What follows belongs to an exercise in optimizing a design on an open flow for a short achievable clock period and few clock cycles; a production flow would make more cautious choices.
At most, simulation tests tie the RTL to the original design; equivalence was not proved.
Not every run is shown, and edits may drop behaviour that the tests do not exercise.
For run 5, only the layout was checked, not whether the RTL still works.
Power figures rest on the tool's default switching activity, not on a simulated workload.

**Run 1: routed clock nets over the placement**

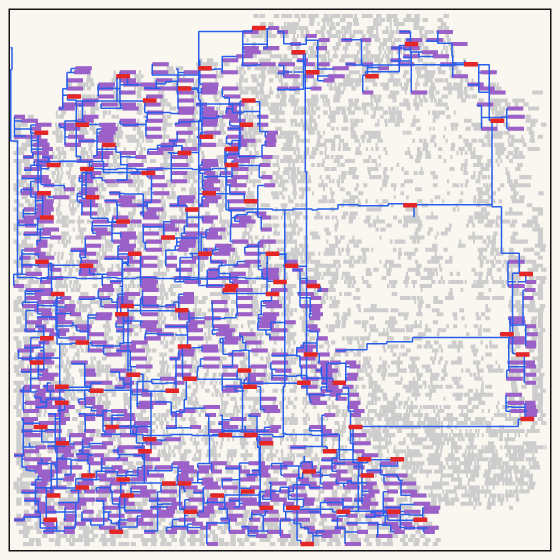
**Run 1: PDN straps and rails**

Pins as bars on the die edge.
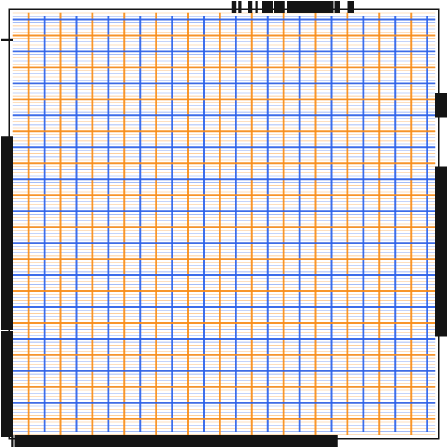
**Run 1: critical path on the layout**

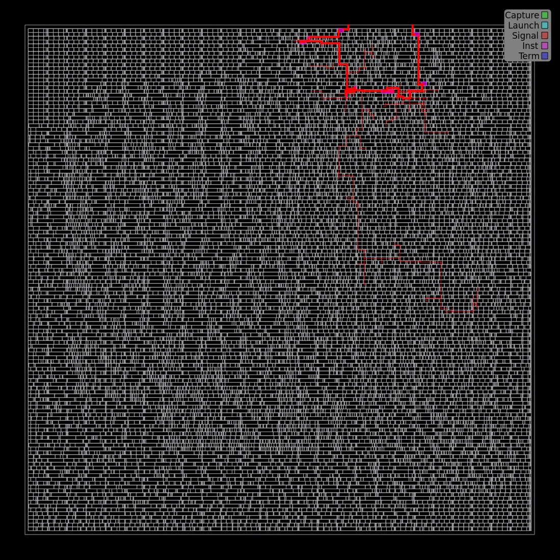
**Run 1: layout detail**

The bar under the picture is 10 um long. Window x 76 to 106, y 76 to 106 um. Cells in gray, sequential cells in the stronger gray; small squares are vias.
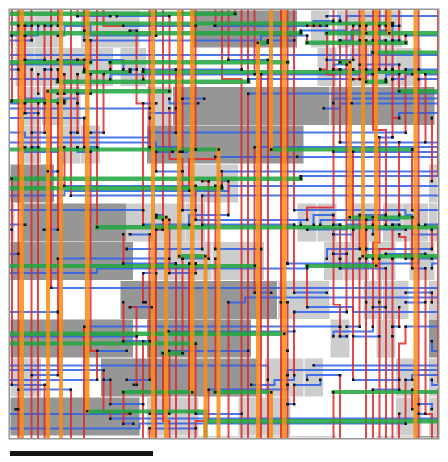
==> flow/design.v <==
module regs(input clk, input rst,
            input [3:0] rin0, output reg[31:0] rout0,
            input [3:0] rin1, output reg[31:0] rout1,
            input       wen0, input[3:0] win0, input[31:0] wdata0,
            input [1:0] rpred, output reg predout,
            input       wpreden, input[1:0] wpred, input write_pred_value,
            input       writing_regs, input[255:0] change_me,
            input       give_me, output reg [255:0] the_regs
            );
   reg [31:0]           data[0:15];
   reg                  pred[3:0];
   integer              i;
   always @(posedge clk) begin
      if (writing_regs) begin
         for (i = 0; i < 8; i = i + 1) begin
            data[i] <= change_me[(32*(8 - i - 1)+31)-:32];
         end
         i = 0;
      end
      for (i = 0; i < 8; i = i + 1) begin
        the_regs[(32*(8 - i - 1)+31)-:32] <= data[i];
      end
      i = 0;
      rout0 <= data[rin0];
      rout1 <= data[rin1];
      predout <= pred[rpred];
      if (wen0) begin
         data[win0] <= wdata0;
      end
      if (rst) begin
         pred[0] <= 1;
         pred[1] <= 1;
         pred[2] <= 1;
         pred[3] <= 1;
      end
      else if (wpreden) begin
         pred[wpred] <= write_pred_value;
      end
   end
endmodule
module processor(input            clk,
                 input         rst,
                 output [15:0] curr_pc, input [31:0] instr,
                 output [3:0]  readreg0, input signed [31:0] in_reg0,
                 output [3:0]  readreg1, input signed [31:0] in_reg1,
                 output        reg_wen, output [3:0] reg_waddr, output [31:0] reg_wval,
                 output [1:0]  pred, input pred_val,
                 output        pred_wen, output [1:0] pred_waddr, output pred_wval,
                 output        mem_ren, output [15:0] readmem0, input [31:0] in_mem0,
                 output        mem_wen, output [15:0] mem_waddr, output [31:0] mem_wval,
                 output        queue_wen, output[3:0] queue_number,
                 output        request_new_pc, input set_pc, input[15:0] new_pc);
   reg                         request_new_pc_;
   assign request_new_pc = request_new_pc_;
   reg [15:0]                  pc;
   assign curr_pc = (set_pc ? new_pc : continue_on ? pc + 1 : pc);
   reg [2:0] stage;
   reg [31:0] saved_ins;
   wire [31:0] ins = stage == 0 ? instr : saved_ins;
   assign pred = ins[31:30];
   wire        optype = ins[29];
   wire [4:0]  opcode = ins[28:24];
   assign readreg0 = ins[23:20];
   assign readreg1 = ins[19:16];
   wire [3:0]  tgtreg = (opcode == 0 || opcode == 5 || opcode == 6 || opcode == 8) ? ins[19:16] :
               (opcode == 12) ? ins[23:20] : ins[15:12];
   wire [15:0] constant = ins[15:0];
   wire        dont_write = (stage == 1 && (pred_val == 0 && pred != 0)) || request_new_pc;
   wire        continue_on = (stage == 1 && (pred_val == 0 && pred != 0)) ||
               (stage == 1 && (opcode == 1 || opcode == 2 || opcode == 3 || opcode == 4 || opcode == 5 || opcode == 6 || opcode == 7 || opcode == 8 || opcode == 9 || opcode == 10 || opcode == 11 || opcode == 12 || opcode == 13 || opcode == 14 || opcode == 15 || opcode == 16)) ||
               (stage == 2 && (opcode == 0));
   assign mem_ren = !request_new_pc && stage == 1 && opcode == 0;
   assign readmem0 = in_reg0[15:0];
   assign mem_wen = !dont_write && (stage == 1 && opcode == 1);
   assign mem_waddr = in_reg1[15:0];
   assign mem_wval = in_reg0;
   assign queue_wen = !dont_write && ((stage == 1 && opcode == 15) || (stage == 1 && opcode == 14));
   assign queue_number = opcode == 15 ? constant[3:0] : in_reg0[3:0];
   assign pred_wen = !dont_write && (stage == 1 && opcode == 13);
   assign pred_waddr = tgtreg[1:0];
   assign pred_wval = in_reg0_tmp < in_reg1_tmp;
   wire signed [15:0] in_reg0_tmp = in_reg0[15:0];
   wire signed [15:0] in_reg1_tmp = in_reg1[15:0];
   wire signed [15:0] mult = in_reg0_tmp * in_reg1_tmp;
   assign reg_wen = !dont_write && ((stage == 1 && opcode == 12) || (stage == 1 && (opcode == 2 || opcode == 3 || opcode == 4 || opcode == 5 || opcode == 6 || opcode == 7 || opcode == 8 || opcode == 9 || opcode == 10 || opcode == 11)) || (stage == 2 && (opcode == 0)));
   assign reg_waddr = tgtreg;
   assign reg_wval = opcode == 2 ? ({{16{1'b0}}, mult}) :
                     opcode == 3 ? (in_reg0 + in_reg1) :
                     opcode == 4 ? (in_reg0 - in_reg1) :
                     opcode == 5 ? (in_reg0 >> constant) :
                     opcode == 6 ? (in_reg0 << constant) :
                     opcode == 7 ? (in_reg0 & in_reg1) :
                     opcode == 8 ? (~in_reg0) :
                     opcode == 9 ? (in_reg0 ^ in_reg1) :
                     opcode == 10 ? (in_reg0 | in_reg1) :
                     opcode == 11 ? (~(in_reg0 & in_reg1)) :
                     opcode == 12 ? ({{16{1'b0}}, constant}) :
                     opcode == 0 ? in_mem0 : 0;
   always @(posedge clk) begin
      if (rst) begin
         request_new_pc_ <= 1;
         stage <= 0;
         pc <= 0;
      end
      else if (set_pc && request_new_pc) begin
         pc <= new_pc;
         request_new_pc_ <= 0;
      end
      else if (!request_new_pc) begin
         if (stage == 0) begin
            saved_ins <= ins;
         end
         if (stage == 1) begin
            if (opcode == 16) begin
               request_new_pc_ <= 1;
            end
         end
         if (continue_on) begin
            pc <= pc + 1;
            stage <= 0;
         end
         else begin
            stage <= stage + 1;
         end
      end
   end
endmodule
module gpu_core(input          clk,
                input          rst,
                output         idle,
                input          start,
                input [15:0]   start_pc,
                input [255:0]  start_regs,
                output [15:0]  imem_addr,
                input [31:0]   imem_rdata,
                output         dmem_ren,
                output [15:0]  dmem_raddr,
                input [31:0]   dmem_rdata,
                output         dmem_wen,
                output [15:0]  dmem_waddr,
                output [31:0]  dmem_wdata,
                output         queue_wen,
                output [3:0]   queue_number,
                output [255:0] queue_regs);
   wire [3:0]                  readreg0;
   wire [3:0]                  readreg1;
   wire [31:0]                 reg0_output;
   wire [31:0]                 reg1_output;
   wire                        reg_wen;
   wire [3:0]                  reg_waddr;
   wire [31:0]                 reg_wval;
   wire [1:0]                  pred;
   wire                        pred_val;
   wire                        pred_wen;
   wire [1:0]                  pred_waddr;
   wire                        pred_wval;
   wire                        request_new_pc;
   wire                        writing_regs = start && request_new_pc;
   regs curr_regs(clk, rst,
                  readreg0, reg0_output,
                  readreg1, reg1_output,
                  reg_wen, reg_waddr, reg_wval,
                  pred, pred_val,
                  pred_wen, pred_waddr, pred_wval,
                  writing_regs, start_regs,
                  queue_wen, queue_regs);
   processor proc1(clk, rst,
                   imem_addr, imem_rdata,
                   readreg0, reg0_output,
                   readreg1, reg1_output,
                   reg_wen, reg_waddr, reg_wval,
                   pred, pred_val,
                   pred_wen, pred_waddr, pred_wval,
                   dmem_ren, dmem_raddr, dmem_rdata,
                   dmem_wen, dmem_waddr, dmem_wdata,
                   queue_wen, queue_number,
                   request_new_pc, start, start_pc);
   assign idle = request_new_pc;
endmodule
==> flow/run.sh <==
#!/bin/bash
# synth_recipe.tcl (not shown) runs the flow's synth.tcl, then flattens the netlist and writes it again
# the make line also repeats each setting of config.mk as NAME=value (left out here)
make -C /OpenROAD-flow-scripts/flow DESIGN_CONFIG=/design/flow/config.mk WORK_HOME=/design/flow/orfs CLKGATE_MAP_FILE= SYNTH_SCRIPT=/design/flow/synth_recipe.tcl finish
==> flow/config.mk <==
export PLATFORM = sky130hd
export DESIGN_NAME = gpu_core
export DESIGN_NICKNAME = gpu_core
export VERILOG_FILES = /design/flow/design.v
export SDC_FILE = /design/flow/constraint.sdc
export NUM_CORES = 4
export LEC_CHECK = 0
export CAP_MARGIN = 20
export CORE_MARGIN = 2
export CORE_UTILIZATION = 40
export SLEW_MARGIN = 20
==> flow/constraint.sdc <==
create_clock -name core_clock -period 10.0 [get_ports {clk}]
set_input_delay 2.0000 -clock core_clock [delete_from_list [all_inputs] [get_ports {clk}]]
set_output_delay 2.0000 -clock core_clock [all_outputs]
set_load 0.01 [all_outputs]
==> metrics.yaml, run 1 <==
synthesis:
  netlist_area_mm2: 0.0519
  synth-edff-count: 544
  syn_nets: 6203
  avgSynthCellArea_um2: 9.24
  async_flop_share_pct: 0
  yosys_warnings: 2
  seq_area_frac_synth_pct: 44.7
  ys_ff_latch: 888
  syn_inst: 5622
  synth.distinct_cells: 116
  synthFlopType: "edfxtp_1"
pwr:
  cellPowerDensity_mw_per_mm2: 312
  p_leak_uw: 0.0252
  total_power_uw: 19900
grt:
  grt_pass1_wl_mm: 368
  grt_use_total_pct: 39.7
  grt_max_degree: 148
  antenna_found_initial: 30
  grt_pass1_vias: 46100
  overflow: 0
place:
  post-place-ws_ps: 1520
  port_buffers: 681
  dp_hpwl_mm: 195
  placed_area_mm2: 0.0604
  place_congestion: 1.03
setup_path:
  cp.arrival_ps: 6530
  path_class: "in2out"
  critPathLaunchType: "primary input"
  crit_fanout: 33
  required_ps: 8000
  endpoint_kind: "output port"
route:
  drt_iter0_markers: 7648
  routed_wl_mm: 272
  wl_per_cell_um: 34.2
  drt-vias-per-instance: 6.27
  antenna_left: 0
  drtPass1Iterations: 10
  remaining_drc_errors: 0
  routed-via-count: 49900
final_layout:
  final_cell_area_mm2: 0.0639
  drive_gt1_share_pct: 9.31
  final_cell_mix: "nand2_1, clkdlybuf4s50_1, nand3_1"
  final_nets: 6694
  syn_to_final_growth_pct: 22.9
  final_common_cell: "nand2_1"
clock_tree:
  cts_root_buf: "clkbuf_16"
  post_cts_resize_count: 0
  worst_skew_pair.late_latency_ps: 730
  cts-hold-fix-buffers: 0
  cts_htree_levels: 3
  clkSinkCount: 888
  cts_buffers: 99
  postCtsSetupBuffers: 0
  cts_buffer_depth: 3
  cts_tree: "done"
  clk_transition_reported_paths_ps: 60
timing:
  fin_crit_sh_pct: 85.3
  timing.final.ws_setup_ps: 1470
  finClkSkew_ps: 38.4
  holdWs_ps: 393
  fmax_ghz: 0.117
  rsz0062_at_grt: "false"
  finalHoldViolCount: 0
  timing.slew.headroom_pct: 22.2
  setup_viol: 0
  finalCriticalPeriod_ps: 8530
  worst_pin_slew_ps: 1170
  slew_viol_final: 0
job:
  max_cap_viol_count: 0
run_status:
  status: "finished clean"
floorplanning:
  die_area_mm2: 0.133
  start_util_pct: 40.2
  row_count: 132
  pin_count: 683
hold_path:
  worstHoldPathType: "reg2reg"
Testbench counts for the RTL of run 1, summed over its fixed seeds: cycles 60,178.
About 'routed clock nets over the placement':
blue -> clock wires  # length 11,800 um
purple -> flip-flops  # count 888
red -> cells driving clock nets  # count 99
routed clock nets = 100

About 'PDN straps and rails':
blue -> VDD
orange -> VSS
met5 straps = 26
met4 straps = 26
rows = 132
Worst IR Drop VDD: 0.00128 V
width of the die: 364 um
Die Y-Extent: 364 um
core area: 0.129 mm^2

About 'critical path on the layout':
Sum Neg Setup Slack: 0 ps
Finished Core Util: 49.4%

About 'layout detail':
red -> met2
green -> met3
orange -> met4
blue -> met1
most frequent = nand2_1 (24), nand3_1 (14), edfxtp_1 (7)
sequential cells in the window = 11
cells with their middle in the window = 60
netlist names of flops here include = curr_regs.data (7), queue_regs (4)

==> run 1: state kept, by name, indices dropped and copies added (netlist names) <==
signal,cells
proc1.pc,16
curr_regs.data,512
curr_regs.pred,4
proc1.request_new_pc_,1
proc1.stage,3
curr_regs.predout,1
proc1.saved_ins,31
curr_regs.rout1,32
curr_regs.rout0,32
queue_regs,256
==> run 1: report_power, final <==
group          internal [uW]  switching (uW)  total (uW)  leakage [uW]
clock                   2180            1630        3800       0.00164
sequential              4280             325        4610       0.00797
combinational           4120            7380       11500        0.0156
==> run 1: Yosys cell counts (all sizes together), types with 8 or more instances <==
master   instances  area [um^2]
mux2           171         2050
ha             161         2010
mux2i          105         1070
or3             14         87.6
nand2b          23          144
a21oi          132          679
a211oi          47          428
o2bb2ai          8         70.1
o22ai           34          213
edfxtp         544        16300
o211ai          39          298
xnor2           49          429
and3            86          538
o21bai          10         78.8
nor4            26          181
nor2           209          792
o32ai            9         97.6
a221oi          22          211
inv            241          905
o221ai          16          140
nand3          573         2880
dfxtp          344         6890
fa              81         1620
clkbuf         274         1030
a21o            15          113
a2111oi         14          136
and2            20          125
a221o           11          110
a21boi          14          109
mux4            25          563
a311oi         136         1190
a31oi           86          551
nand4           19          134
nor3            57          343
a41oi           10         95.1
nor2b           11         68.8
o21ai          143          727
buf            152          915
o21a            13         97.6
a22oi           33          263
o31ai           57          452
xor2            31          272
nand2         1434         5410
==> run 1: cells by family after synthesis <==
kind of cell | after synthesis | synth area share (%)
and+or+nand+nor | 2511 | 21.3
AOI/OAI and AO/OA | 926 | 13.0
DFF | 888 | 44.7
buffers and inverters | 674 | 5.53
muxes | 301 | 7.10
adders and majority gates | 242 | 7.00
xor gates and xnor gates | 80 | 1.35
==> run 1: cell type report <==
class / instances / area, um^2
multi-input combinational: 4060 / 26200
clock inverter: 48 / 527
sequential: 888 / 23200
timing repair buffer: 816 / 7920
clock buffer: 138 / 2840
antenna: 16 / 40.0
tap: 1742 / 2180
inverter: 248 / 951
fill: 12200 / 65300
==> run 1: final timing paths <==
path	cells after the start	end	from	slack, ps
worst max-delay path	12	imem_addr[2]	imem_rdata[27]	1470
worst min-delay path	0	queue_regs[137]	curr_regs.data[3][9]	390
worst max register to register	20	curr_regs.data[9][14]	curr_regs.rout0[3]	2510
worst min register to register	0	queue_regs[137]	curr_regs.data[3][9]	390
==> run 1: through the flow <==
stage / utilization (%) / cells
global placement: 46.8 / 7752
detailed placement: 46.8 / 7753
global route: 49.4 / 7948
CTS: 49.4 / 7939
finish: 49.4 / 7956
floorplan: - / 5622
==> run 1: critical path, stage by stage <==
cell	delay, ps
clkdlybuf4s50_1	440
mux2i_1	840
inv_2	480
nor3_4	280
buf_4	430
nand2_1	100
o21a_1	240
nand2_1	570
nand2_1	140
xor2_1	160
o21ai_0	230
clkdlybuf4s50_1	590
==> run 1: routing by layer <==
layer	vias up	GRT usage, %	wire length, um
met5	-	0	103
met4	16	25.2	20500
met3	648	9.93	31800
met2	3636	59.9	118000
met1	24600	50.8	101000
li1	21000	-	-
**Run 1: wires at chosen ports, followed through buffers**

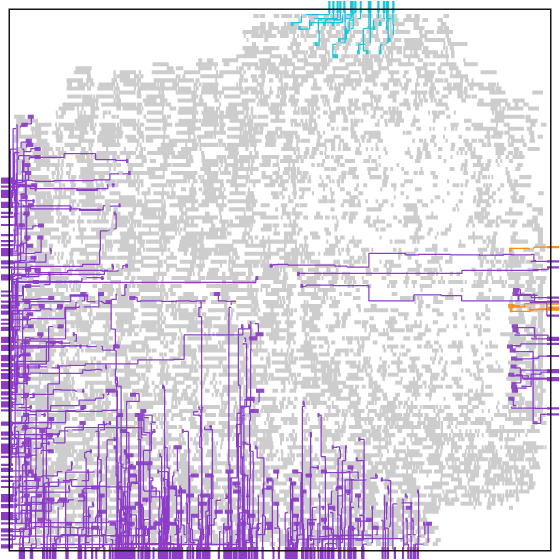

--- run 2 (changed files replaced; the others as in run 1) ---
==> flow/design.v <==
module regs(input          clk,
            input          rst,
            input          load_start,
            input [255:0]  start_regs,
            input          e_wen,
            input [3:0]    e_waddr,
            input [31:0]   e_wdata,
            input          l_wen,
            input [3:0]    l_waddr,
            input [31:0]   l_wdata,
            input          p_wen,
            input [1:0]    p_waddr,
            input          p_wdata,
            output [511:0] r_flat,      
            output [3:0]   p_flat);
   reg [31:0] r [0:15];
   reg [3:0]  p;
   integer    i;
   always @(posedge clk) begin
      for (i = 0; i < 16; i = i + 1) begin
         if (load_start && i < 8)
           r[i] <= start_regs[32*(7-i) +: 32];
         else if (e_wen && e_waddr == i)
           r[i] <= e_wdata;
         else if (l_wen && l_waddr == i)
           r[i] <= l_wdata;
      end
      if (rst)
        p <= 4'b1111;
      else if (p_wen)
        p[p_waddr] <= p_wdata;
   end
   genvar g;
   generate
      for (g = 0; g < 16; g = g + 1) begin : flat
         assign r_flat[32*g +: 32] = r[g];
      end
   endgenerate
   assign p_flat = p;
endmodule
module mul_csa4(input [15:0] a, input [15:0] b,
                output [15:0] s0, output [15:0] s1,
                output [15:0] s2, output [15:0] s3);
   wire [15:0] pp [0:15];
   genvar g;
   generate
      for (g = 0; g < 16; g = g + 1) begin : gen_pp
         assign pp[g] = ({16{b[g]}} & a) << g;
      end
   endgenerate
   function [31:0] csa(input [15:0] x, input [15:0] y, input [15:0] z);
      csa = {(x ^ y ^ z), (((x & y) | (x & z) | (y & z)) << 1)};
   endfunction
   wire [31:0] l1a = csa(pp[0], pp[1], pp[2]);
   wire [31:0] l1b = csa(pp[3], pp[4], pp[5]);
   wire [31:0] l1c = csa(pp[6], pp[7], pp[8]);
   wire [31:0] l1d = csa(pp[9], pp[10], pp[11]);
   wire [31:0] l1e = csa(pp[12], pp[13], pp[14]);
   wire [31:0] l2a = csa(l1a[31:16], l1a[15:0], l1b[31:16]);
   wire [31:0] l2b = csa(l1b[15:0], l1c[31:16], l1c[15:0]);
   wire [31:0] l2c = csa(l1d[31:16], l1d[15:0], l1e[31:16]);
   wire [31:0] l3a = csa(l2a[31:16], l2a[15:0], l2b[31:16]);
   wire [31:0] l3b = csa(l2b[15:0], l2c[31:16], l2c[15:0]);
   wire [31:0] l4a = csa(l3a[31:16], l3a[15:0], l3b[31:16]);
   wire [31:0] l4b = csa(l3b[15:0], l1e[15:0], pp[15]);
   assign s0 = l4a[31:16];
   assign s1 = l4a[15:0];
   assign s2 = l4b[31:16];
   assign s3 = l4b[15:0];
endmodule
module mul_fin(input [15:0] s0, input [15:0] s1, input [15:0] s2, input [15:0] s3,
               output [15:0] y);
   wire [15:0] t0 = s0 ^ s1 ^ s2;
   wire [15:0] t1 = ((s0 & s1) | (s0 & s2) | (s1 & s2)) << 1;
   wire [15:0] u0 = t0 ^ t1 ^ s3;
   wire [15:0] u1 = ((t0 & t1) | (t0 & s3) | (t1 & s3)) << 1;
   assign y = u0 + u1;
endmodule
module processor(input          clk,
                 input          rst,
                 output         idle,
                 input          start,
                 input [15:0]   start_pc,
                 output         load_start,
                 output [15:0]  imem_addr,
                 input [31:0]   imem_rdata,
                 output         dmem_ren,
                 output [15:0]  dmem_raddr,
                 input [31:0]   dmem_rdata,
                 output         dmem_wen,
                 output [15:0]  dmem_waddr,
                 output [31:0]  dmem_wdata,
                 output         queue_wen,
                 output [3:0]   queue_number,
                 input [511:0]  r_flat,
                 input [3:0]    p_flat,
                 output         e_wen,
                 output [3:0]   e_waddr,
                 output [31:0]  e_wdata,
                 output         l_wen,
                 output [3:0]   l_waddr,
                 output [31:0]  l_wdata,
                 output         p_wen,
                 output [1:0]   p_waddr,
                 output         p_wdata);
   localparam D_HALT = 0, D_LOAD = 1, D_STORE = 2, D_MUL = 3, D_PUSH = 4,
              D_PUSHK = 5, D_CMP = 6, D_WR = 7, D_LATE = 8, D_RA = 9, D_RB = 10,
              D_ADD = 11, D_SUB = 12, D_AND = 13, D_XOR = 14, D_OR = 15,
              D_NAND = 16, D_NOT = 17, D_SHR = 18, D_SHL = 19, D_CNST = 20,
              D_BIG = 21, D_RD = 22, DW = 26;
   function [DW-1:0] predecode(input [31:0] w);
      reg [3:0] o;
      reg [DW-1:0] d;
      begin
         o = w[27:24];
         d = 0;
         d[D_HALT]  = w[28];
         d[D_LOAD]  = !w[28] && o == 0;
         d[D_STORE] = !w[28] && o == 1;
         d[D_MUL]   = !w[28] && o == 2;
         d[D_ADD]   = !w[28] && o == 3;
         d[D_SUB]   = !w[28] && o == 4;
         d[D_SHR]   = !w[28] && o == 5;
         d[D_SHL]   = !w[28] && o == 6;
         d[D_AND]   = !w[28] && o == 7;
         d[D_NOT]   = !w[28] && o == 8;
         d[D_XOR]   = !w[28] && o == 9;
         d[D_OR]    = !w[28] && o == 10;
         d[D_NAND]  = !w[28] && o == 11;
         d[D_CNST]  = !w[28] && o == 12;
         d[D_CMP]   = !w[28] && o == 13;
         d[D_PUSH]  = !w[28] && (o == 14 || o == 15);
         d[D_PUSHK] = !w[28] && o == 15;
         d[D_LATE]  = d[D_LOAD] | d[D_MUL];
         d[D_WR]    = d[D_LOAD] | d[D_MUL] | d[D_ADD] | d[D_SUB] | d[D_SHR] |
                      d[D_SHL] | d[D_AND] | d[D_NOT] | d[D_XOR] | d[D_OR] |
                      d[D_NAND] | d[D_CNST];
         d[D_RA]    = !w[28] && !(o == 12 || o == 15);
         d[D_RB]    = d[D_STORE] | d[D_MUL] | d[D_ADD] | d[D_SUB] | d[D_AND] |
                      d[D_XOR] | d[D_OR] | d[D_NAND] | d[D_CMP];
         d[D_BIG]   = |w[15:5];
         d[D_RD+3:D_RD] = (d[D_LOAD] | d[D_SHR] | d[D_SHL] | d[D_NOT]) ? w[19:16] :
                          d[D_CNST] ? w[23:20] : w[15:12];
         predecode = d;
      end
   endfunction
   reg         idle_q;
   reg [15:0]  pc_q;
   reg         f_valid_q;       
   reg         arr_q;           
   reg         halt_seen_q;     
   wire        go = start && idle_q;
   assign load_start = go;
   assign idle = idle_q;
   assign imem_addr = pc_q;
   reg [31:0]   qw [0:3];
   reg [DW-1:0] qd [0:3];
   reg [3:0]    qv;
   wire [31:0]   hw = qw[0];
   wire [DW-1:0] hd = qd[0];
   wire [DW-1:0] in_d = predecode(imem_rdata);
   wire          app = arr_q && !halt_seen_q && !idle_q;
   reg         e_we, e_lv, e_pw, e_mul;
   reg [3:0]   e_rd;
   reg [1:0]   e_pidx;
   reg [31:0]  e_a, e_b;
   reg [15:0]  e_k;
   reg         e_big;
   reg         e_add, e_sub, e_and, e_xor, e_or, e_nand, e_not, e_shr, e_shl, e_cnst;
   reg         l_we, l_mul;
   reg [3:0]   l_rd;
   reg [15:0]  m0, m1, m2, m3;
   wire [31:0] add_r = e_a + e_b;
   wire [31:0] sub_r = e_a - e_b;
   wire [31:0] shr_r = e_big ? 32'd0 : (e_a >> e_k[4:0]);
   wire [31:0] shl_r = e_big ? 32'd0 : (e_a << e_k[4:0]);
   wire [31:0] e_res = ({32{e_add}} & add_r) |
                       ({32{e_sub}} & sub_r) |
                       ({32{e_and}} & (e_a & e_b)) |
                       ({32{e_xor}} & (e_a ^ e_b)) |
                       ({32{e_or}} & (e_a | e_b)) |
                       ({32{e_nand}} & ~(e_a & e_b)) |
                       ({32{e_not}} & ~e_a) |
                       ({32{e_shr}} & shr_r) |
                       ({32{e_shl}} & shl_r) |
                       ({32{e_cnst}} & {16'd0, e_k});
   wire        e_lt = (e_a[15] != e_b[15]) ? e_a[15] : (e_a[14:0] < e_b[14:0]);
   wire [15:0] c0, c1, c2, c3;
   mul_csa4 mul_e(e_a[15:0], e_b[15:0], c0, c1, c2, c3);
   wire [15:0] mul_y;
   mul_fin mul_l(m0, m1, m2, m3, mul_y);
   wire [31:0] l_res = l_mul ? {16'd0, mul_y} : dmem_rdata;
   assign e_wen = e_we;
   assign e_waddr = e_rd;
   assign e_wdata = e_res;
   assign l_wen = l_we;
   assign l_waddr = l_rd;
   assign l_wdata = l_res;
   assign p_wen = e_pw;
   assign p_waddr = e_pidx;
   assign p_wdata = e_lt;
   wire [3:0] ra = hw[23:20];
   wire [3:0] rb = hw[19:16];
   wire [31:0] rf_a = r_flat[32*ra +: 32];
   wire [31:0] rf_b = r_flat[32*rb +: 32];
   wire [31:0] op_a = (e_we && e_rd == ra) ? e_res :
                      (l_we && l_rd == ra) ? l_res : rf_a;
   wire [31:0] op_b = (e_we && e_rd == rb) ? e_res :
                      (l_we && l_rd == rb) ? l_res : rf_b;
   wire [3:0]  p_eff;
   genvar      gp;
   generate
      for (gp = 0; gp < 4; gp = gp + 1) begin : gen_peff
         assign p_eff[gp] = (e_pw && e_pidx == gp) ? e_lt : p_flat[gp];
      end
   endgenerate
   wire        pred_ok = (hw[31:30] == 2'd0) || p_eff[hw[31:30]];
   wire        haz = e_lv && ((hd[D_RA] && e_rd == ra) ||
                              (hd[D_RB] && e_rd == rb) ||
                              (hd[D_PUSH] && !e_rd[3]));
   wire        d_go = !idle_q && qv[0] && !hd[D_HALT] && !haz;
   wire        x_ok = d_go && pred_ok;
   reg         ren_q, wen_q, qwen_q;
   reg [15:0]  raddr_q, waddr_q;
   reg [31:0]  wdata_q;
   reg [3:0]   qnum_q;
   assign dmem_ren = ren_q;
   assign dmem_raddr = raddr_q;
   assign dmem_wen = wen_q;
   assign dmem_waddr = waddr_q;
   assign dmem_wdata = wdata_q;
   assign queue_wen = qwen_q;
   assign queue_number = qnum_q;
   reg [3:0]   src_v;
   reg [3:0]   nv;
   reg         placed;
   integer     j;
   always @(*) begin
      placed = 1'b0;
      for (j = 0; j < 4; j = j + 1) begin
         src_v[j] = d_go ? ((j < 3) ? qv[j+1] : 1'b0) : qv[j];
         nv[j] = src_v[j];
         if (!src_v[j] && !placed) begin
            placed = 1'b1;
            nv[j] = app;
         end
      end
   end
   integer     i;
   wire halt_next = halt_seen_q || (app && in_d[D_HALT]);
   wire [2:0] inflight = qv[0] + qv[1] + qv[2] + qv[3] + arr_q + f_valid_q;
   always @(posedge clk) begin
      for (i = 0; i < 4; i = i + 1) begin
         if (src_v[i]) begin
            if (d_go && i < 3) begin
               qw[i] <= qw[(i < 3) ? i + 1 : i];
               qd[i] <= qd[(i < 3) ? i + 1 : i];
            end
         end
         else begin
            qw[i] <= imem_rdata;
            qd[i] <= in_d;
         end
      end
   end
   always @(posedge clk) begin
      if (rst) begin
         idle_q <= 1'b1;
         pc_q <= 16'd0;
         f_valid_q <= 1'b0;
         arr_q <= 1'b0;
         halt_seen_q <= 1'b0;
         qv <= 4'd0;
      end
      else if (go) begin
         idle_q <= 1'b0;
         pc_q <= start_pc;
         f_valid_q <= 1'b1;
         arr_q <= 1'b0;
         halt_seen_q <= 1'b0;
         qv <= 4'd0;
      end
      else begin
         idle_q <= idle_q || (nv == 4'b0001 && halt_next);
         pc_q <= pc_q + {15'd0, f_valid_q};
         f_valid_q <= !idle_q && !halt_next && (inflight < 3'd4);
         arr_q <= f_valid_q;
         halt_seen_q <= halt_next;
         qv <= nv;
      end
   end
   always @(posedge clk) begin
      if (rst) begin
         e_we <= 1'b0;
         e_lv <= 1'b0;
         e_pw <= 1'b0;
         l_we <= 1'b0;
         ren_q <= 1'b0;
         wen_q <= 1'b0;
         qwen_q <= 1'b0;
      end
      else begin
         e_we <= x_ok && hd[D_WR] && !hd[D_LATE];
         e_lv <= x_ok && hd[D_LATE];
         e_pw <= x_ok && hd[D_CMP];
         l_we <= e_lv && !(go && !e_rd[3]);
         ren_q <= x_ok && hd[D_LOAD];
         wen_q <= x_ok && hd[D_STORE];
         qwen_q <= x_ok && hd[D_PUSH];
      end
      e_rd <= hd[D_RD+3:D_RD];
      e_pidx <= hw[13:12];
      e_mul <= hd[D_MUL];
      e_a <= op_a;
      e_b <= op_b;
      e_k <= hw[15:0];
      e_big <= hd[D_BIG];
      e_add <= hd[D_ADD];
      e_sub <= hd[D_SUB];
      e_and <= hd[D_AND];
      e_xor <= hd[D_XOR];
      e_or <= hd[D_OR];
      e_nand <= hd[D_NAND];
      e_not <= hd[D_NOT];
      e_shr <= hd[D_SHR];
      e_shl <= hd[D_SHL];
      e_cnst <= hd[D_CNST];
      l_rd <= e_rd;
      l_mul <= e_mul;
      m0 <= c0;
      m1 <= c1;
      m2 <= c2;
      m3 <= c3;
      raddr_q <= op_a[15:0];
      waddr_q <= op_b[15:0];
      wdata_q <= op_a;
      qnum_q <= hd[D_PUSHK] ? hw[3:0] : op_a[3:0];
   end
endmodule
module gpu_core(input          clk,
                input          rst,
                output         idle,
                input          start,
                input [15:0]   start_pc,
                input [255:0]  start_regs,
                output [15:0]  imem_addr,
                input [31:0]   imem_rdata,
                output         dmem_ren,
                output [15:0]  dmem_raddr,
                input [31:0]   dmem_rdata,
                output         dmem_wen,
                output [15:0]  dmem_waddr,
                output [31:0]  dmem_wdata,
                output         queue_wen,
                output [3:0]   queue_number,
                output [255:0] queue_regs);
   wire [511:0] r_flat;
   wire [3:0]   p_flat;
   wire         load_start;
   wire         e_wen, l_wen, p_wen;
   wire [3:0]   e_waddr, l_waddr;
   wire [31:0]  e_wdata, l_wdata;
   wire [1:0]   p_waddr;
   wire         p_wdata;
   regs curr_regs(.clk(clk), .rst(rst),
                  .load_start(load_start), .start_regs(start_regs),
                  .e_wen(e_wen), .e_waddr(e_waddr), .e_wdata(e_wdata),
                  .l_wen(l_wen), .l_waddr(l_waddr), .l_wdata(l_wdata),
                  .p_wen(p_wen), .p_waddr(p_waddr), .p_wdata(p_wdata),
                  .r_flat(r_flat), .p_flat(p_flat));
   processor proc1(.clk(clk), .rst(rst),
                   .idle(idle), .start(start), .start_pc(start_pc),
                   .load_start(load_start),
                   .imem_addr(imem_addr), .imem_rdata(imem_rdata),
                   .dmem_ren(dmem_ren), .dmem_raddr(dmem_raddr), .dmem_rdata(dmem_rdata),
                   .dmem_wen(dmem_wen), .dmem_waddr(dmem_waddr), .dmem_wdata(dmem_wdata),
                   .queue_wen(queue_wen), .queue_number(queue_number),
                   .r_flat(r_flat), .p_flat(p_flat),
                   .e_wen(e_wen), .e_waddr(e_waddr), .e_wdata(e_wdata),
                   .l_wen(l_wen), .l_waddr(l_waddr), .l_wdata(l_wdata),
                   .p_wen(p_wen), .p_waddr(p_waddr), .p_wdata(p_wdata));
   genvar g;
   generate
      for (g = 0; g < 8; g = g + 1) begin : gen_q
         assign queue_regs[32*(7-g) +: 32] = r_flat[32*g +: 32];
      end
   endgenerate
endmodule
==> flow/config.mk <==
export PLATFORM = sky130hd
export DESIGN_NAME = gpu_core
export DESIGN_NICKNAME = gpu_core
export VERILOG_FILES = /design/flow/design.v
export SDC_FILE = /design/flow/constraint.sdc
export NUM_CORES = 4
export LEC_CHECK = 0
export CAP_MARGIN = 20
export CORE_MARGIN = 2
export CORE_UTILIZATION = 40
export SETUP_SLACK_MARGIN = 5
export SLEW_MARGIN = 20
export TNS_END_PERCENT = 100
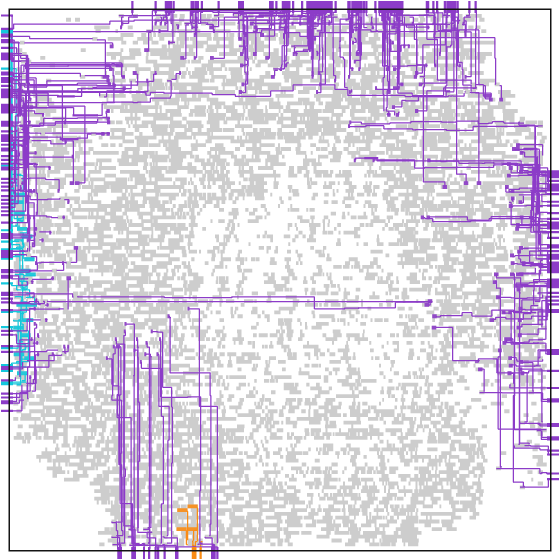
**Above:** run 2 (wires at chosen ports, followed through buffers).
orange -> queue_number  # bits 4, direction output, end cells 4, buffers 4, wire 90.9 um
cyan -> imem_addr  # bits 16, direction output, end cells 16, buffers 16, wire 1,120 um
purple -> start_regs  # bits 256, direction input, end cells 256, buffers 256, wire 18,600 um

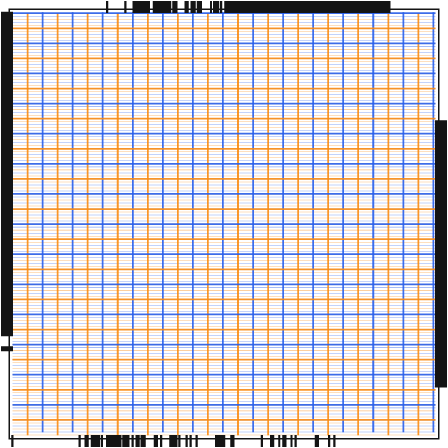
**Above:** run 2 (PDN straps and rails).
Pins as bars on the die edge.
orange -> VSS
blue -> VDD
signal pins = 683
met4 straps = 28
met1 rails = 141

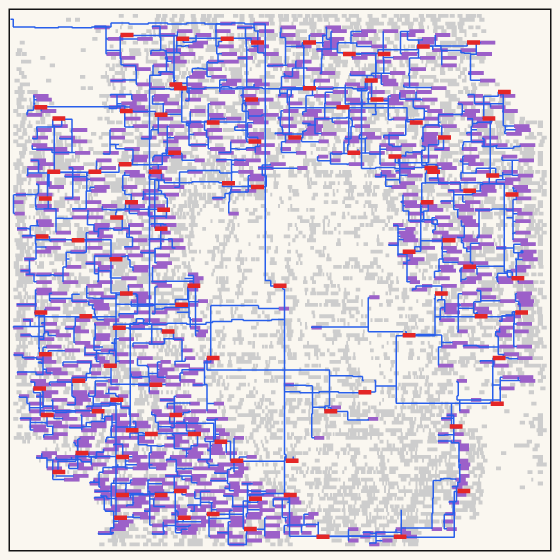
**Above:** run 2 (routed clock nets over the placement).
red -> cells driving clock nets  # count 102
blue -> clock wires  # length 13,200 um
purple -> flip-flops  # count 893
flops lie = widely spread
routed clock nets = 103

==> metrics.yaml, run 2 <==
run_status:
  status: "finished clean"
route:
  routed_wl_mm: 288
  drtPass1Iterations: 6
  remaining_drc_errors: 0
  routed-via-count: 51900
  drt_iter0_markers: 7899
  drt-vias-per-instance: 6.51
  wl_per_cell_um: 36.1
  antenna_left: 0
final_layout:
  max_flop_register: "curr_regs.r"
  post-route-util_pct: 48.8
  final_nets: 6536
  drive_gt1_share_pct: 16.4
  final_common_cell: "edfxtp_1"
  largest_register_ffs: 512
  final_cells: 7976
  final_cell_area_mm2: 0.0709
  final_cell_mix: "edfxtp_1, clkdlybuf4s50_1, nand2_1"
  syn_to_final_growth_pct: 21.2
timing:
  rsz0062_at_grt: "false"
  fmax_ghz: 0.203
  setup_viol: 0
  fin_crit_sh_pct: 49.1
  finClkSkew_ps: 42.7
  worst_pin_slew_ps: 1240
  finalHoldViolCount: 0
  slew_viol_final: 0
  finalCriticalPeriod_ps: 4910
  timing.slew.headroom_pct: 17.0
  fin_tns_setup_ps: 0
synthesis:
  synth-edff-count: 720
  yosys_warnings: 14
  synth_common_cells: "edfxtp_1, nand2_1, nor2_1, o21ai_0, a21oi_1"
  synth.distinct_cells: 105
  syn_nets: 6087
  avgSynthCellArea_um2: 10.6
  synth_top_area_share_pct: 37.0
  syn_inst: 5513
  seq_area_frac_synth_pct: 42.9
  async_flop_share_pct: 0
  netlist_top_cells_area: "edfxtp_1, mux4_2, dfxtp_1"
  synthFlopType: "edfxtp_1"
  netlist_area_mm2: 0.0585
  synth_most_common_cell: "edfxtp_1"
  ys_ff_latch: 893
  yosysTopAreaCell: "edfxtp_1"
pwr:
  pwr-share-clk_pct: 29.3
  p_leak_uw: 0.0264
  vdd_drop_max_v: 0.000152
  switching_share_pct: 37.3
  cellPowerDensity_mw_per_mm2: 193
  p_switching_uw: 5090
  seqPwrFrac_pct: 33.6
  p_int_uw: 8550
  comb_power_share_pct: 37.1
setup_path:
  cp.arrival_ps: 5420
  endpoint_kind: "flop"
  critPathLaunchType: "flop"
  cpPeakStageDelay_ps: 720
  path_class: "reg2reg"
  rrSetupSlack_ps: 5090
  slowest_stage: "ha_1"
  required_ps: 10500
  path_common_cell: "a221o_1"
  crit_chain: "buf_4, clkinv_1, ha_1, nand4_1, a31oi_1, o21ai_2, and3_1, a221o_1, a221o_1, a21oi_1, nor2_1"
  crit_fanout: 18
place:
  dp_cells: 7767
  dp_hpwl_mm: 206
  place_congestion: 1.03
  placed_area_mm2: 0.0672
  port_buffers: 681
clock_tree:
  cts-hold-fix-buffers: 0
  cts_buffers: 102
  cts_htree_levels: 3
  cts_tree: "done"
  cts_root_buf: "clkbuf_16"
  clk_transition_reported_paths_ps: 70
  cts_buffer_depth: 3
  clkSinkCount: 893
  worst_skew_pair.late_latency_ps: 770
grt:
  grt_use_total_pct: 37.7
  grt_max_degree: 178
  grt_pass1_wl_mm: 397
  antenna_found_initial: 24
  overflow: 0
  grt_pass1_vias: 49800
floorplanning:
  fp.dieH_um: 386
  die_w_um: 386
  start_util_pct: 40.2
  core_mm2: 0.145
  pin_count: 683
  row_count: 140
  die_area_mm2: 0.149
hold_path:
  worstHoldPathType: "reg2reg"
job:
  max_cap_viol_count: 0
Testbench counts for the RTL of run 2, summed over its fixed seeds: cycles 31,284.
[run 2: changes by cell type in the layout (fill, tap and decap cells not counted), moves of 69 or more]
cell and change:
nand2_1 -811, nand3_1 -525, nor2_1 +367, mux4_2 +324
o21ai_0 +318, a21oi_1 +308, dfxtp_1 -181, edfxtp_1 +176
a311oi_1 -131, and3_1 -76, a31oi_1 -69
[run 2: metal layers]
layer	global-route usage [%]	up-vias	wire length [um]
met3	10.7	696	36000
li1	-	21400	-
met5	0	-	102
met4	17.5	16	15700
met2	57.3	3879	126000
met1	49.7	25900	110000
[run 2: kinds of logic (layout without fill, tap and decap cells)]
| group | after synthesis | count (layout) | share of synthesized area [%] |
|---|---|---|---|
| and+or+nand+nor | 1482 | 1482 | 10.7 |
| AOI/OAI and AO/OA | 1478 | 1478 | 15.6 |
| adders and majority gates | 235 | 235 | 6.13 |
| other | 0 | 7 | 0 |
| muxes | 596 | 596 | 18.1 |
| buffers and inverters | 746 | 1285 | 5.37 |
| DFF | 893 | 893 | 42.9 |
| xor gates and xnor gates | 83 | 83 | 1.24 |
[run 2: power groups by stage]
stage | Clock (uW) | Combinational (uW) | Sequential, uW
after floorplan | 0 | 2870 | 4600
after detailed placement | 0 | 4920 | 4650
after CTS | 4020 | 4970 | 4570
after global routing | 4160 | 5410 | 4600
after global placement | 0 | 4900 | 4640
final | 4000 | 5060 | 4580
[run 2: final cells by class]
type / instances / area [um^2]
tap: 1917 / 2400
clock buffer: 143 / 2930
clock inverter: 51 / 582
multi-input combinational: 3874 / 30700
sequential: 893 / 25100
fill: 13300 / 74500
timing repair buffer: 865 / 8260
antenna: 7 / 17.5
inverter: 226 / 868
[run 2: timing repair]
action / 4_1_cts / 5_1_grt
setup buffers: 3 / 3
resized for setup: 12 / 14
pin swaps: 1 / 0
endpoints found under the setup margin: 86 / 103
[run 2: worst max-delay path, delay by kind of cell (launching register included)]
family	cells	cell delay [ps]
simple gates	3	560
flops	1	320
fa+ha+maj	1	720
buf+inv	2	820
compound gates	5	2170
[run 2: final timing paths]
kind | start | cells past startpoint | to
worst max-delay path | proc1.e_a[5] | 11 | curr_regs.r[5][19]
worst max register to register | proc1.e_a[5] | 11 | curr_regs.r[5][19]
worst min-delay path | proc1.qd[0][18] | 0 | proc1.e_shr
worst min register to register | proc1.qd[0][18] | 0 | proc1.e_shr
[run 2: stage by stage]
stage / setup WS (ps) / power, uW / hold slack (ps)
floorplan: 5860 / 7470 / 310
global placement: 4070 / 9540 / 325
detailed placement: 4290 / 9570 / 327
CTS: 5000 / 13600 / 321
global route: 5010 / 14200 / 332
finish: 5090 / 13600 / 311
**Run 2: critical path on the layout**

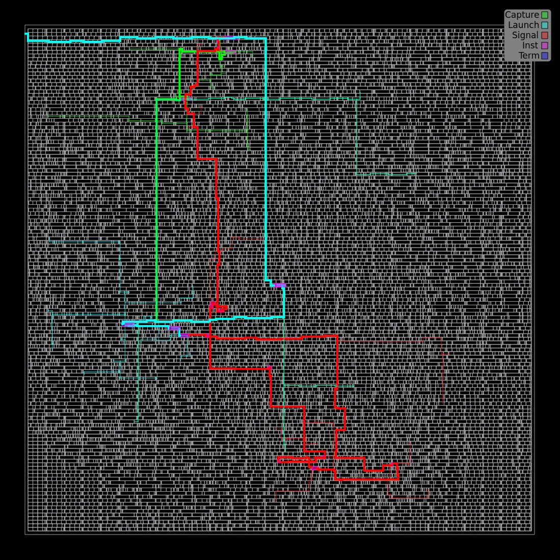

==> run 2 -> run 3 <==
--- a/flow/config.mk
+++ b/flow/config.mk
@@ -10,4 +10,2 @@
 export CORE_UTILIZATION = 40
-export SETUP_SLACK_MARGIN = 5
 export SLEW_MARGIN = 20
-export TNS_END_PERCENT = 100
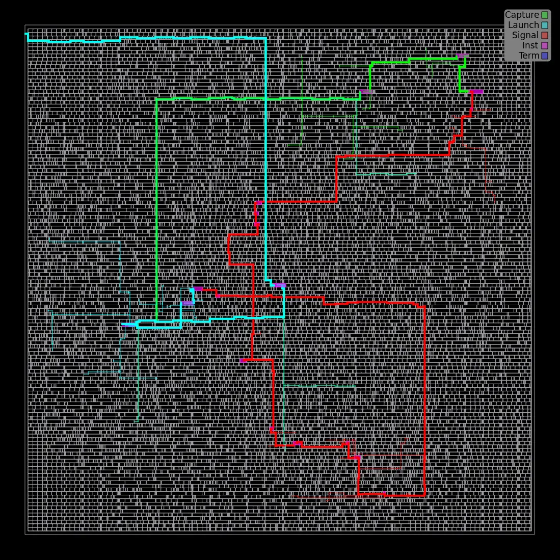
**Above:** run 3 (critical path on the layout).
min Tclk post-route: 5870 ps
non-filler cells, final: 7,974
Finished Core Util: 48.6%

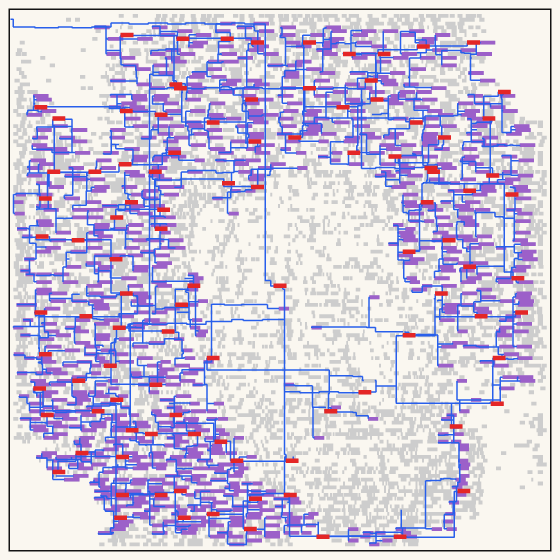
**Above:** run 3 (routed clock nets over the placement).
blue -> clock wires  # length 13,200 um
purple -> flip-flops  # count 893
red -> cells driving clock nets  # count 102
routed clock nets = 103
flops lie = widely spread
clock network fraction of total power: 29.4%
Fin Clk Skew: 47.0 ps

==> metrics.yaml, run 3 <==
floorplanning:
  die_w_um: 386
  pin_count: 683
  start_util_pct: 40.2
  fp.dieH_um: 386
  die_area_mm2: 0.149
  row_count: 140
  core_mm2: 0.145
route:
  wl_per_cell_um: 36.1
  routed_wl_mm: 288
  drt-vias-per-instance: 6.50
  drt_iter0_markers: 8041
  drtPass1Iterations: 8
  routed-via-count: 51900
clock_tree:
  cts_htree_levels: 3
  worst_skew_pair.late_latency_ps: 780
  clkSinkCount: 893
  clk_transition_reported_paths_ps: 70
  cts_root_buf: "clkbuf_16"
  post_cts_resize_count: 0
  cts-hold-fix-buffers: 0
  cts_buffer_depth: 3
  cts_tree: "done"
  cts_buffers: 102
setup_path:
  rrSetupSlack_ps: 4130
  reg2reg_depth: 11
  cpPeakStageDelay_ps: 920
  rr_startpoint: "proc1.e_b[3]"
  worst-path-buf-inv: 2
  slowest_stage: "a21boi_2"
  crit_fanout: 18
  endpoint_kind: "flop"
  cp.arrival_ps: 6320
  path_class: "reg2reg"
  required_ps: 10440
  rr_endpoint: "curr_regs.r[2][29]"
  critical-path-top-delay-family: "compound AO/OA/AOI/OAI gates"
  crit_chain: "buf_4, clkinv_1, ha_1, nor4_1, o41ai_2, or4_1, a31oi_2, mux2_2, a2111oi_0, a21boi_2, o21ai_0"
timing:
  timing.slew.headroom_pct: 14.0
  fin_crit_sh_pct: 58.7
  finalHoldViolCount: 0
  slew_viol_final: 0
  worst_pin_slew_ps: 1290
  fin_tns_setup_ps: 0
  timing.final.ws_setup_ps: 4130
  fmax_ghz: 0.170
  rsz0062_at_grt: "false"
  setup_viol: 0
place:
  place_congestion: 1.03
  dp_cells: 7767
  placed_area_mm2: 0.0672
  dp_hpwl_mm: 206
  post-place-ws_ps: 4290
  port_buffers: 681
hold_path:
  whs_endpoint: "proc1.e_shr"
  min_from: "proc1.qd[0][18]"
  worstHoldPathType: "reg2reg"
  hold_depth: 0
final_layout:
  multi_input_area_mm2: 0.0306
  final_cell_area_mm2: 0.0707
  seq_area_mm2: 0.0251
  syn_to_final_growth_pct: 20.9
  final_cell_mix: "edfxtp_1, clkdlybuf4s50_1, nand2_1"
  largest_register_ffs: 512
  final_common_cell: "edfxtp_1"
  final_nets: 6530
  max_flop_register: "curr_regs.r"
  drive_gt1_share_pct: 16.0
  fillers: 13300
synthesis:
  synth_most_common_cell: "edfxtp_1"
  avgSynthCellArea_um2: 10.6
  netlist_top_cells_area: "edfxtp_1, mux4_2, dfxtp_1"
  synthFlopType: "edfxtp_1"
  synth_top_area_share_pct: 37.0
  yosys_warnings: 14
  async_flop_share_pct: 0
  synth.distinct_cells: 105
  yosysTopAreaCell: "edfxtp_1"
  synth_common_cells: "edfxtp_1, nand2_1, nor2_1, o21ai_0, a21oi_1"
  synth-edff-count: 720
  seq_area_frac_synth_pct: 42.9
  syn_inst: 5513
  netlist_area_mm2: 0.0585
  syn_nets: 6087
job:
  max_cap_viol_count: 0
run_status:
  status: "finished clean"
grt:
  antenna_found_initial: 24
  grt_pass1_vias: 49800
  overflow: 0
  grt_use_total_pct: 37.7
  grt_max_degree: 178
  grt_pass1_wl_mm: 397
pwr:
  vdd_drop_max_v: 0.000152
  cellPowerDensity_mw_per_mm2: 192
  p_leak_uw: 0.0264
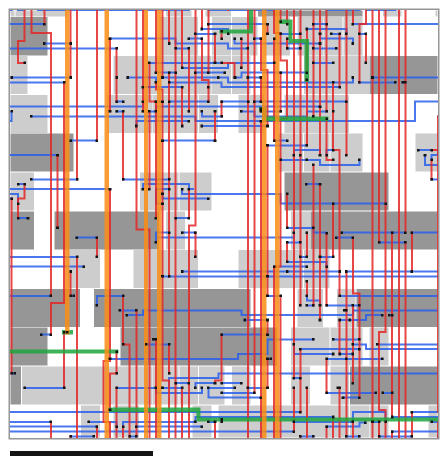
**Above:** run 3 (layout detail).
The bar under the picture is 10 um long. Window x 82 to 112, y 82 to 112 um. Cells in gray, sequential cells in the stronger gray; small squares are vias.
orange -> met4
green -> met3
red -> met2
blue -> met1
cells with their middle in the window = 58
sequential cells in the window = 8
most frequent = nand2_1 (11), o21ai_0 (7), inv_1 (6)
netlist names of flops here include = proc1.qd (5)

[run 3: cell counts after synthesis]
No cell type changed its count.
[run 3: worst register-to-register path: cells and delay by family, from the launching register on]
kind,cells,cell delay (ps)
muxes,1,410
buffers and inverters,2,790
and+or+nand+nor,2,1250
DFF,1,330
adders and majority gates,1,580
AOI/OAI and AO/OA,5,2210
[run 3: worst max path at each step]
stage	depth (start not counted)	end	slack, ps	start
6_report	11	curr_regs.r[2][29]	4130	proc1.e_b[3]
5_1_grt	11	curr_regs.r[2][29]	3970	proc1.e_b[1]
4_1_cts	11	curr_regs.r[2][29]	4280	proc1.e_b[1]
3_5_place_dp	11	curr_regs.r[2][29]	4290	proc1.e_b[1]
3_3_place_gp	12	curr_regs.r[0][30]	4070	proc1.e_a[8]
2_1_floorplan	14	curr_regs.r[0][29]	5860	proc1.e_a[3]
[run 3: final cells by class]
class	count	area share [%]
timing repair buffer	859	11.6
multi-input combinational	3874	43.3
clock inverter	51	0.823
sequential	893	35.5
inverter	226	1.20
antenna	11	0.0389
tap	1917	3.39
clock buffer	143	4.15
[run 3: report_power, final]
group	internal (uW)	leakage [uW]	total [uW]	switching, uW
Clock	2310	0.00173	4010	1690
Sequential	4340	0.00849	4580	245
Combinational	1890	0.0162	5020	3130
Total	8530	0.0264	13600	5070
[run 3: cells by family after synthesis]
family | Yosys count | synth area share, %
xor+xnor | 83 | 1.24
flops | 893 | 42.9
fa+ha+maj | 235 | 6.13
mux | 596 | 18.1
simple gates | 1482 | 10.7
compound gates | 1478 | 15.6
buf+inv | 746 | 5.37
[run 3: layer usage]
metal,up-vias,GRT usage (%),wire length (um)
met2,3815,57.0,126000
met3,726,11.0,35400
met5,-,0,99
met1,25900,49.5,110000
li1,21400,-,-
met4,16,17.9,16300
[run 3: through the flow]
stage	hold slack, ps	power (uW)
CTS	321	13500
global placement	325	9540
finish	309	13600
floorplan	310	7470
detailed placement	327	9570
global route	332	14100
**Run 3: wires at chosen ports, followed through buffers**

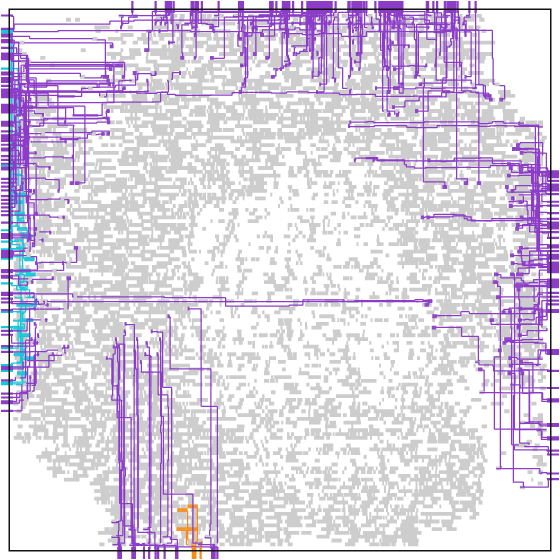

==> run 3 -> run 4 <==
==> flow/flow/run.sh (new file) <==
#!/bin/bash
# Own flow: the standard layout (standard.sh) unchanged, except that timing
# repair (floorplan, CTS and global-route repair_timing) aims for extra setup
# slack, so the tools keep improving paths that already meet the 10 ns clock.
# The constraints (constraint.sdc) are the design's, unchanged.
set -euo pipefail
export SETUP_SLACK_MARGIN=7
bash standard.sh > standard_flow.log 2>&1
==> flow/standard.sh (new file) <==
#!/bin/bash
# synth_recipe.tcl (not shown) runs the flow's synth.tcl, then flattens the netlist and writes it again
# the make line also repeats each setting of config.mk as NAME=value (left out here)
make -C /OpenROAD-flow-scripts/flow DESIGN_CONFIG=/design/flow/config.mk WORK_HOME=/design/flow/orfs CLKGATE_MAP_FILE= SYNTH_SCRIPT=/design/flow/synth_recipe.tcl "${@:-finish}"
--- a/flow/config.mk
+++ b/flow/config.mk
@@ -11 +11,2 @@
 export SLEW_MARGIN = 20
+export TNS_END_PERCENT = 100
removed: flow/run.sh
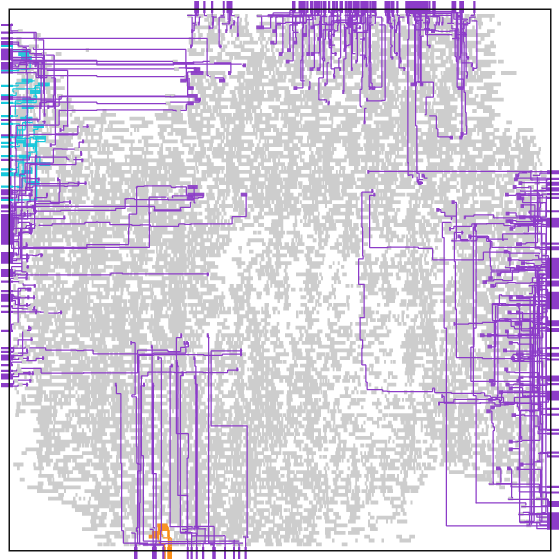
**Above:** run 4 (wires at chosen ports, followed through buffers).
purple -> start_regs  # bits 256, direction input, end cells 256, buffers 256, wire 18,800 um
orange -> queue_number  # bits 4, direction output, end cells 4, buffers 4, wire 58.9 um
cyan -> imem_addr  # bits 16, direction output, end cells 16, buffers 16, wire 563 um
I/O pins: 683
I/O Buffers: 681

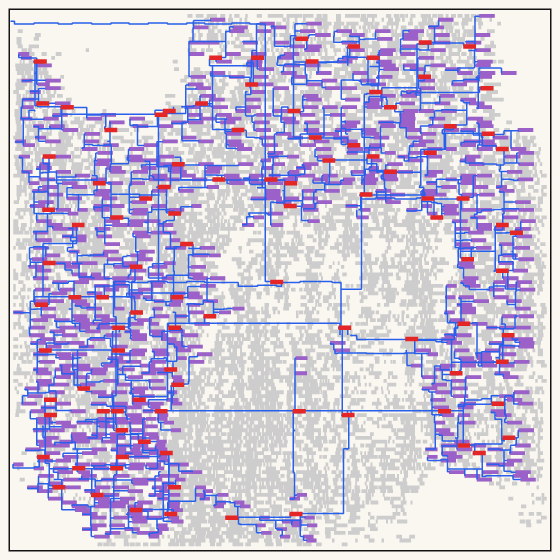
**Above:** run 4 (routed clock nets over the placement).
red -> cells driving clock nets  # count 102
blue -> clock wires  # length 13,000 um
purple -> flip-flops  # count 893
flops lie = widely spread
routed clock nets = 103
clk pwr: 3970 uW
clk latency of the worst-skew pair: 770 ps
clock network fraction of total power: 24.1%
Fin Clk Skew: 65.6 ps

==> metrics.yaml, run 4 <==
run_status:
  status: "finished clean"
setup_path:
  worst-path-buf-inv: 7
  slowest_stage: "or3_4"
  cpPeakStageDelay_ps: 360
  critPathLaunchType: "flop"
  cp.arrival_ps: 4350
  path_common_cell: "buf_6"
  critical-path-top-delay-family: "buffers and inverters"
  crit_chain: "buf_12, clkinvlp_4, ha_4, or2_4, or3_4, buf_6, nor3_4, a21boi_4, buf_6, nor2_4, a21oi_4, mux2i_1, a221oi_2, buf_6, buf_6, buf_8, a21oi_1"
  endpoint_kind: "flop"
route:
  drt-vias-per-instance: 6.66
  remaining_drc_errors: 0
  routed-via-count: 59000
  wl_per_cell_um: 37.7
timing:
  holdWs_ps: 311
  fin_tns_setup_ps: 0
  finalHoldViolCount: 0
  worst_pin_slew_ps: 1140
  fmax_ghz: 0.259
  fin_crit_sh_pct: 38.7
  finalCriticalPeriod_ps: 3870
  timing.slew.headroom_pct: 23.5
clock_tree:
  cts_buffer_depth: 3
  cts_buffers: 102
  cts_tree: "done"
  cts_root_buf: "clkbuf_16"
  clkSinkCount: 893
  cts_htree_levels: 3
pwr:
  comb_power_share_pct: 47.8
  cellPowerDensity_mw_per_mm2: 190
  vdd_drop_max_v: 0.000163
  seqPwrFrac_pct: 28.1
  p_switching_uw: 6260
  p_leak_uw: 0.0336
  switching_share_pct: 38.0
grt:
  grt_pass1_wl_mm: 439
  grt_max_degree: 71
  grt_pass1_vias: 55200
synthesis:
  yosysTopAreaCell: "edfxtp_1"
  yosys_warnings: 14
  avgSynthCellArea_um2: 10.6
  synth_most_common_cell: "edfxtp_1"
  synth.distinct_cells: 105
  synth-edff-count: 720
  synth_top_area_share_pct: 37.0
  seq_area_frac_synth_pct: 42.9
  netlist_area_mm2: 0.0585
  synthFlopType: "edfxtp_1"
  syn_inst: 5513
  syn_nets: 6087
floorplanning:
  die_area_mm2: 0.149
  core_mm2: 0.145
  start_util_pct: 40.2
  die_w_um: 386
final_layout:
  final_cells: 8863
  multi_input_area_mm2: 0.0366
  final_common_cell: "edfxtp_1"
  fillers: 11800
  largest_register_ffs: 512
place:
  place_congestion: 1.03
  placed_area_mm2: 0.0678
  dp_hpwl_mm: 202
  dp_cells: 7722
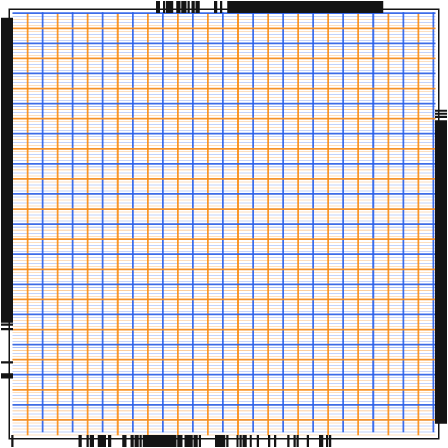
**Above:** run 4 (PDN straps and rails).
Pins as bars on the die edge.
blue -> VDD
orange -> VSS
signal pins = 683
met1 rails = 141
rows = 140
met5 straps = 28
met4 straps = 28

-- run 4: cell counts after synthesis --
No cell type changed its count.
-- run 4: area by class of cell --
class	instances	area share (%)
Inverter	226	1.19
Clock inverter	45	0.669
Clock buffer	148	3.34
Multi-Input combinational cell	3893	42.1
Antenna cell	21	0.0605
Sequential cell	893	29.1
Timing Repair Buffer	1720	20.7
Tap cell	1917	2.76
-- run 4: power by group through the flow --
stage / Clock [uW] / Sequential (uW) / Combinational [uW]
2_1_floorplan: 0 / 4610 / 3070
3_3_place_gp: 0 / 4740 / 4790
3_5_place_dp: 0 / 4740 / 4810
4_1_cts: 3960 / 4590 / 6800
5_1_grt: 4090 / 4620 / 8150
6_report: 3970 / 4620 / 7870
-- run 4: logic make-up (layout without fill, tap and decap cells) --
family	Yosys count	after routing	synth area share, %
and+or+nand+nor	1482	1493	10.7
AOI/OAI and AO/OA	1478	1485	15.6
DFF	893	893	42.9
buffers and inverters	746	2139	5.37
muxes	596	597	18.1
adders and majority gates	235	235	6.13
xor gates and xnor gates	83	83	1.24
other	0	21	0
-- run 4: metal layers --
| layer | vias up | GRT usage (%) | routed length [um] |
|---|---|---|---|
| met5 | - | 0.584 | 115 |
| met4 | 16 | 34.6 | 35200 |
| met3 | 1509 | 14.2 | 47200 |
| met2 | 5159 | 62.5 | 143000 |
| met1 | 29100 | 49.1 | 109000 |
| li1 | 23300 | - | - |
-- run 4: timing repair --
action                     4_1_cts  5_1_grt
buffers inserted               616      205
setup endpoints to repair     1650     1392
resized for setup             2714      749
cloned                          73       33
pin swaps                      226      268
-- run 4: final timing paths --
path / from / to / slack (ps) / depth (start not counted)
worst min register to register: proc1.qd[0][19] / proc1.e_shl / 310 / 0
worst max-delay path: proc1.e_a[15] / curr_regs.r[6][28] / 6130 / 17
worst max register to register: proc1.e_a[15] / curr_regs.r[6][28] / 6130 / 17
worst min-delay path: proc1.qd[0][19] / proc1.e_shl / 310 / 0
-- run 4: per-stage QoR --
stage | setup slack, ps | total power [uW]
6_report | 6130 | 16500
3_3_place_gp | 4380 | 9520
2_1_floorplan | 6440 | 7680
3_5_place_dp | 4610 | 9560
5_1_grt | 6130 | 16900
4_1_cts | 6300 | 15300
**Run 4: layout detail**

The bar under the picture is 10 um long. Window x 82 to 112, y 82 to 112 um. Cells in gray, sequential cells in the stronger gray; small squares are vias.
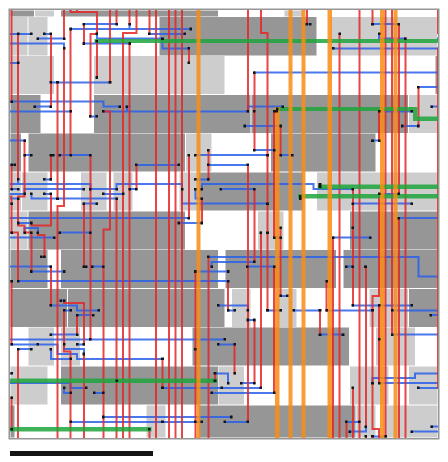

==> run 4 -> run 5 <==
--- a/flow/design.v
+++ b/flow/design.v
@@ -94,2 +94,3 @@
                  output [3:0]   queue_number,
+                 output [255:0] queue_regs,
                  input [511:0]  r_flat,
@@ -167,3 +168,7 @@
    reg [15:0]  e_k;
-   reg         e_big;
+   reg [31:0]  s_a;
+   reg [4:0]   s_k;
+   reg         s_big;
+   reg [15:0]  c_a, c_b;
+   reg [15:0]  m_a, m_b;
    reg         e_add, e_sub, e_and, e_xor, e_or, e_nand, e_not, e_shr, e_shl, e_cnst;
@@ -174,4 +179,4 @@
    wire [31:0] sub_r = e_a - e_b;
-   wire [31:0] shr_r = e_big ? 32'd0 : (e_a >> e_k[4:0]);
-   wire [31:0] shl_r = e_big ? 32'd0 : (e_a << e_k[4:0]);
+   wire [31:0] shr_r = s_big ? 32'd0 : (s_a >> s_k);
+   wire [31:0] shl_r = s_big ? 32'd0 : (s_a << s_k);
    wire [31:0] e_res = ({32{e_add}} & add_r) |
@@ -186,5 +191,5 @@
                        ({32{e_cnst}} & {16'd0, e_k});
-   wire        e_lt = (e_a[15] != e_b[15]) ? e_a[15] : (e_a[14:0] < e_b[14:0]);
+   wire        e_lt = (c_a[15] != c_b[15]) ? c_a[15] : (c_a[14:0] < c_b[14:0]);
    wire [15:0] c0, c1, c2, c3;
-   mul_csa4 mul_e(e_a[15:0], e_b[15:0], c0, c1, c2, c3);
+   mul_csa4 mul_e(m_a, m_b, c0, c1, c2, c3);
    wire [15:0] mul_y;
@@ -226,2 +231,4 @@
    reg [3:0]   qnum_q;
+   reg [255:0] qregs_q;      
+   assign queue_regs = qregs_q;
    assign dmem_ren = ren_q;
@@ -316,3 +323,15 @@
       e_k <= hw[15:0];
-      e_big <= hd[D_BIG];
+      if (hd[D_SHR] | hd[D_SHL]) begin
+         s_a <= op_a;
+         s_k <= hw[4:0];
+         s_big <= hd[D_BIG];
+      end
+      if (hd[D_CMP]) begin
+         c_a <= op_a[15:0];
+         c_b <= op_b[15:0];
+      end
+      if (hd[D_MUL]) begin
+         m_a <= op_a[15:0];
+         m_b <= op_b[15:0];
+      end
       e_add <= hd[D_ADD];
@@ -333,6 +352,14 @@
       m3 <= c3;
-      raddr_q <= op_a[15:0];
-      waddr_q <= op_b[15:0];
-      wdata_q <= op_a;
-      qnum_q <= hd[D_PUSHK] ? hw[3:0] : op_a[3:0];
+      if (hd[D_LOAD])
+        raddr_q <= op_a[15:0];
+      if (hd[D_STORE]) begin
+         waddr_q <= op_b[15:0];
+         wdata_q <= op_a;
+      end
+      if (hd[D_PUSH]) begin
+         qnum_q <= hd[D_PUSHK] ? hw[3:0] : op_a[3:0];
+         for (i = 0; i < 8; i = i + 1)
+           qregs_q[32*(7-i) +: 32] <= (e_we && e_rd == i) ? e_res :
+                                      (l_we && l_rd == i) ? l_res : r_flat[32*i +: 32];
+      end
    end
@@ -376,3 +403,3 @@
                    .dmem_wen(dmem_wen), .dmem_waddr(dmem_waddr), .dmem_wdata(dmem_wdata),
-                   .queue_wen(queue_wen), .queue_number(queue_number),
+                   .queue_wen(queue_wen), .queue_number(queue_number), .queue_regs(queue_regs),
                    .r_flat(r_flat), .p_flat(p_flat),
@@ -381,8 +408,2 @@
                    .p_wen(p_wen), .p_waddr(p_waddr), .p_wdata(p_wdata));
-   genvar g;
-   generate
-      for (g = 0; g < 8; g = g + 1) begin : gen_q
-         assign queue_regs[32*(7-g) +: 32] = r_flat[32*g +: 32];
-      end
-   endgenerate
 endmodule
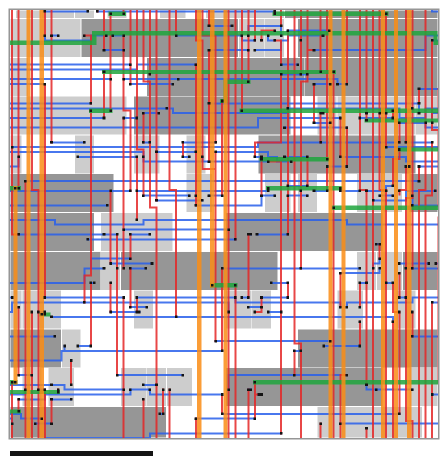
**Above:** run 5 (layout detail).
The bar under the picture is 10 um long. Window x 93 to 123, y 93 to 123 um. Cells in gray, sequential cells in the stronger gray; small squares are vias.

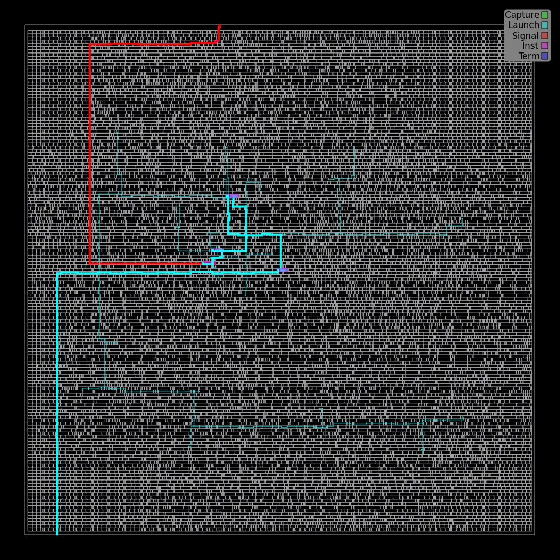
**Above:** run 5 (critical path on the layout).
Finished Core Util: 58.2%
min Tclk post-route: 3880 ps
non-filler cells, final: 10,400
setup ws final: 6120 ps

==> metrics.yaml, run 5 <==
run_status:
  status: "finished clean"
setup_path:
  rrSetupSlack_ps: 6370
  crit_chain: "buf_2"
  crit_fanout: 1
  endpoint_kind: "output port"
  slowest_stage: "edfxtp_1"
  cpPeakStageDelay_ps: 780
  reg2reg_depth: 16
  critical-path-top-delay-family: "flip-flops"
  cp.arrival_ps: 1880
  rr_endpoint: "proc1.qregs_q[94]"
  critPathLaunchType: "flop"
  worst-path-buf-inv: 1
  path_class: "reg2out"
  required_ps: 8000
clock_tree:
  cts_buffer_depth: 3
  cts-hold-fix-buffers: 0
  clk_transition_reported_paths_ps: 60
  clkSinkCount: 1314
  cts_tree: "done"
  cts_buffers: 149
  cts_root_buf: "clkbuf_16"
place:
  dp_hpwl_mm: 232
  port_buffers: 681
pwr:
  pwr-share-clk_pct: 28.8
  comb_power_share_pct: 38.0
  p_int_uw: 13000
  cellPowerDensity_mw_per_mm2: 188
  p_leak_uw: 0.0402
  total_power_uw: 19900
  seqPwrFrac_pct: 33.2
timing:
  rsz0062_at_grt: "true"
  finalHoldViolCount: 0
  fmax_ghz: 0.258
  finClkSkew_ps: 91.3
  setup_viol: 0
  worst_pin_slew_ps: 1200
grt:
  grt_use_total_pct: 37.8
  grt_pass1_wl_mm: 494
  antenna_found_initial: 62
  grt_pass1_vias: 62900
  overflow: 0
route:
  wl_per_cell_um: 35.3
  antenna_left: 0
  drt-vias-per-instance: 6.47
  remaining_drc_errors: 0
  routed_wl_mm: 366
  drtPass1Iterations: 7
  drt_iter0_markers: 9780
job:
  max_cap_viol_count: 0
floorplanning:
  start_util_pct: 40.4
  pin_count: 683
  die_area_mm2: 0.186
synthesis:
  synth.distinct_cells: 104
  synth-edff-count: 890
  yosys_warnings: 14
  ys_ff_latch: 1314
  avgSynthCellArea_um2: 11.1
  yosysTopAreaCell: "edfxtp_1"
  async_flop_share_pct: 0
  synth_most_common_cell: "edfxtp_1"
  seq_area_frac_synth_pct: 48.1
  synthFlopType: "edfxtp_1"
  netlist_top_cells_area: "edfxtp_1, dfxtp_1, mux4_2"
  syn_nets: 7155
  netlist_area_mm2: 0.0732
final_layout:
  largest_register_ffs: 512
  drive_gt1_share_pct: 43.6
  syn_to_final_growth_pct: 44.2
  final_common_cell: "edfxtp_1"
  fillers: 14300
hold_path:
  worstHoldPathType: "reg2reg"
  min_from: "proc1.e_mul"
  hold_depth: 0
  whs_endpoint: "proc1.l_mul"
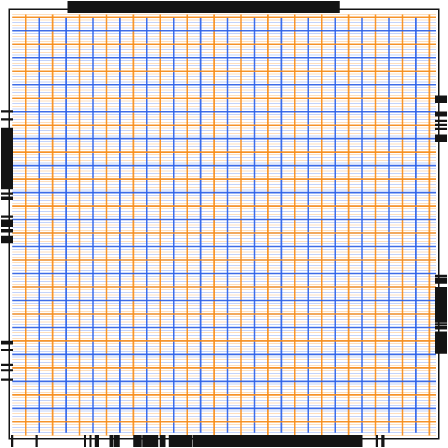
**Above:** run 5 (PDN straps and rails).
Pins as bars on the die edge.
core area: 0.181 mm^2
width of the die: 432 um
Die Y-Extent: 432 um
Worst IR Drop VDD: 0.000146 V

==> run 5: area by class of cell <==
cell class | instances | area, um^2 | share of cell area, %
timing repair buffer | 1607 | 17200 | 16.3
multi-input combinational | 4493 | 43900 | 41.6
antenna | 44 | 110 | 0.104
sequential | 1314 | 35300 | 33.5
clock buffer | 211 | 4190 | 3.97
tap | 2370 | 2970 | 2.81
inverter | 244 | 986 | 0.934
timing repair inverter | 1 | 16.3 | 0.0154
clock inverter | 69 | 831 | 0.787
==> run 5: worst max-delay path by stage <==
stage,startpoint,endpoint,slack (ps),cells after the start
after detailed placement,proc1.s_k[1],proc1.wdata_q[27],4670,11
after CTS,proc1.qregs_q[193],queue_regs[193],6320,1
after global placement,proc1.s_k[1],proc1.wdata_q[27],4730,11
final,proc1.qregs_q[44],queue_regs[44],6120,1
after floorplan,proc1.qd[0][4],proc1.qw[1][0],2300,9
after global routing,proc1.qregs_q[44],queue_regs[44],6100,1
==> run 5: timing repair <==
item,in CTS,in global routing
gates cloned,71,6
pin swaps,414,279
setup buffers,577,127
setup endpoints to repair,1755,1613
gates resized for setup,3343,719
==> run 5: power groups by stage <==
stage / clock, uW / sequential [uW] / combinational, uW
6_report: 5730 / 6600 / 7560
5_1_grt: 5950 / 6610 / 7750
4_1_cts: 5730 / 6560 / 6670
3_5_place_dp: 0 / 6670 / 4220
3_3_place_gp: 0 / 6660 / 4190
2_1_floorplan: 0 / 6560 / 2590
==> run 5: metrics by stage <==
| step | hold WS, ps | worst slack (ps) | cells | util, % | cell area, um^2 |
|---|---|---|---|---|---|
| 4_1_cts | 324 | 6320 | 10200 | 55.9 | 101000 |
| 2_1_floorplan | 310 | 2300 | 6568 | - | 74600 |
| 3_5_place_dp | 322 | 4670 | 9247 | 45.9 | 83300 |
| 3_3_place_gp | 310 | 4730 | 9247 | 45.9 | 83300 |
| 6_report | 320 | 6120 | 10400 | 58.2 | 106000 |
| 5_1_grt | 332 | 6100 | 10300 | 58.2 | 105000 |
==> run 5: logic make-up (layout without fill, tap and decap cells) <==
group	Yosys count	in the layout	synth area share, %
buffers and inverters	775	2132	4.21
adders and majority gates	248	248	5.13
muxes	740	747	17.3
AOI/OAI and AO/OA	1641	1644	13.7
and+or+nand+nor	1762	1766	10.4
xor gates and xnor gates	88	88	1.05
other	0	44	0
DFF	1314	1314	48.1
==> run 5: routing by layer <==
metal / wire length (um) / track usage (%) / part of all wire, %
met3: 47900 / 11.2 / 13
met4: 33000 / 26.2 / 9.0
met1: 128000 / 47.6 / 35
met2: 157000 / 55.8 / 43
met5: 106 / 0 / 0.029
**Run 5: routed clock nets over the placement**

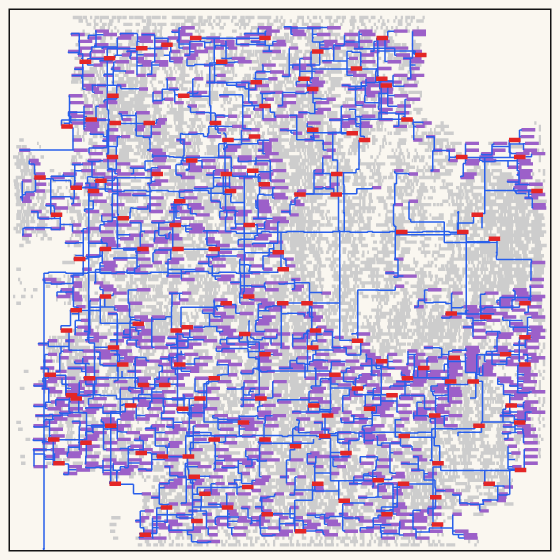

==> run 5 -> run 6 <==
--- a/flow/design.v
+++ b/flow/design.v
@@ -174,4 +174,5 @@
    reg         e_add, e_sub, e_and, e_xor, e_or, e_nand, e_not, e_shr, e_shl, e_cnst;
-   reg         l_we, l_mul;
+   reg         w_we, l_we, l_mul;
    reg [3:0]   l_rd;
+   reg [31:0]  w_val;
    reg [15:0]  m0, m1, m2, m3;
@@ -197,5 +198,7 @@
    wire [31:0] l_res = l_mul ? {16'd0, mul_y} : dmem_rdata;
-   assign e_wen = e_we;
-   assign e_waddr = e_rd;
-   assign e_wdata = e_res;
+   wire        p_we = w_we | l_we;
+   wire [31:0] p_res = w_we ? w_val : l_res;
+   assign e_wen = w_we;
+   assign e_waddr = l_rd;
+   assign e_wdata = w_val;
    assign l_wen = l_we;
@@ -211,5 +214,5 @@
    wire [31:0] op_a = (e_we && e_rd == ra) ? e_res :
-                      (l_we && l_rd == ra) ? l_res : rf_a;
+                      (p_we && l_rd == ra) ? p_res : rf_a;
    wire [31:0] op_b = (e_we && e_rd == rb) ? e_res :
-                      (l_we && l_rd == rb) ? l_res : rf_b;
+                      (p_we && l_rd == rb) ? p_res : rf_b;
    wire [3:0]  p_eff;
@@ -304,2 +307,3 @@
          l_we <= 1'b0;
+         w_we <= 1'b0;
          ren_q <= 1'b0;
@@ -313,2 +317,3 @@
          l_we <= e_lv && !(go && !e_rd[3]);
+         w_we <= e_we && !(go && !e_rd[3]);
          ren_q <= x_ok && hd[D_LOAD];
@@ -347,2 +352,3 @@
       l_rd <= e_rd;
+      w_val <= e_res;
       l_mul <= e_mul;
@@ -358,8 +364,7 @@
       end
-      if (hd[D_PUSH]) begin
-         qnum_q <= hd[D_PUSHK] ? hw[3:0] : op_a[3:0];
-         for (i = 0; i < 8; i = i + 1)
-           qregs_q[32*(7-i) +: 32] <= (e_we && e_rd == i) ? e_res :
-                                      (l_we && l_rd == i) ? l_res : r_flat[32*i +: 32];
-      end
+      if (hd[D_PUSH])
+        qnum_q <= hd[D_PUSHK] ? hw[3:0] : op_a[3:0];
+      for (i = 0; i < 8; i = i + 1)
+        qregs_q[32*(7-i) +: 32] <= (e_we && e_rd == i) ? e_res :
+                                   (p_we && l_rd == i) ? p_res : r_flat[32*i +: 32];
    end
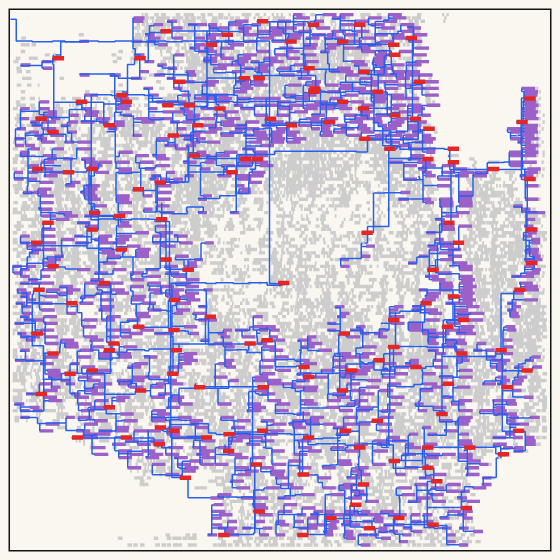
**Above:** run 6 (routed clock nets over the placement).
clk pwr: 5920 uW
clk latency of the worst-skew pair: 870 ps
clock network fraction of total power: 31.7%

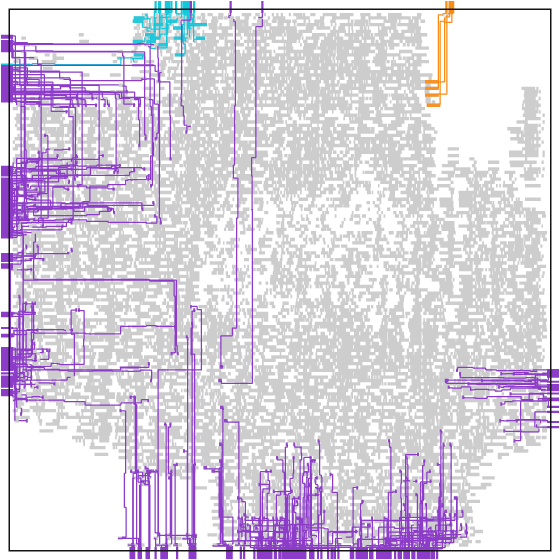
**Above:** run 6 (wires at chosen ports, followed through buffers).
purple -> start_regs  # bits 256, direction input, end cells 256, buffers 256, wire 20.0 mm
cyan -> imem_addr  # bits 16, direction output, end cells 16, buffers 16, wire 622 um
orange -> queue_number  # bits 4, direction output, end cells 4, buffers 4, wire 297 um

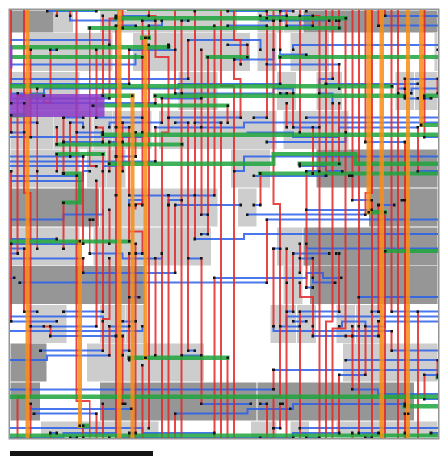
**Above:** run 6 (layout detail).
The bar under the picture is 10 um long. Window x 94 to 124, y 94 to 124 um. Cells in gray, sequential cells in the stronger gray; small squares are vias.

==> metrics.yaml, run 6 <==
clock_tree:
  cts_htree_levels: 4
  cts_tree: "done"
  cts-hold-fix-buffers: 0
  cts_root_buf: "clkbuf_16"
  clk_transition_reported_paths_ps: 90
  cts_buffer_depth: 3
  cts_buffers: 151
  clkSinkCount: 1347
hold_path:
  hold_depth: 0
  worstHoldPathType: "reg2reg"
  min_from: "proc1.qd[0][13]"
synthesis:
  synthFlopType: "edfxtp_1"
  synth-edff-count: 890
  seq_area_frac_synth_pct: 47.7
  synth_top_area_share_pct: 35.5
  syn_nets: 7994
  avgSynthCellArea_um2: 10.2
  syn_inst: 7407
  ys_ff_latch: 1347
  yosysTopAreaCell: "edfxtp_1"
  synth.distinct_cells: 95
  netlist_area_mm2: 0.0752
  synth_common_cells: "nand2_1, edfxtp_1, nor2_1, a21oi_1, o21ai_0"
  async_flop_share_pct: 0
  synth_most_common_cell: "nand2_1"
  yosys_warnings: 14
  netlist_top_cells_area: "edfxtp_1, dfxtp_1, mux4_2"
grt:
  overflow: 0
  grt_pass1_vias: 66200
  antenna_found_initial: 48
  grt_pass1_wl_mm: 511
  grt_use_total_pct: 37.8
  grt_max_degree: 115
setup_path:
  rr_endpoint: "proc1.qregs_q[239]"
  slowest_stage: "a21oi_4"
  rr_startpoint: "proc1.m0[7]"
  crit_path_start: "proc1.m0[7]"
  reg2reg_depth: 16
  cp.arrival_ps: 4500
  cpPeakStageDelay_ps: 400
  required_ps: 10700
  crit_fanout: 4
  critPathLaunchType: "flop"
  path_class: "reg2reg"
  path_common_cell: "ha_4"
  cp-endpoint: "proc1.qregs_q[239]"
  endpoint_kind: "flop"
  rrSetupSlack_ps: 6200
  crit_chain: "ha_4, ha_4, ha_4, fa_2, a21o_1, a21o_1, a311oi_2, a21oi_2, xnor2_2, buf_6, nand3_2, o211ai_1, buf_4, buf_4, nand2_4, a21oi_4"
final_layout:
  largest_register_ffs: 512
  max_flop_register: "curr_regs.r"
  syn_to_final_growth_pct: 39.2
  drive_gt1_share_pct: 36.8
  final_nets: 8926
  final_cells: 11000
  fillers: 15500
  post-route-util_pct: 55.9
  final_common_cell: "nand2_1"
  final_cell_mix: "nand2_1, edfxtp_1, nor2_1"
job:
  max_cap_viol_count: 1
route:
  drtPass1Iterations: 7
  wl_per_cell_um: 34.4
  antenna_left: 0
  routed-via-count: 70400
  routed_wl_mm: 378
  drt_iter0_markers: 10400
  remaining_drc_errors: 0
  drt-vias-per-instance: 6.41
place:
  dp_hpwl_mm: 238
  dp_cells: 10100
  place_congestion: 0.984
  port_buffers: 681
pwr:
  cellPowerDensity_mw_per_mm2: 179
  p_leak_uw: 0.0392
  vdd_drop_max_v: 0.000284
floorplanning:
  fp.dieH_um: 438
  die_area_mm2: 0.191
  die_w_um: 438
  row_count: 159
  pin_count: 683
  core_mm2: 0.187
  start_util_pct: 40.2
run_status:
  status: "complete, but fails checks"
  violations: "capacitance limit, slew limit"
timing:
  slew_viol_final: 25
  finalCriticalPeriod_ps: 3800
  rsz0062_at_grt: "true"
  fin_tns_setup_ps: 0
  fin_crit_sh_pct: 38.0
  fmax_ghz: 0.263
  worst_pin_slew_ps: 1650
  setup_viol: 0
  finalHoldViolCount: 0
  finClkSkew_ps: 57.8
  timing.slew.headroom_pct: -10.1
Testbench counts for the RTL of run 6, summed over its fixed seeds: cycles 31,284.
## run 6: cell types whose count changed in the layout (fill, tap and decap cells not counted), sizes merged, moves of 28 or more
| cell | previous run | this run |
|---|---|---|
| buf | 1261 | 1057 |
| dfxtp | 424 | 457 |
| mux2i | 86 | 114 |
| mux4 | 390 | 346 |
| a21oi | 442 | 707 |
| nor2 | 580 | 749 |
| nor3 | 85 | 54 |
| o22ai | 80 | 21 |
| nand2 | 743 | 1092 |
| o21ai | 595 | 709 |
| mux2 | 271 | 94 |
| o211ai | 129 | 166 |
| a211oi | 84 | 177 |
## run 6: layer usage
layer	track usage (%)	vias up	share of wire [%]
met4	30.5	40	10
met1	44.8	34400	34
met3	12.7	1494	13
met2	55.8	5718	42
met5	0.227	-	0.084
li1	-	28800	-
## run 6: final cells by class
| type | count | area (um^2) | area share [%] |
|---|---|---|---|
| timing repair buffer | 1414 | 15900 | 15.2 |
| antenna | 25 | 62.6 | 0.0598 |
| sequential | 1347 | 36300 | 34.7 |
| multi-input combinational | 5167 | 43100 | 41.2 |
| clock buffer | 223 | 4550 | 4.35 |
| clock inverter | 59 | 668 | 0.638 |
| tap | 2495 | 3120 | 2.98 |
| timing repair inverter | 1 | 7.51 | 0.00717 |
| inverter | 257 | 987 | 0.943 |
## run 6: kinds of logic (layout without fill, tap and decap cells)
logic type,after synthesis,count (layout),share of synthesized area [%]
flip-flops,1347,1347,47.7
buffers and inverters,920,1954,4.86
AO/OA/AOI/OAI,2033,2034,16.0
AND/OR/NAND/NOR,2241,2250,12.5
adder cells (fa/ha/maj),249,249,5.01
XOR/XNOR,80,80,0.932
other,0,25,0
multiplexers,537,554,13.1
## run 6: worst min path at each step
stage | endpoint | slack (ps)
after floorplan | proc1.l_mul | 310
after global placement | proc1.l_mul | 310
after detailed placement | proc1.l_mul | 310
after CTS | proc1.e_and | 310
after global routing | proc1.e_and | 320
final | proc1.e_and | 300
## run 6: where the power goes
group          total (uW)  leakage (uW)  switching (uW)  internal [uW]
clock network        5920       0.00257            2520           3400
logic                5900        0.0242            3300           2590
registers            6870        0.0124             503           6370
total               18700        0.0392            6320          12400
## run 6: per-stage QoR
stage / hold slack, ps / total power [uW] / setup slack [ps] / area (um^2)
finish: 302 / 18700 / 6200 / 105000
global route: 324 / 19100 / 6190 / 105000
CTS: 311 / 18000 / 6220 / 101000
detailed placement: 312 / 10700 / 4720 / 85000
global placement: 311 / 10600 / 4770 / 85000
floorplan: 310 / 8890 / 6430 / 76500
## run 6: critical path, delay by kind of cell (launching register included)
| family | cells | cell delay (ps) |
|---|---|---|
| AOI/OAI and AO/OA | 6 | 1380 |
| adders and majority gates | 4 | 980 |
| buffers and inverters | 3 | 580 |
| DFF | 1 | 330 |
| xor gates and xnor gates | 1 | 230 |
| and+or+nand+nor | 2 | 130 |
## run 6: timing repair
item | 4_1_cts | 5_1_grt
setup buffers | 404 | 102
endpoints found under the hold margin | 0 | 0
pin swaps | 293 | 249
gates cloned | 70 | 23
gates resized for setup | 3143 | 694
endpoints found under the setup margin | 1989 | 1342
**Run 6: PDN straps and rails**

Pins as bars on the die edge.
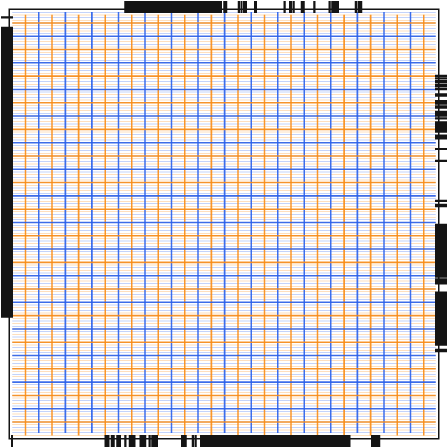

==> run 6 -> run 7 <==
--- a/flow/design.v
+++ b/flow/design.v
@@ -18,11 +18,19 @@
    integer    i;
-   always @(posedge clk) begin
+   reg [31:0] nxt [0:15];
+   reg        s_st, s_e, s_l;
+   always @(*) begin
       for (i = 0; i < 16; i = i + 1) begin
-         if (load_start && i < 8)
-           r[i] <= start_regs[32*(7-i) +: 32];
-         else if (e_wen && e_waddr == i)
-           r[i] <= e_wdata;
-         else if (l_wen && l_waddr == i)
-           r[i] <= l_wdata;
+         s_st = load_start && i < 8;
+         s_e = !s_st && e_wen && e_waddr == i;
+         s_l = !s_st && !s_e && l_wen && l_waddr == i;
+         nxt[i] = ({32{s_st}} & start_regs[32*(7-(i%8)) +: 32]) |
+                  ({32{s_e}} & e_wdata) |
+                  ({32{s_l}} & l_wdata) |
+                  ({32{!s_st && !s_e && !s_l}} & r[i]);
       end
+   end
+   integer k;
+   always @(posedge clk) begin
+      for (k = 0; k < 16; k = k + 1)
+        r[k] <= nxt[k];
       if (rst)
@@ -164,2 +172,8 @@
    reg         e_we, e_lv, e_pw, e_mul;
+   reg         e_hw;            
+   reg         e_hm;            
+   reg [15:0]  pm_a, pm_b;      
+   reg [15:0]  hm0, hm1, hm2, hm3;
+   reg         h_hoist_q;       
+   reg         h_mhoist_q;      
    reg [3:0]   e_rd;
@@ -198,2 +212,8 @@
    wire [31:0] l_res = l_mul ? {16'd0, mul_y} : dmem_rdata;
+   wire [15:0] hc0, hc1, hc2, hc3;
+   mul_csa4 mul_hd(pm_a, pm_b, hc0, hc1, hc2, hc3);
+   wire [15:0] hmul_y;
+   mul_fin mul_he(hm0, hm1, hm2, hm3, hmul_y);
+   wire [31:0] e_alt = e_hw ? dmem_rdata : {16'd0, hmul_y};
+   wire        e_av = e_hw || e_hm;
    wire        p_we = w_we | l_we;
@@ -214,4 +234,6 @@
    wire [31:0] op_a = (e_we && e_rd == ra) ? e_res :
+                      (e_av && e_rd == ra) ? e_alt :
                       (p_we && l_rd == ra) ? p_res : rf_a;
    wire [31:0] op_b = (e_we && e_rd == rb) ? e_res :
+                      (e_av && e_rd == rb) ? e_alt :
                       (p_we && l_rd == rb) ? p_res : rf_b;
@@ -230,2 +252,23 @@
    wire        x_ok = d_go && pred_ok;
+   wire [31:0]   n_w = qv[1] ? qw[1] : imem_rdata;
+   wire [DW-1:0] n_d = qv[1] ? qd[1] : in_d;
+   wire          n_valid = (qv[1] || app) && (d_go || !qv[0]);
+   wire [3:0]    n_a = n_w[23:20];
+   wire          x_st = qv[0] && hd[D_STORE];
+   wire          x_ldn = qv[0] && hd[D_LOAD] && !h_hoist_q;
+   wire          x_wa = qv[0] && hd[D_WR] && hd[D_RD+3:D_RD] == n_a;
+   wire          g_wa = e_lv && e_rd == n_a;
+   wire          hoist = !idle_q && n_valid && n_d[D_LOAD] && !x_st && !x_ldn && !x_wa && !g_wa;
+   wire [3:0]    n_b = n_w[19:16];
+   wire          x_wb = qv[0] && hd[D_WR] && hd[D_RD+3:D_RD] == n_b;
+   wire          g_wb = e_lv && e_rd == n_b;
+   wire          mhoist = !idle_q && n_valid && n_d[D_MUL] && !x_wa && !g_wa && !x_wb && !g_wb;
+   wire [31:0]   rf_nb = r_flat[32*n_b +: 32];
+   wire [15:0]   pf_b = (e_we && e_rd == n_b) ? e_res[15:0] :
+                        (e_av && e_rd == n_b) ? e_alt[15:0] :
+                        (p_we && l_rd == n_b) ? p_res[15:0] : rf_nb[15:0];
+   wire [31:0]   rf_n = r_flat[32*n_a +: 32];
+   wire [15:0]   pf_a = (e_we && e_rd == n_a) ? e_res[15:0] :
+                        (e_av && e_rd == n_a) ? e_alt[15:0] :
+                        (p_we && l_rd == n_a) ? p_res[15:0] : rf_n[15:0];
    reg         ren_q, wen_q, qwen_q;
@@ -261,14 +304,19 @@
    wire [2:0] inflight = qv[0] + qv[1] + qv[2] + qv[3] + arr_q + f_valid_q;
+   reg [31:0]   nqw [0:3];
+   reg [DW-1:0] nqd [0:3];
+   reg          sh, kp;
+   always @(*) begin
+      for (j = 0; j < 4; j = j + 1) begin
+         sh = src_v[j] && d_go && j < 3;
+         kp = src_v[j] && !(d_go && j < 3);
+         nqw[j] = ({32{sh}} & qw[(j < 3) ? j + 1 : j]) | ({32{kp}} & qw[j]) |
+                  ({32{!src_v[j]}} & imem_rdata);
+         nqd[j] = ({DW{sh}} & qd[(j < 3) ? j + 1 : j]) | ({DW{kp}} & qd[j]) |
+                  ({DW{!src_v[j]}} & in_d);
+      end
+   end
    always @(posedge clk) begin
       for (i = 0; i < 4; i = i + 1) begin
-         if (src_v[i]) begin
-            if (d_go && i < 3) begin
-               qw[i] <= qw[(i < 3) ? i + 1 : i];
-               qd[i] <= qd[(i < 3) ? i + 1 : i];
-            end
-         end
-         else begin
-            qw[i] <= imem_rdata;
-            qd[i] <= in_d;
-         end
+         qw[i] <= nqw[i];
+         qd[i] <= nqd[i];
       end
@@ -305,2 +353,6 @@
          e_lv <= 1'b0;
+         e_hw <= 1'b0;
+         e_hm <= 1'b0;
+         h_hoist_q <= 1'b0;
+         h_mhoist_q <= 1'b0;
          e_pw <= 1'b0;
@@ -314,7 +366,11 @@
          e_we <= x_ok && hd[D_WR] && !hd[D_LATE];
-         e_lv <= x_ok && hd[D_LATE];
+         e_lv <= x_ok && hd[D_LATE] && !(hd[D_LOAD] && h_hoist_q) && !(hd[D_MUL] && h_mhoist_q);
+         e_hw <= x_ok && hd[D_LOAD] && h_hoist_q;
+         e_hm <= x_ok && hd[D_MUL] && h_mhoist_q;
+         h_hoist_q <= hoist;
+         h_mhoist_q <= mhoist;
          e_pw <= x_ok && hd[D_CMP];
          l_we <= e_lv && !(go && !e_rd[3]);
-         w_we <= e_we && !(go && !e_rd[3]);
-         ren_q <= x_ok && hd[D_LOAD];
+         w_we <= (e_we || e_av) && !(go && !e_rd[3]);
+         ren_q <= hoist || (x_ok && hd[D_LOAD] && !h_hoist_q);
          wen_q <= x_ok && hd[D_STORE];
@@ -328,15 +384,9 @@
       e_k <= hw[15:0];
-      if (hd[D_SHR] | hd[D_SHL]) begin
-         s_a <= op_a;
-         s_k <= hw[4:0];
-         s_big <= hd[D_BIG];
-      end
-      if (hd[D_CMP]) begin
-         c_a <= op_a[15:0];
-         c_b <= op_b[15:0];
-      end
-      if (hd[D_MUL]) begin
-         m_a <= op_a[15:0];
-         m_b <= op_b[15:0];
-      end
+      s_a <= op_a & {32{hd[D_SHR] | hd[D_SHL]}};
+      s_k <= hw[4:0];
+      s_big <= hd[D_BIG];
+      c_a <= op_a[15:0] & {16{hd[D_CMP]}};
+      c_b <= op_b[15:0] & {16{hd[D_CMP]}};
+      m_a <= op_a[15:0] & {16{hd[D_MUL]}};
+      m_b <= op_b[15:0] & {16{hd[D_MUL]}};
       e_add <= hd[D_ADD];
@@ -352,3 +402,9 @@
       l_rd <= e_rd;
-      w_val <= e_res;
+      w_val <= e_av ? e_alt : e_res;
+      pm_a <= pf_a;
+      pm_b <= pf_b;
+      hm0 <= hc0;
+      hm1 <= hc1;
+      hm2 <= hc2;
+      hm3 <= hc3;
       l_mul <= e_mul;
@@ -358,12 +414,9 @@
       m3 <= c3;
-      if (hd[D_LOAD])
-        raddr_q <= op_a[15:0];
-      if (hd[D_STORE]) begin
-         waddr_q <= op_b[15:0];
-         wdata_q <= op_a;
-      end
-      if (hd[D_PUSH])
-        qnum_q <= hd[D_PUSHK] ? hw[3:0] : op_a[3:0];
+      raddr_q <= hoist ? pf_a : (op_a[15:0] & {16{hd[D_LOAD]}});
+      waddr_q <= op_b[15:0] & {16{hd[D_STORE]}};
+      wdata_q <= op_a & {32{hd[D_STORE]}};
+      qnum_q <= hd[D_PUSHK] ? hw[3:0] : (op_a[3:0] & {4{hd[D_PUSH]}});
       for (i = 0; i < 8; i = i + 1)
         qregs_q[32*(7-i) +: 32] <= (e_we && e_rd == i) ? e_res :
+                                   (e_av && e_rd == i) ? e_alt :
                                    (p_we && l_rd == i) ? p_res : r_flat[32*i +: 32];
==> flow/flow/run.sh (replaced) <==
#!/bin/bash
# Own flow: the standard layout (standard.sh) unchanged, except that
# - timing repair (floorplan, CTS and global-route repair_timing) aims for
#   extra setup slack, so the tools keep improving paths that already meet
#   the 10 ns clock (the constraints in constraint.sdc are the design's);
# - after global-route timing repair, slew and capacitance are repaired once
#   more (flow/post_grt.tcl), since that timing repair can overload drivers.
set -euo pipefail
export SETUP_SLACK_MARGIN=7
export POST_GLOBAL_ROUTE_TCL="$PWD/flow/post_grt.tcl"
bash standard.sh > standard_flow.log 2>&1
==> flow/flow/post_grt.tcl (new file) <==
# Repair max slew and max capacitance again after global-route timing repair,
# then legalize and re-route the nets that changed.
log_cmd global_route -start_incremental
repair_design_helper
log_cmd detailed_placement
log_cmd global_route -end_incremental
log_cmd estimate_parasitics -global_routing
report_check_types -max_slew -max_capacitance -violators
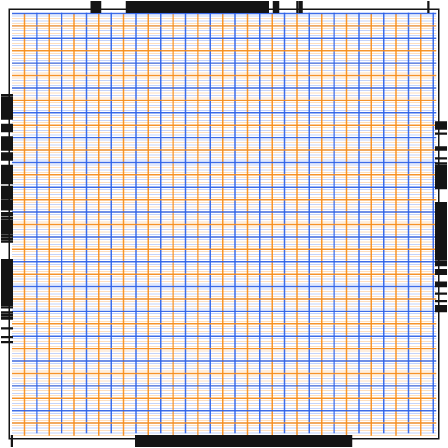
**Above:** run 7 (PDN straps and rails).
Pins as bars on the die edge.
blue -> VDD
orange -> VSS
signal pins = 683
met1 rails = 171
met4 straps = 34

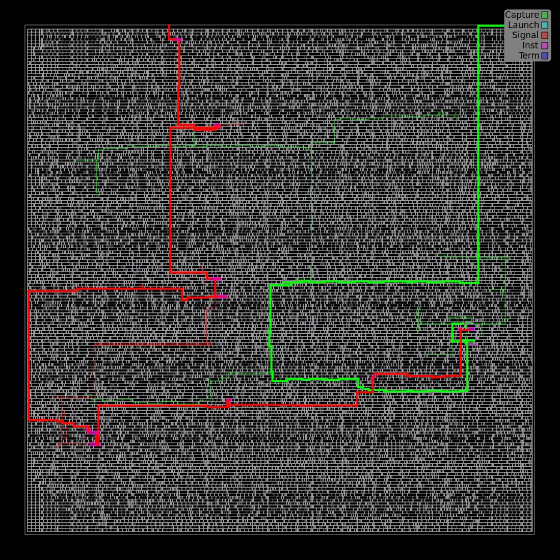
**Above:** run 7 (critical path on the layout).
non-filler cells, final: 14,200
setup ws final: 6160 ps
Finished Core Util: 58.2%
min Tclk post-route: 3840 ps

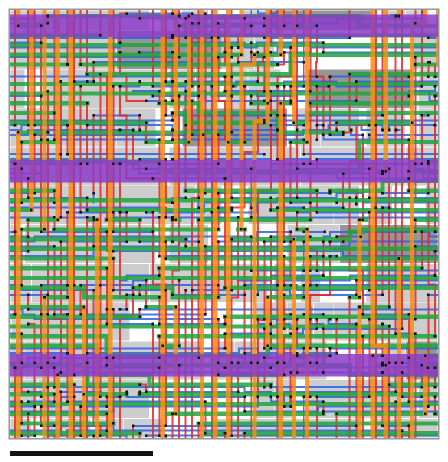
**Above:** run 7 (layout detail).
The bar under the picture is 10 um long. Window x 102 to 132, y 102 to 132 um. Cells in gray, sequential cells in the stronger gray; small squares are vias.

==> metrics.yaml, run 7 <==
run_status:
  status: "finished clean"
clock_tree:
  post_cts_resize_count: 3998
  cts_buffers: 164
  clkSinkCount: 1412
  worst_skew_pair.late_latency_ps: 890
  postCtsSetupBuffers: 633
  clk_transition_reported_paths_ps: 60
  cts_buffer_depth: 3
  cts-hold-fix-buffers: 0
  cts_tree: "done"
  cts_htree_levels: 4
  cts_root_buf: "clkbuf_16"
route:
  drt-vias-per-instance: 7.11
  wl_per_cell_um: 41.2
  routed-via-count: 101000
  drt_iter0_markers: 18200
  drtPass1Iterations: 20
  routed_wl_mm: 585
  remaining_drc_errors: 0
  antenna_left: 0
synthesis:
  synth-edff-count: 52
  ys_ff_latch: 1412
  seq_area_frac_synth_pct: 33.3
  async_flop_share_pct: 0
  synth.distinct_cells: 104
  netlist_top_cells_area: "dfxtp_1, mux4_2, nand2_1"
  yosys_warnings: 9
  synth_top_area_share_pct: 31.5
  synth_most_common_cell: "nand2_1"
  yosysTopAreaCell: "dfxtp_1"
  netlist_area_mm2: 0.0865
  synthFlopType: "dfxtp_1"
  synth_common_cells: "nand2_1, dfxtp_1, o21ai_0, clkbuf_1, nor2_1"
  avgSynthCellArea_um2: 8.55
  syn_inst: 10100
  syn_nets: 10800
grt:
  busiest_layer: "met2"
  grt_use_total_pct: 50.5
  grt.met1_usage_pct: 61.8
  grt_pass1_vias: 91000
  grt_max_degree: 123
  gr-usage-met3_pct: 24.7
  grt_pass1_wl_mm: 772
  antenna_found_initial: 76
  grt_use_met2_pct: 67.4
  overflow: 0
pwr:
  pwr-share-clk_pct: 28.0
  p_leak_uw: 0.0481
  cellPowerDensity_mw_per_mm2: 189
  switching_share_pct: 40.3
  seqPwrFrac_pct: 30.6
  p_int_uw: 14100
  p_switching_uw: 9520
  vdd_drop_max_v: 0.000272
  comb_power_share_pct: 41.4
setup_path:
  cp-endpoint: "proc1.raddr_q[0]"
  crit_path_start: "imem_rdata[21]"
  reg2reg_depth: 14
  crit_fanout: 7
  rr_startpoint: "proc1.qv[1]"
  rrSetupSlack_ps: 6240
  rr_endpoint: "proc1.raddr_q[0]"
  required_ps: 10760
  cp.arrival_ps: 4590
  path_class: "in2reg"
  endpoint_kind: "flop"
  critPathLaunchType: "primary input"
final_layout:
  drive_gt1_share_pct: 36.5
  syn_to_final_growth_pct: 44.7
  max_flop_register: "curr_regs.r"
  largest_register_ffs: 512
  final_cell_mix: "nand2_1, dfxtp_1, buf_6"
  final_common_cell: "nand2_1"
  final_nets: 11900
  final_cell_area_mm2: 0.125
job:
  max_cap_viol_count: 0
place:
  dp_hpwl_mm: 384
  place_congestion: 1.08
  port_buffers: 681
  dp_cells: 12900
  placed_area_mm2: 0.0966
timing:
  fin_tns_setup_ps: 0
  setup_viol: 0
  fin_crit_sh_pct: 38.4
  slew_viol_final: 0
  worst_pin_slew_ps: 1280
  finalHoldViolCount: 0
  fmax_ghz: 0.261
  timing.slew.headroom_pct: 14.7
  finClkSkew_ps: 62.1
hold_path:
  worstHoldPathType: "reg2reg"
floorplanning:
  die_w_um: 469
  core_mm2: 0.215
  pin_count: 683
  fp.dieH_um: 469
  die_area_mm2: 0.220
  start_util_pct: 40.2
  row_count: 170
Testbench counts for the RTL of run 7, summed over its fixed seeds: cycles 30,564.
run 7: layout make-up:
type | count | area [um^2]
timing repair inverter | 1 | 7.51
antenna | 40 | 100
tap | 2838 | 3550
timing repair buffer | 1863 | 21500
inverter | 336 | 1310
multi-input combinational | 7389 | 63300
sequential | 1412 | 29500
clock inverter | 90 | 1120
clock buffer | 211 | 4700
fill | 18500 | 89700
run 7: kinds of logic (layout without fill, tap and decap cells):
family	count (synthesis)	in the layout	synth area share (%)
AOI/OAI and AO/OA	3147	3150	24.2
xor gates and xnor gates	159	159	1.61
adders and majority gates	372	372	6.87
buffers and inverters	1326	2501	6.04
DFF	1412	1412	33.3
muxes	534	536	11.8
other	0	40	0
and+or+nand+nor	3159	3172	16.1
run 7: power groups by stage:
stage	clock (uW)	combinational [uW]	sequential, uW
finish	6620	9790	7250
global placement	0	6310	7200
detailed placement	0	6370	7220
floorplan	0	3660	6700
CTS	6590	8590	7120
run 7: worst min-delay path by stage:
stage                 from  cells past startpoint     endpoint
6_report       proc1.e_mul                      0  proc1.l_mul
4_1_cts        proc1.e_mul                      0  proc1.l_mul
3_5_place_dp   proc1.e_mul                      0  proc1.l_mul
3_3_place_gp   proc1.e_mul                      0  proc1.l_mul
2_1_floorplan  proc1.e_mul                      0  proc1.l_mul
run 7: layer usage:
| layer | vias to the layer above | share of wire (%) |
|---|---|---|
| li1 | 39400 | - |
| met1 | 49600 | 35 |
| met2 | 9102 | 38 |
| met3 | 2575 | 16 |
| met4 | 81 | 10 |
| met5 | - | 0.36 |
run 7: worst max-delay path: stages:
cell and delay [ps]:
buf_12 120, mux2_4 390, buf_16 210, buf_16 170
nand2_4 70, a311oi_4 100, a311oi_4 570, a2111o_1 360
o211ai_1 150, buf_4 180, a22o_1 230
run 7: through the flow:
step                hold slack (ps)  utilization, %  total power, uW  setup slack [ps]
global placement                311            44.9            13500              3690
floorplan                       310               -            10400              6180
detailed placement              313            45.0            13600              3700
finish                          327            58.2            23700              6160
CTS                             326            55.7            22300              6370
**Run 7: routed clock nets over the placement**

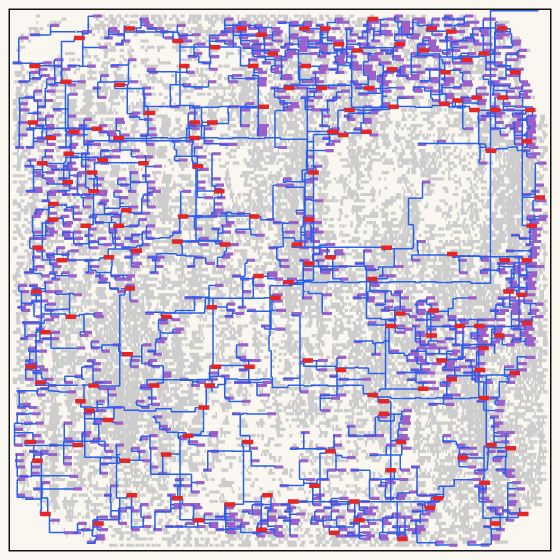

==> run 7 -> run 8 <==
--- a/flow/design.v
+++ b/flow/design.v
@@ -259,3 +259,3 @@
    wire          x_wa = qv[0] && hd[D_WR] && hd[D_RD+3:D_RD] == n_a;
-   wire          g_wa = e_lv && e_rd == n_a;
+   wire          g_wa = (e_lv || e_we || e_av) && e_rd == n_a || p_we && l_rd == n_a;
    wire          hoist = !idle_q && n_valid && n_d[D_LOAD] && !x_st && !x_ldn && !x_wa && !g_wa;
@@ -263,12 +263,8 @@
    wire          x_wb = qv[0] && hd[D_WR] && hd[D_RD+3:D_RD] == n_b;
-   wire          g_wb = e_lv && e_rd == n_b;
+   wire          g_wb = (e_lv || e_we || e_av) && e_rd == n_b || p_we && l_rd == n_b;
    wire          mhoist = !idle_q && n_valid && n_d[D_MUL] && !x_wa && !g_wa && !x_wb && !g_wb;
    wire [31:0]   rf_nb = r_flat[32*n_b +: 32];
-   wire [15:0]   pf_b = (e_we && e_rd == n_b) ? e_res[15:0] :
-                        (e_av && e_rd == n_b) ? e_alt[15:0] :
-                        (p_we && l_rd == n_b) ? p_res[15:0] : rf_nb[15:0];
+   wire [15:0]   pf_b = rf_nb[15:0];
    wire [31:0]   rf_n = r_flat[32*n_a +: 32];
-   wire [15:0]   pf_a = (e_we && e_rd == n_a) ? e_res[15:0] :
-                        (e_av && e_rd == n_a) ? e_alt[15:0] :
-                        (p_we && l_rd == n_a) ? p_res[15:0] : rf_n[15:0];
+   wire [15:0]   pf_a = rf_n[15:0];
    reg         ren_q, wen_q, qwen_q;
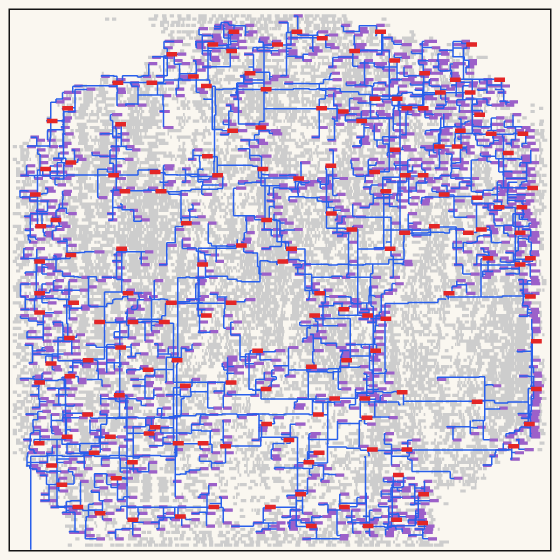
**Above:** run 8 (routed clock nets over the placement).
clock network fraction of total power: 26.8%
clk pwr: 6120 uW

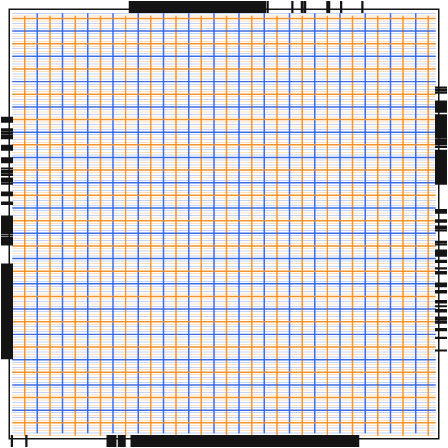
**Above:** run 8 (PDN straps and rails).
Pins as bars on the die edge.
orange -> VSS
blue -> VDD
signal pins = 683
met1 rails = 168
rows = 167
met4 straps = 33
Worst IR Drop VDD: 0.000317 V
core area: 0.207 mm^2

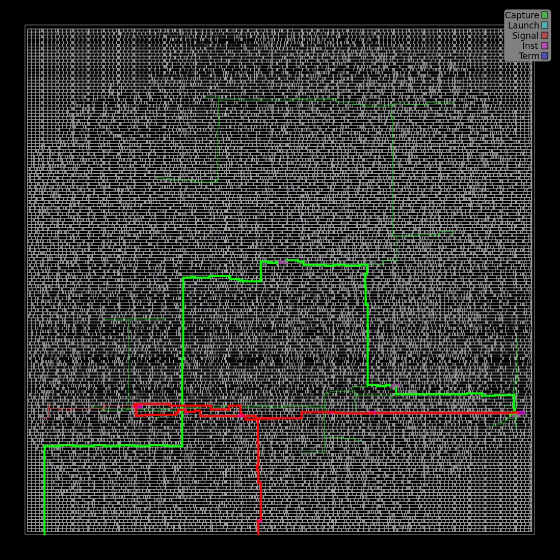
**Above:** run 8 (critical path on the layout).
Finished Core Util: 56.0%
min Tclk post-route: 3740 ps
non-filler cells, final: 12,800

==> metrics.yaml, run 8 <==
place:
  post-place-ws_ps: 4020
  place_congestion: 1.11
  dp_hpwl_mm: 340
  port_buffers: 681
route:
  drtPass1Iterations: 13
  routed_wl_mm: 504
  drt-vias-per-instance: 7.02
  antenna_left: 0
  drt_iter0_markers: 15700
  wl_per_cell_um: 39.5
  routed-via-count: 89600
  remaining_drc_errors: 0
pwr:
  cellPowerDensity_mw_per_mm2: 197
  p_leak_uw: 0.0449
  switching_share_pct: 39.4
  comb_power_share_pct: 41.1
  p_switching_uw: 8990
  seqPwrFrac_pct: 32.1
  total_power_uw: 22800
  p_int_uw: 13800
grt:
  grt_pass1_wl_mm: 674
  overflow: 0
  grt_use_total_pct: 45.4
  grt_max_degree: 109
  grt_pass1_vias: 81200
  antenna_found_initial: 79
synthesis:
  syn_inst: 8910
  synth_top_area_share_pct: 32.6
  synth-xor-area-share_pct: 1.58
  muxShareOfSynthArea_pct: 15.8
  yosysTopAreaCell: "dfxtp_1"
  netlist_top_cells_area: "dfxtp_1, mux4_2, o21ai_0"
  synth_most_common_cell: "dfxtp_1"
  avgSynthCellArea_um2: 9.36
  synthFlopType: "dfxtp_1"
  yosys_warnings: 9
  syn_nets: 9621
  netlist_area_mm2: 0.0834
  synthAdderAreaFrac_pct: 7.12
  seq_area_frac_synth_pct: 34.5
  synth.distinct_cells: 102
  async_flop_share_pct: 0
  synth-edff-count: 52
  synth-simple-area-share_pct: 12.2
  synth_common_cells: "dfxtp_1, nand2_1, o21ai_0, clkbuf_1, nor2_1"
  synth_top_family_by_area: "compound AO/OA/AOI/OAI gates"
  synth_compound_area_share_pct: 23.2
  ys_ff_latch: 1412
setup_path:
  rrSetupSlack_ps: 6350
  critPathLaunchType: "primary input"
  crit_chain: "clkdlybuf4s50_1, nand2b_4, nor2_2, a21oi_4, nor2_1, a21oi_1, o22ai_1, o21a_4"
  required_ps: 10740
  slowest_stage: "a21oi_1"
  crit_fanout: 9
  cpPeakStageDelay_ps: 660
  endpoint_kind: "flop"
  path_class: "in2reg"
  cp.arrival_ps: 4490
timing:
  finClkSkew_ps: 60.5
  fmax_ghz: 0.267
  slew_viol_final: 0
  fin_crit_sh_pct: 37.4
  holdWs_ps: 337
  fin_tns_setup_ps: 0
  worst_pin_slew_ps: 1280
  timing.slew.headroom_pct: 14.1
  setup_viol: 0
  finalHoldViolCount: 0
  timing.final.ws_setup_ps: 6260
floorplanning:
  die_area_mm2: 0.212
  die_w_um: 461
  fp.dieH_um: 461
  row_count: 167
  start_util_pct: 40.3
  pin_count: 683
clock_tree:
  clkSinkCount: 1412
  post_cts_resize_count: 3654
  cts_buffer_depth: 3
  cts-hold-fix-buffers: 0
  cts_buffers: 162
  cts_htree_levels: 4
  clk_transition_reported_paths_ps: 60
  cts_tree: "done"
  cts_root_buf: "clkbuf_16"
  worst_skew_pair.late_latency_ps: 900
  postCtsSetupBuffers: 454
final_layout:
  syn_to_final_growth_pct: 39.1
  final_cell_mix: "dfxtp_1, nand2_1, o21ai_0"
  final_common_cell: "dfxtp_1"
  final_nets: 10500
  largest_register_ffs: 512
  max_flop_register: "curr_regs.r"
  drive_gt1_share_pct: 37.4
run_status:
  status: "finished clean"
job:
  max_cap_viol_count: 0
hold_path:
  worstHoldPathType: "reg2reg"
Testbench counts for the RTL of run 8, summed over its fixed seeds: cycles 30,679.
-- run 8: cell types whose count changed after synthesis, moves of 65 or more --
cell | previous run | this run
a21oi_1 | 613 | 471
a221o_1 | 153 | 234
a311oi_1 | 83 | 0
and3_1 | 82 | 17
clkbuf_1 | 770 | 698
mux4_2 | 385 | 526
nand2_1 | 1532 | 930
nand3_1 | 371 | 97
o22ai_1 | 302 | 202
-- run 8: through the flow --
stage	util (%)	std cells	instance area (um^2)
final	56.0	12800	116000
after CTS	53.6	12500	111000
after detailed placement	45.1	11700	93400
after global placement	45.1	11700	93300
after floorplan	-	8910	85100
-- run 8: worst max-delay path: cells and delay by family --
family          cells  cell delay (ps)
simple gates        3              420
buf+inv             1              600
compound gates      4             1440
-- run 8: power groups by stage --
| stage | clock network (uW) | registers [uW] | logic [uW] |
|---|---|---|---|
| after CTS | 6100 | 7180 | 7880 |
| after global placement | 0 | 7230 | 6080 |
| final | 6120 | 7320 | 9380 |
| after detailed placement | 0 | 7260 | 6120 |
| after floorplan | 0 | 6700 | 3640 |
-- run 8: final cells by class --
class	count	area, um^2
Fill cell	17800	91100
Multi-Input combinational cell	6312	58700
Sequential cell	1412	29600
Timing Repair Buffer	1584	17500
Clock buffer	229	4650
Tap cell	2788	3490
Inverter	329	1260
Clock inverter	64	643
Antenna cell	50	125
-- run 8: worst paths after layout --
path                  start                  to  cells after the start
max          dmem_rdata[31]   proc1.qregs_q[95]                      8
min             proc1.e_mul         proc1.l_mul                      0
max reg2reg     proc1.m0[6]  proc1.qregs_q[239]                     15
min reg2reg     proc1.e_mul         proc1.l_mul                      0
-- run 8: cells by family (layout without fill, tap and decap cells) --
family,count (synthesis),after routing
XOR/XNOR,150,150
multiplexers,648,649
AO/OA/AOI/OAI,2884,2887
buffers and inverters,1200,2206
adder cells (fa/ha/maj),372,372
flip-flops,1412,1412
AND/OR/NAND/NOR,2244,2254
other,0,50
-- run 8: layer usage --
layer	track usage, %	vias up	wire [um]
li1	-	34900	-
met1	55.5	43800	175000
met2	62.2	8608	199000
met3	21.5	2192	81600
met4	31.7	40	47400
met5	2.32	-	622
**Run 8: wires at chosen ports, followed through buffers**

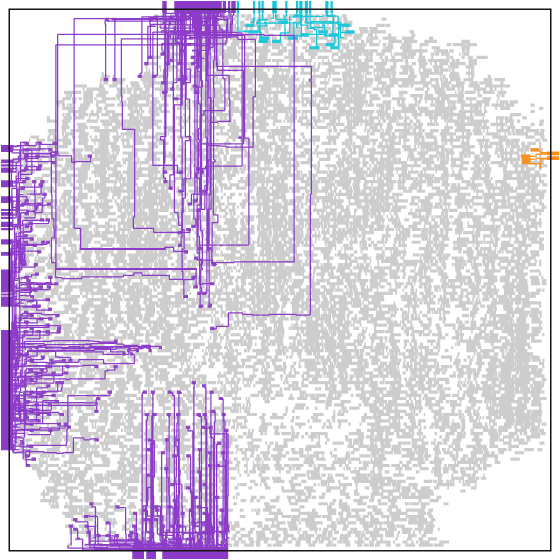

==> run 8 -> run 9 <==
--- a/flow/design.v
+++ b/flow/design.v
@@ -196,5 +196,3 @@
    wire [31:0] shl_r = s_big ? 32'd0 : (s_a << s_k);
-   wire [31:0] e_res = ({32{e_add}} & add_r) |
-                       ({32{e_sub}} & sub_r) |
-                       ({32{e_and}} & (e_a & e_b)) |
+   wire [31:0] e_oth = ({32{e_and}} & (e_a & e_b)) |
                        ({32{e_xor}} & (e_a ^ e_b)) |
@@ -218,4 +216,5 @@
    wire        e_av = e_hw || e_hm;
-   wire        p_we = w_we | l_we;
-   wire [31:0] p_res = w_we ? w_val : l_res;
+   wire        p_any = w_we | l_we;
+   wire        p_we = w_we | (l_we & !l_mul);
+   wire [31:0] p_res = w_we ? w_val : dmem_rdata;
    assign e_wen = w_we;
@@ -233,6 +232,10 @@
    wire [31:0] rf_b = r_flat[32*rb +: 32];
-   wire [31:0] op_a = (e_we && e_rd == ra) ? e_res :
+   wire [31:0] op_a = (e_we && e_add && e_rd == ra) ? add_r :
+                      (e_we && e_sub && e_rd == ra) ? sub_r :
+                      (e_we && e_rd == ra) ? e_oth :
                       (e_av && e_rd == ra) ? e_alt :
                       (p_we && l_rd == ra) ? p_res : rf_a;
-   wire [31:0] op_b = (e_we && e_rd == rb) ? e_res :
+   wire [31:0] op_b = (e_we && e_add && e_rd == rb) ? add_r :
+                      (e_we && e_sub && e_rd == rb) ? sub_r :
+                      (e_we && e_rd == rb) ? e_oth :
                       (e_av && e_rd == rb) ? e_alt :
@@ -247,5 +250,9 @@
    wire        pred_ok = (hw[31:30] == 2'd0) || p_eff[hw[31:30]];
+   wire        lm = l_we && l_mul;
    wire        haz = e_lv && ((hd[D_RA] && e_rd == ra) ||
                               (hd[D_RB] && e_rd == rb) ||
-                              (hd[D_PUSH] && !e_rd[3]));
+                              (hd[D_PUSH] && !e_rd[3])) ||
+                     lm && ((hd[D_RA] && l_rd == ra) ||
+                            (hd[D_RB] && l_rd == rb) ||
+                            (hd[D_PUSH] && !l_rd[3]));
    wire        d_go = !idle_q && qv[0] && !hd[D_HALT] && !haz;
@@ -259,3 +266,3 @@
    wire          x_wa = qv[0] && hd[D_WR] && hd[D_RD+3:D_RD] == n_a;
-   wire          g_wa = (e_lv || e_we || e_av) && e_rd == n_a || p_we && l_rd == n_a;
+   wire          g_wa = (e_lv || e_we || e_av) && e_rd == n_a || p_any && l_rd == n_a;
    wire          hoist = !idle_q && n_valid && n_d[D_LOAD] && !x_st && !x_ldn && !x_wa && !g_wa;
@@ -263,3 +270,3 @@
    wire          x_wb = qv[0] && hd[D_WR] && hd[D_RD+3:D_RD] == n_b;
-   wire          g_wb = (e_lv || e_we || e_av) && e_rd == n_b || p_we && l_rd == n_b;
+   wire          g_wb = (e_lv || e_we || e_av) && e_rd == n_b || p_any && l_rd == n_b;
    wire          mhoist = !idle_q && n_valid && n_d[D_MUL] && !x_wa && !g_wa && !x_wb && !g_wb;
@@ -398,3 +405,3 @@
       l_rd <= e_rd;
-      w_val <= e_av ? e_alt : e_res;
+      w_val <= e_av ? e_alt : e_add ? add_r : e_sub ? sub_r : e_oth;
       pm_a <= pf_a;
@@ -415,3 +422,5 @@
       for (i = 0; i < 8; i = i + 1)
-        qregs_q[32*(7-i) +: 32] <= (e_we && e_rd == i) ? e_res :
+        qregs_q[32*(7-i) +: 32] <= (e_we && e_add && e_rd == i) ? add_r :
+                                   (e_we && e_sub && e_rd == i) ? sub_r :
+                                   (e_we && e_rd == i) ? e_oth :
                                    (e_av && e_rd == i) ? e_alt :
--- a/flow/config.mk
+++ b/flow/config.mk
@@ -9,3 +9,3 @@
 export CORE_MARGIN = 2
-export CORE_UTILIZATION = 40
+export CORE_UTILIZATION = 35
 export SLEW_MARGIN = 20
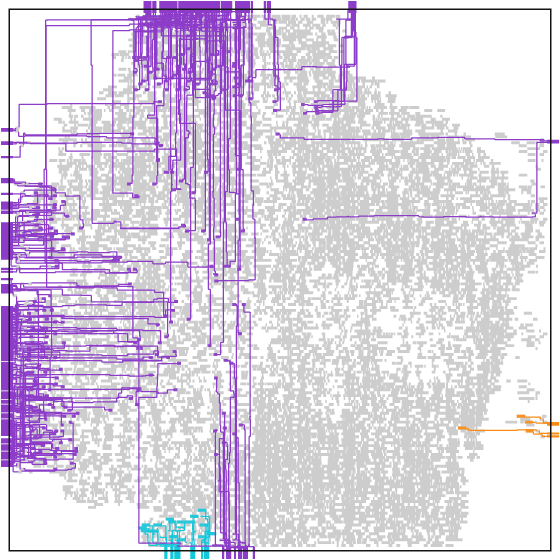
**Above:** run 9 (wires at chosen ports, followed through buffers).

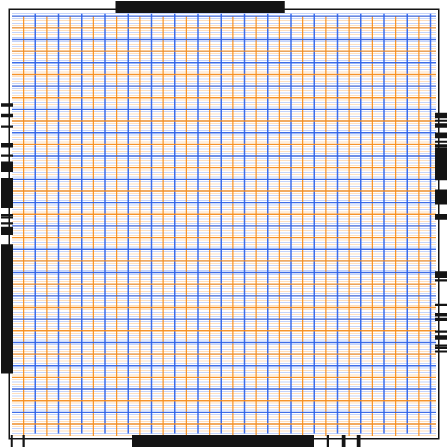
**Above:** run 9 (PDN straps and rails).
Pins as bars on the die edge.
blue -> VDD
orange -> VSS
met4 straps = 36
met5 straps = 36
rows = 181
Die Y-Extent: 500 um
width of the die: 500 um
Worst IR Drop VDD: 0.000176 V

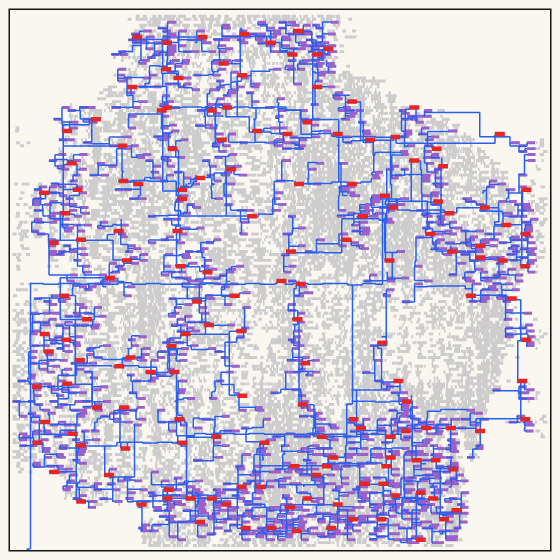
**Above:** run 9 (routed clock nets over the placement).
clock network fraction of total power: 30.6%
Fin Clk Skew: 76.0 ps

==> metrics.yaml, run 9 <==
synthesis:
  synth_most_common_cell: "dfxtp_1"
  synth_top_area_share_pct: 31.7
  avgSynthCellArea_um2: 8.96
  async_flop_share_pct: 0
  synth.distinct_cells: 95
final_layout:
  final_common_cell: "dfxtp_1"
  syn_to_final_growth_pct: 46.0
grt:
  grt_max_degree: 157
  busiest_layer: "met2"
  grt_use_total_pct: 42.1
  overflow: 0
  grt.met1_usage_pct: 48.9
  grt_pass1_vias: 89300
  antenna_found_initial: 90
clock_tree:
  cts_htree_levels: 4
  cts_buffers: 164
  cts_buffer_depth: 3
  cts_tree: "done"
  clk_transition_reported_paths_ps: 70
  post_cts_resize_count: 3932
timing:
  setup_viol: 0
  slew_viol_final: 0
  fin_crit_sh_pct: 37.6
  fmax_ghz: 0.266
  fin_tns_setup_ps: 0
route:
  met1_length_mm: 190
  drt_iter0_markers: 17900
hold_path:
  min_from: "proc1.e_mul"
setup_path:
  reg2reg_depth: 11
  rrSetupSlack_ps: 6240
  critPathLaunchType: "flop"
  cp-endpoint: "proc1.qregs_q[247]"
floorplanning:
  pin_count: 683
pwr:
  cellPowerDensity_mw_per_mm2: 171
  p_leak_uw: 0.0461
place:
  port_buffers: 681
run_status:
  status: "finished clean"
Testbench counts for the RTL of run 9, summed over its fixed seeds: cycles 30,835.
## run 9: critical path, cell delays in order (launching register included)
cell and delay [ps]:
dfxtp_2 350, inv_2 60, ha_4 250, or3_4 400, or4_4 450, a21oi_4 210, o311ai_4 130, a2111oi_4 410
o41ai_2 130, mux2i_2 200, a211o_4 410, a21oi_4 560
## run 9: metrics by stage
stage | cells | worst slack, ps | instance area [um^2] | hold slack (ps) | utilization (%)
after detailed placement | 12800 | 4090 | 96200 | 315 | 39.5
after floorplan | 9591 | 6320 | 87300 | 310 | -
final | 14100 | 6240 | 126000 | 340 | 51.5
after global placement | 12800 | 4130 | 96100 | 312 | 39.4
after CTS | 13700 | 6470 | 118000 | 335 | 48.4
## run 9: logic make-up (layout without fill, tap and decap cells)
logic type      count (synthesis)  in the layout  synth area share (%)
mux                           701            701                  15.5
buf+inv                      1286           2485                  5.90
xor+xnor                      147            147                  1.50
other cells                     0             56                     0
flops                        1412           1412                  33.5
compound gates               3131           3135                  23.5
fa+ha+maj                     372            372                  6.91
simple gates                 2542           2564                  13.2
## run 9: final cells by class
class	instances	area, um^2
clock inverter	83	1120
antenna	56	140
multi-input combinational	6919	63500
tap	3202	4010
clock buffer	226	4710
fill	21500	118000
sequential	1412	29500
inverter	366	1470
timing repair buffer	1810	21000
## run 9: power breakdown
group	internal, uW	switching [uW]	leakage (uW)
combinational	3460	4440	0.0313
sequential	6180	816	0.0119
clock	3750	2830	0.00284

==> layout pictures side by side <==
Critical path on the layout.
Plate I
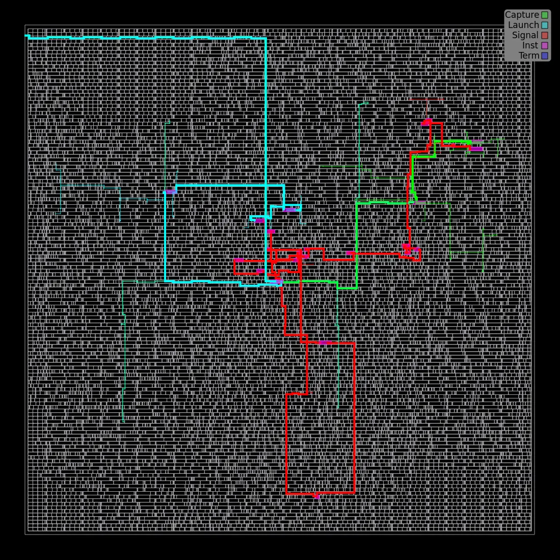
Plate II
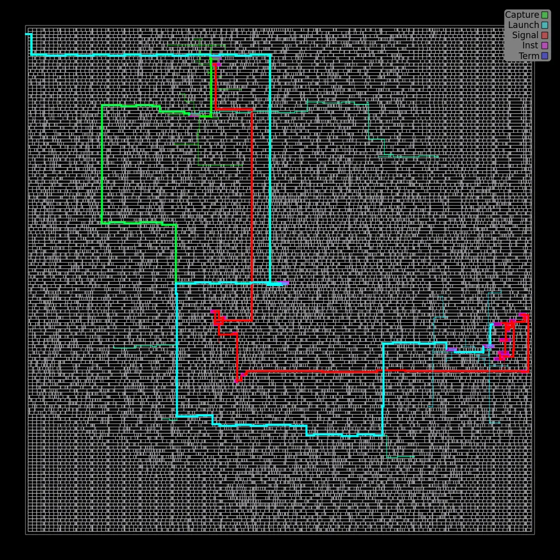
- run 4 = Plate I
- run 6 = Plate II
The one with the most cells is Plate II.

-- what the ideal ports hide --
Ports are ideal in the flow. The routed layouts listed here were re-timed in OpenROAD.
Step 1 (the two cells are an assumption about what drives the block):
set clk [get_ports {clk}]
set_driving_cell -lib_cell sky130_fd_sc_hd__clkbuf_16 $clk
set_driving_cell -lib_cell sky130_fd_sc_hd__buf_2 [delete_from_list [all_inputs] $clk]
Step 2 adds t to the input delays and takes it off the output delays; t is the mean of the earliest and latest rising clock arrival at the registers after step 1. Input paths then give back, and output paths get back, about the clock's delay inside the block.
a / b / c = no drivers / after step 1 / after step 2; a / b = the first two.
| run | shift t [ns] | setup WS [ns] | worst setup path at the end | latest minus earliest clock arrival (ns) | slew at the worst register clock pin (ns) |
|---|---|---|---|---|---|
| run 1 | 0.795 | 1.468 / 1.446 / 1.446 | input to output | 0.040 / 0.041 | 0.07 / 0.07 |
| run 2 | 0.843 | 5.085 / 5.085 / 4.807 | input to register | 0.043 / 0.043 | 0.07 / 0.07 |
| run 3 | 0.843 | 4.126 / 4.126 / 4.126 | register to register | 0.047 / 0.048 | 0.07 / 0.07 |
| run 4 | 0.825 | 6.132 / 6.132 / 5.722 | input to register | 0.066 / 0.065 | 0.07 / 0.07 |
| run 5 | 0.899 | 6.124 / 6.033 / 5.474 | input to register | 0.092 / 0.091 | 0.08 / 0.08 |
| run 6 | 0.941 | 6.200 / 6.200 / 5.598 | input to register | 0.063 / 0.063 | 0.09 / 0.09 |
| run 7 | 0.968 | 6.161 / 6.220 / 5.253 | input to register | 0.063 / 0.063 | 0.07 / 0.07 |
| run 8 | 0.971 | 6.255 / 6.333 / 5.362 | input to register | 0.061 / 0.062 | 0.08 / 0.08 |
| run 9 | 0.984 | 6.239 / 6.239 / 5.385 | input to register | 0.076 / 0.076 | 0.07 / 0.07 |
For run 7, which loses most, drivers alone change the setup slack by +0.059 ns; drivers and shift together by -0.908 ns.
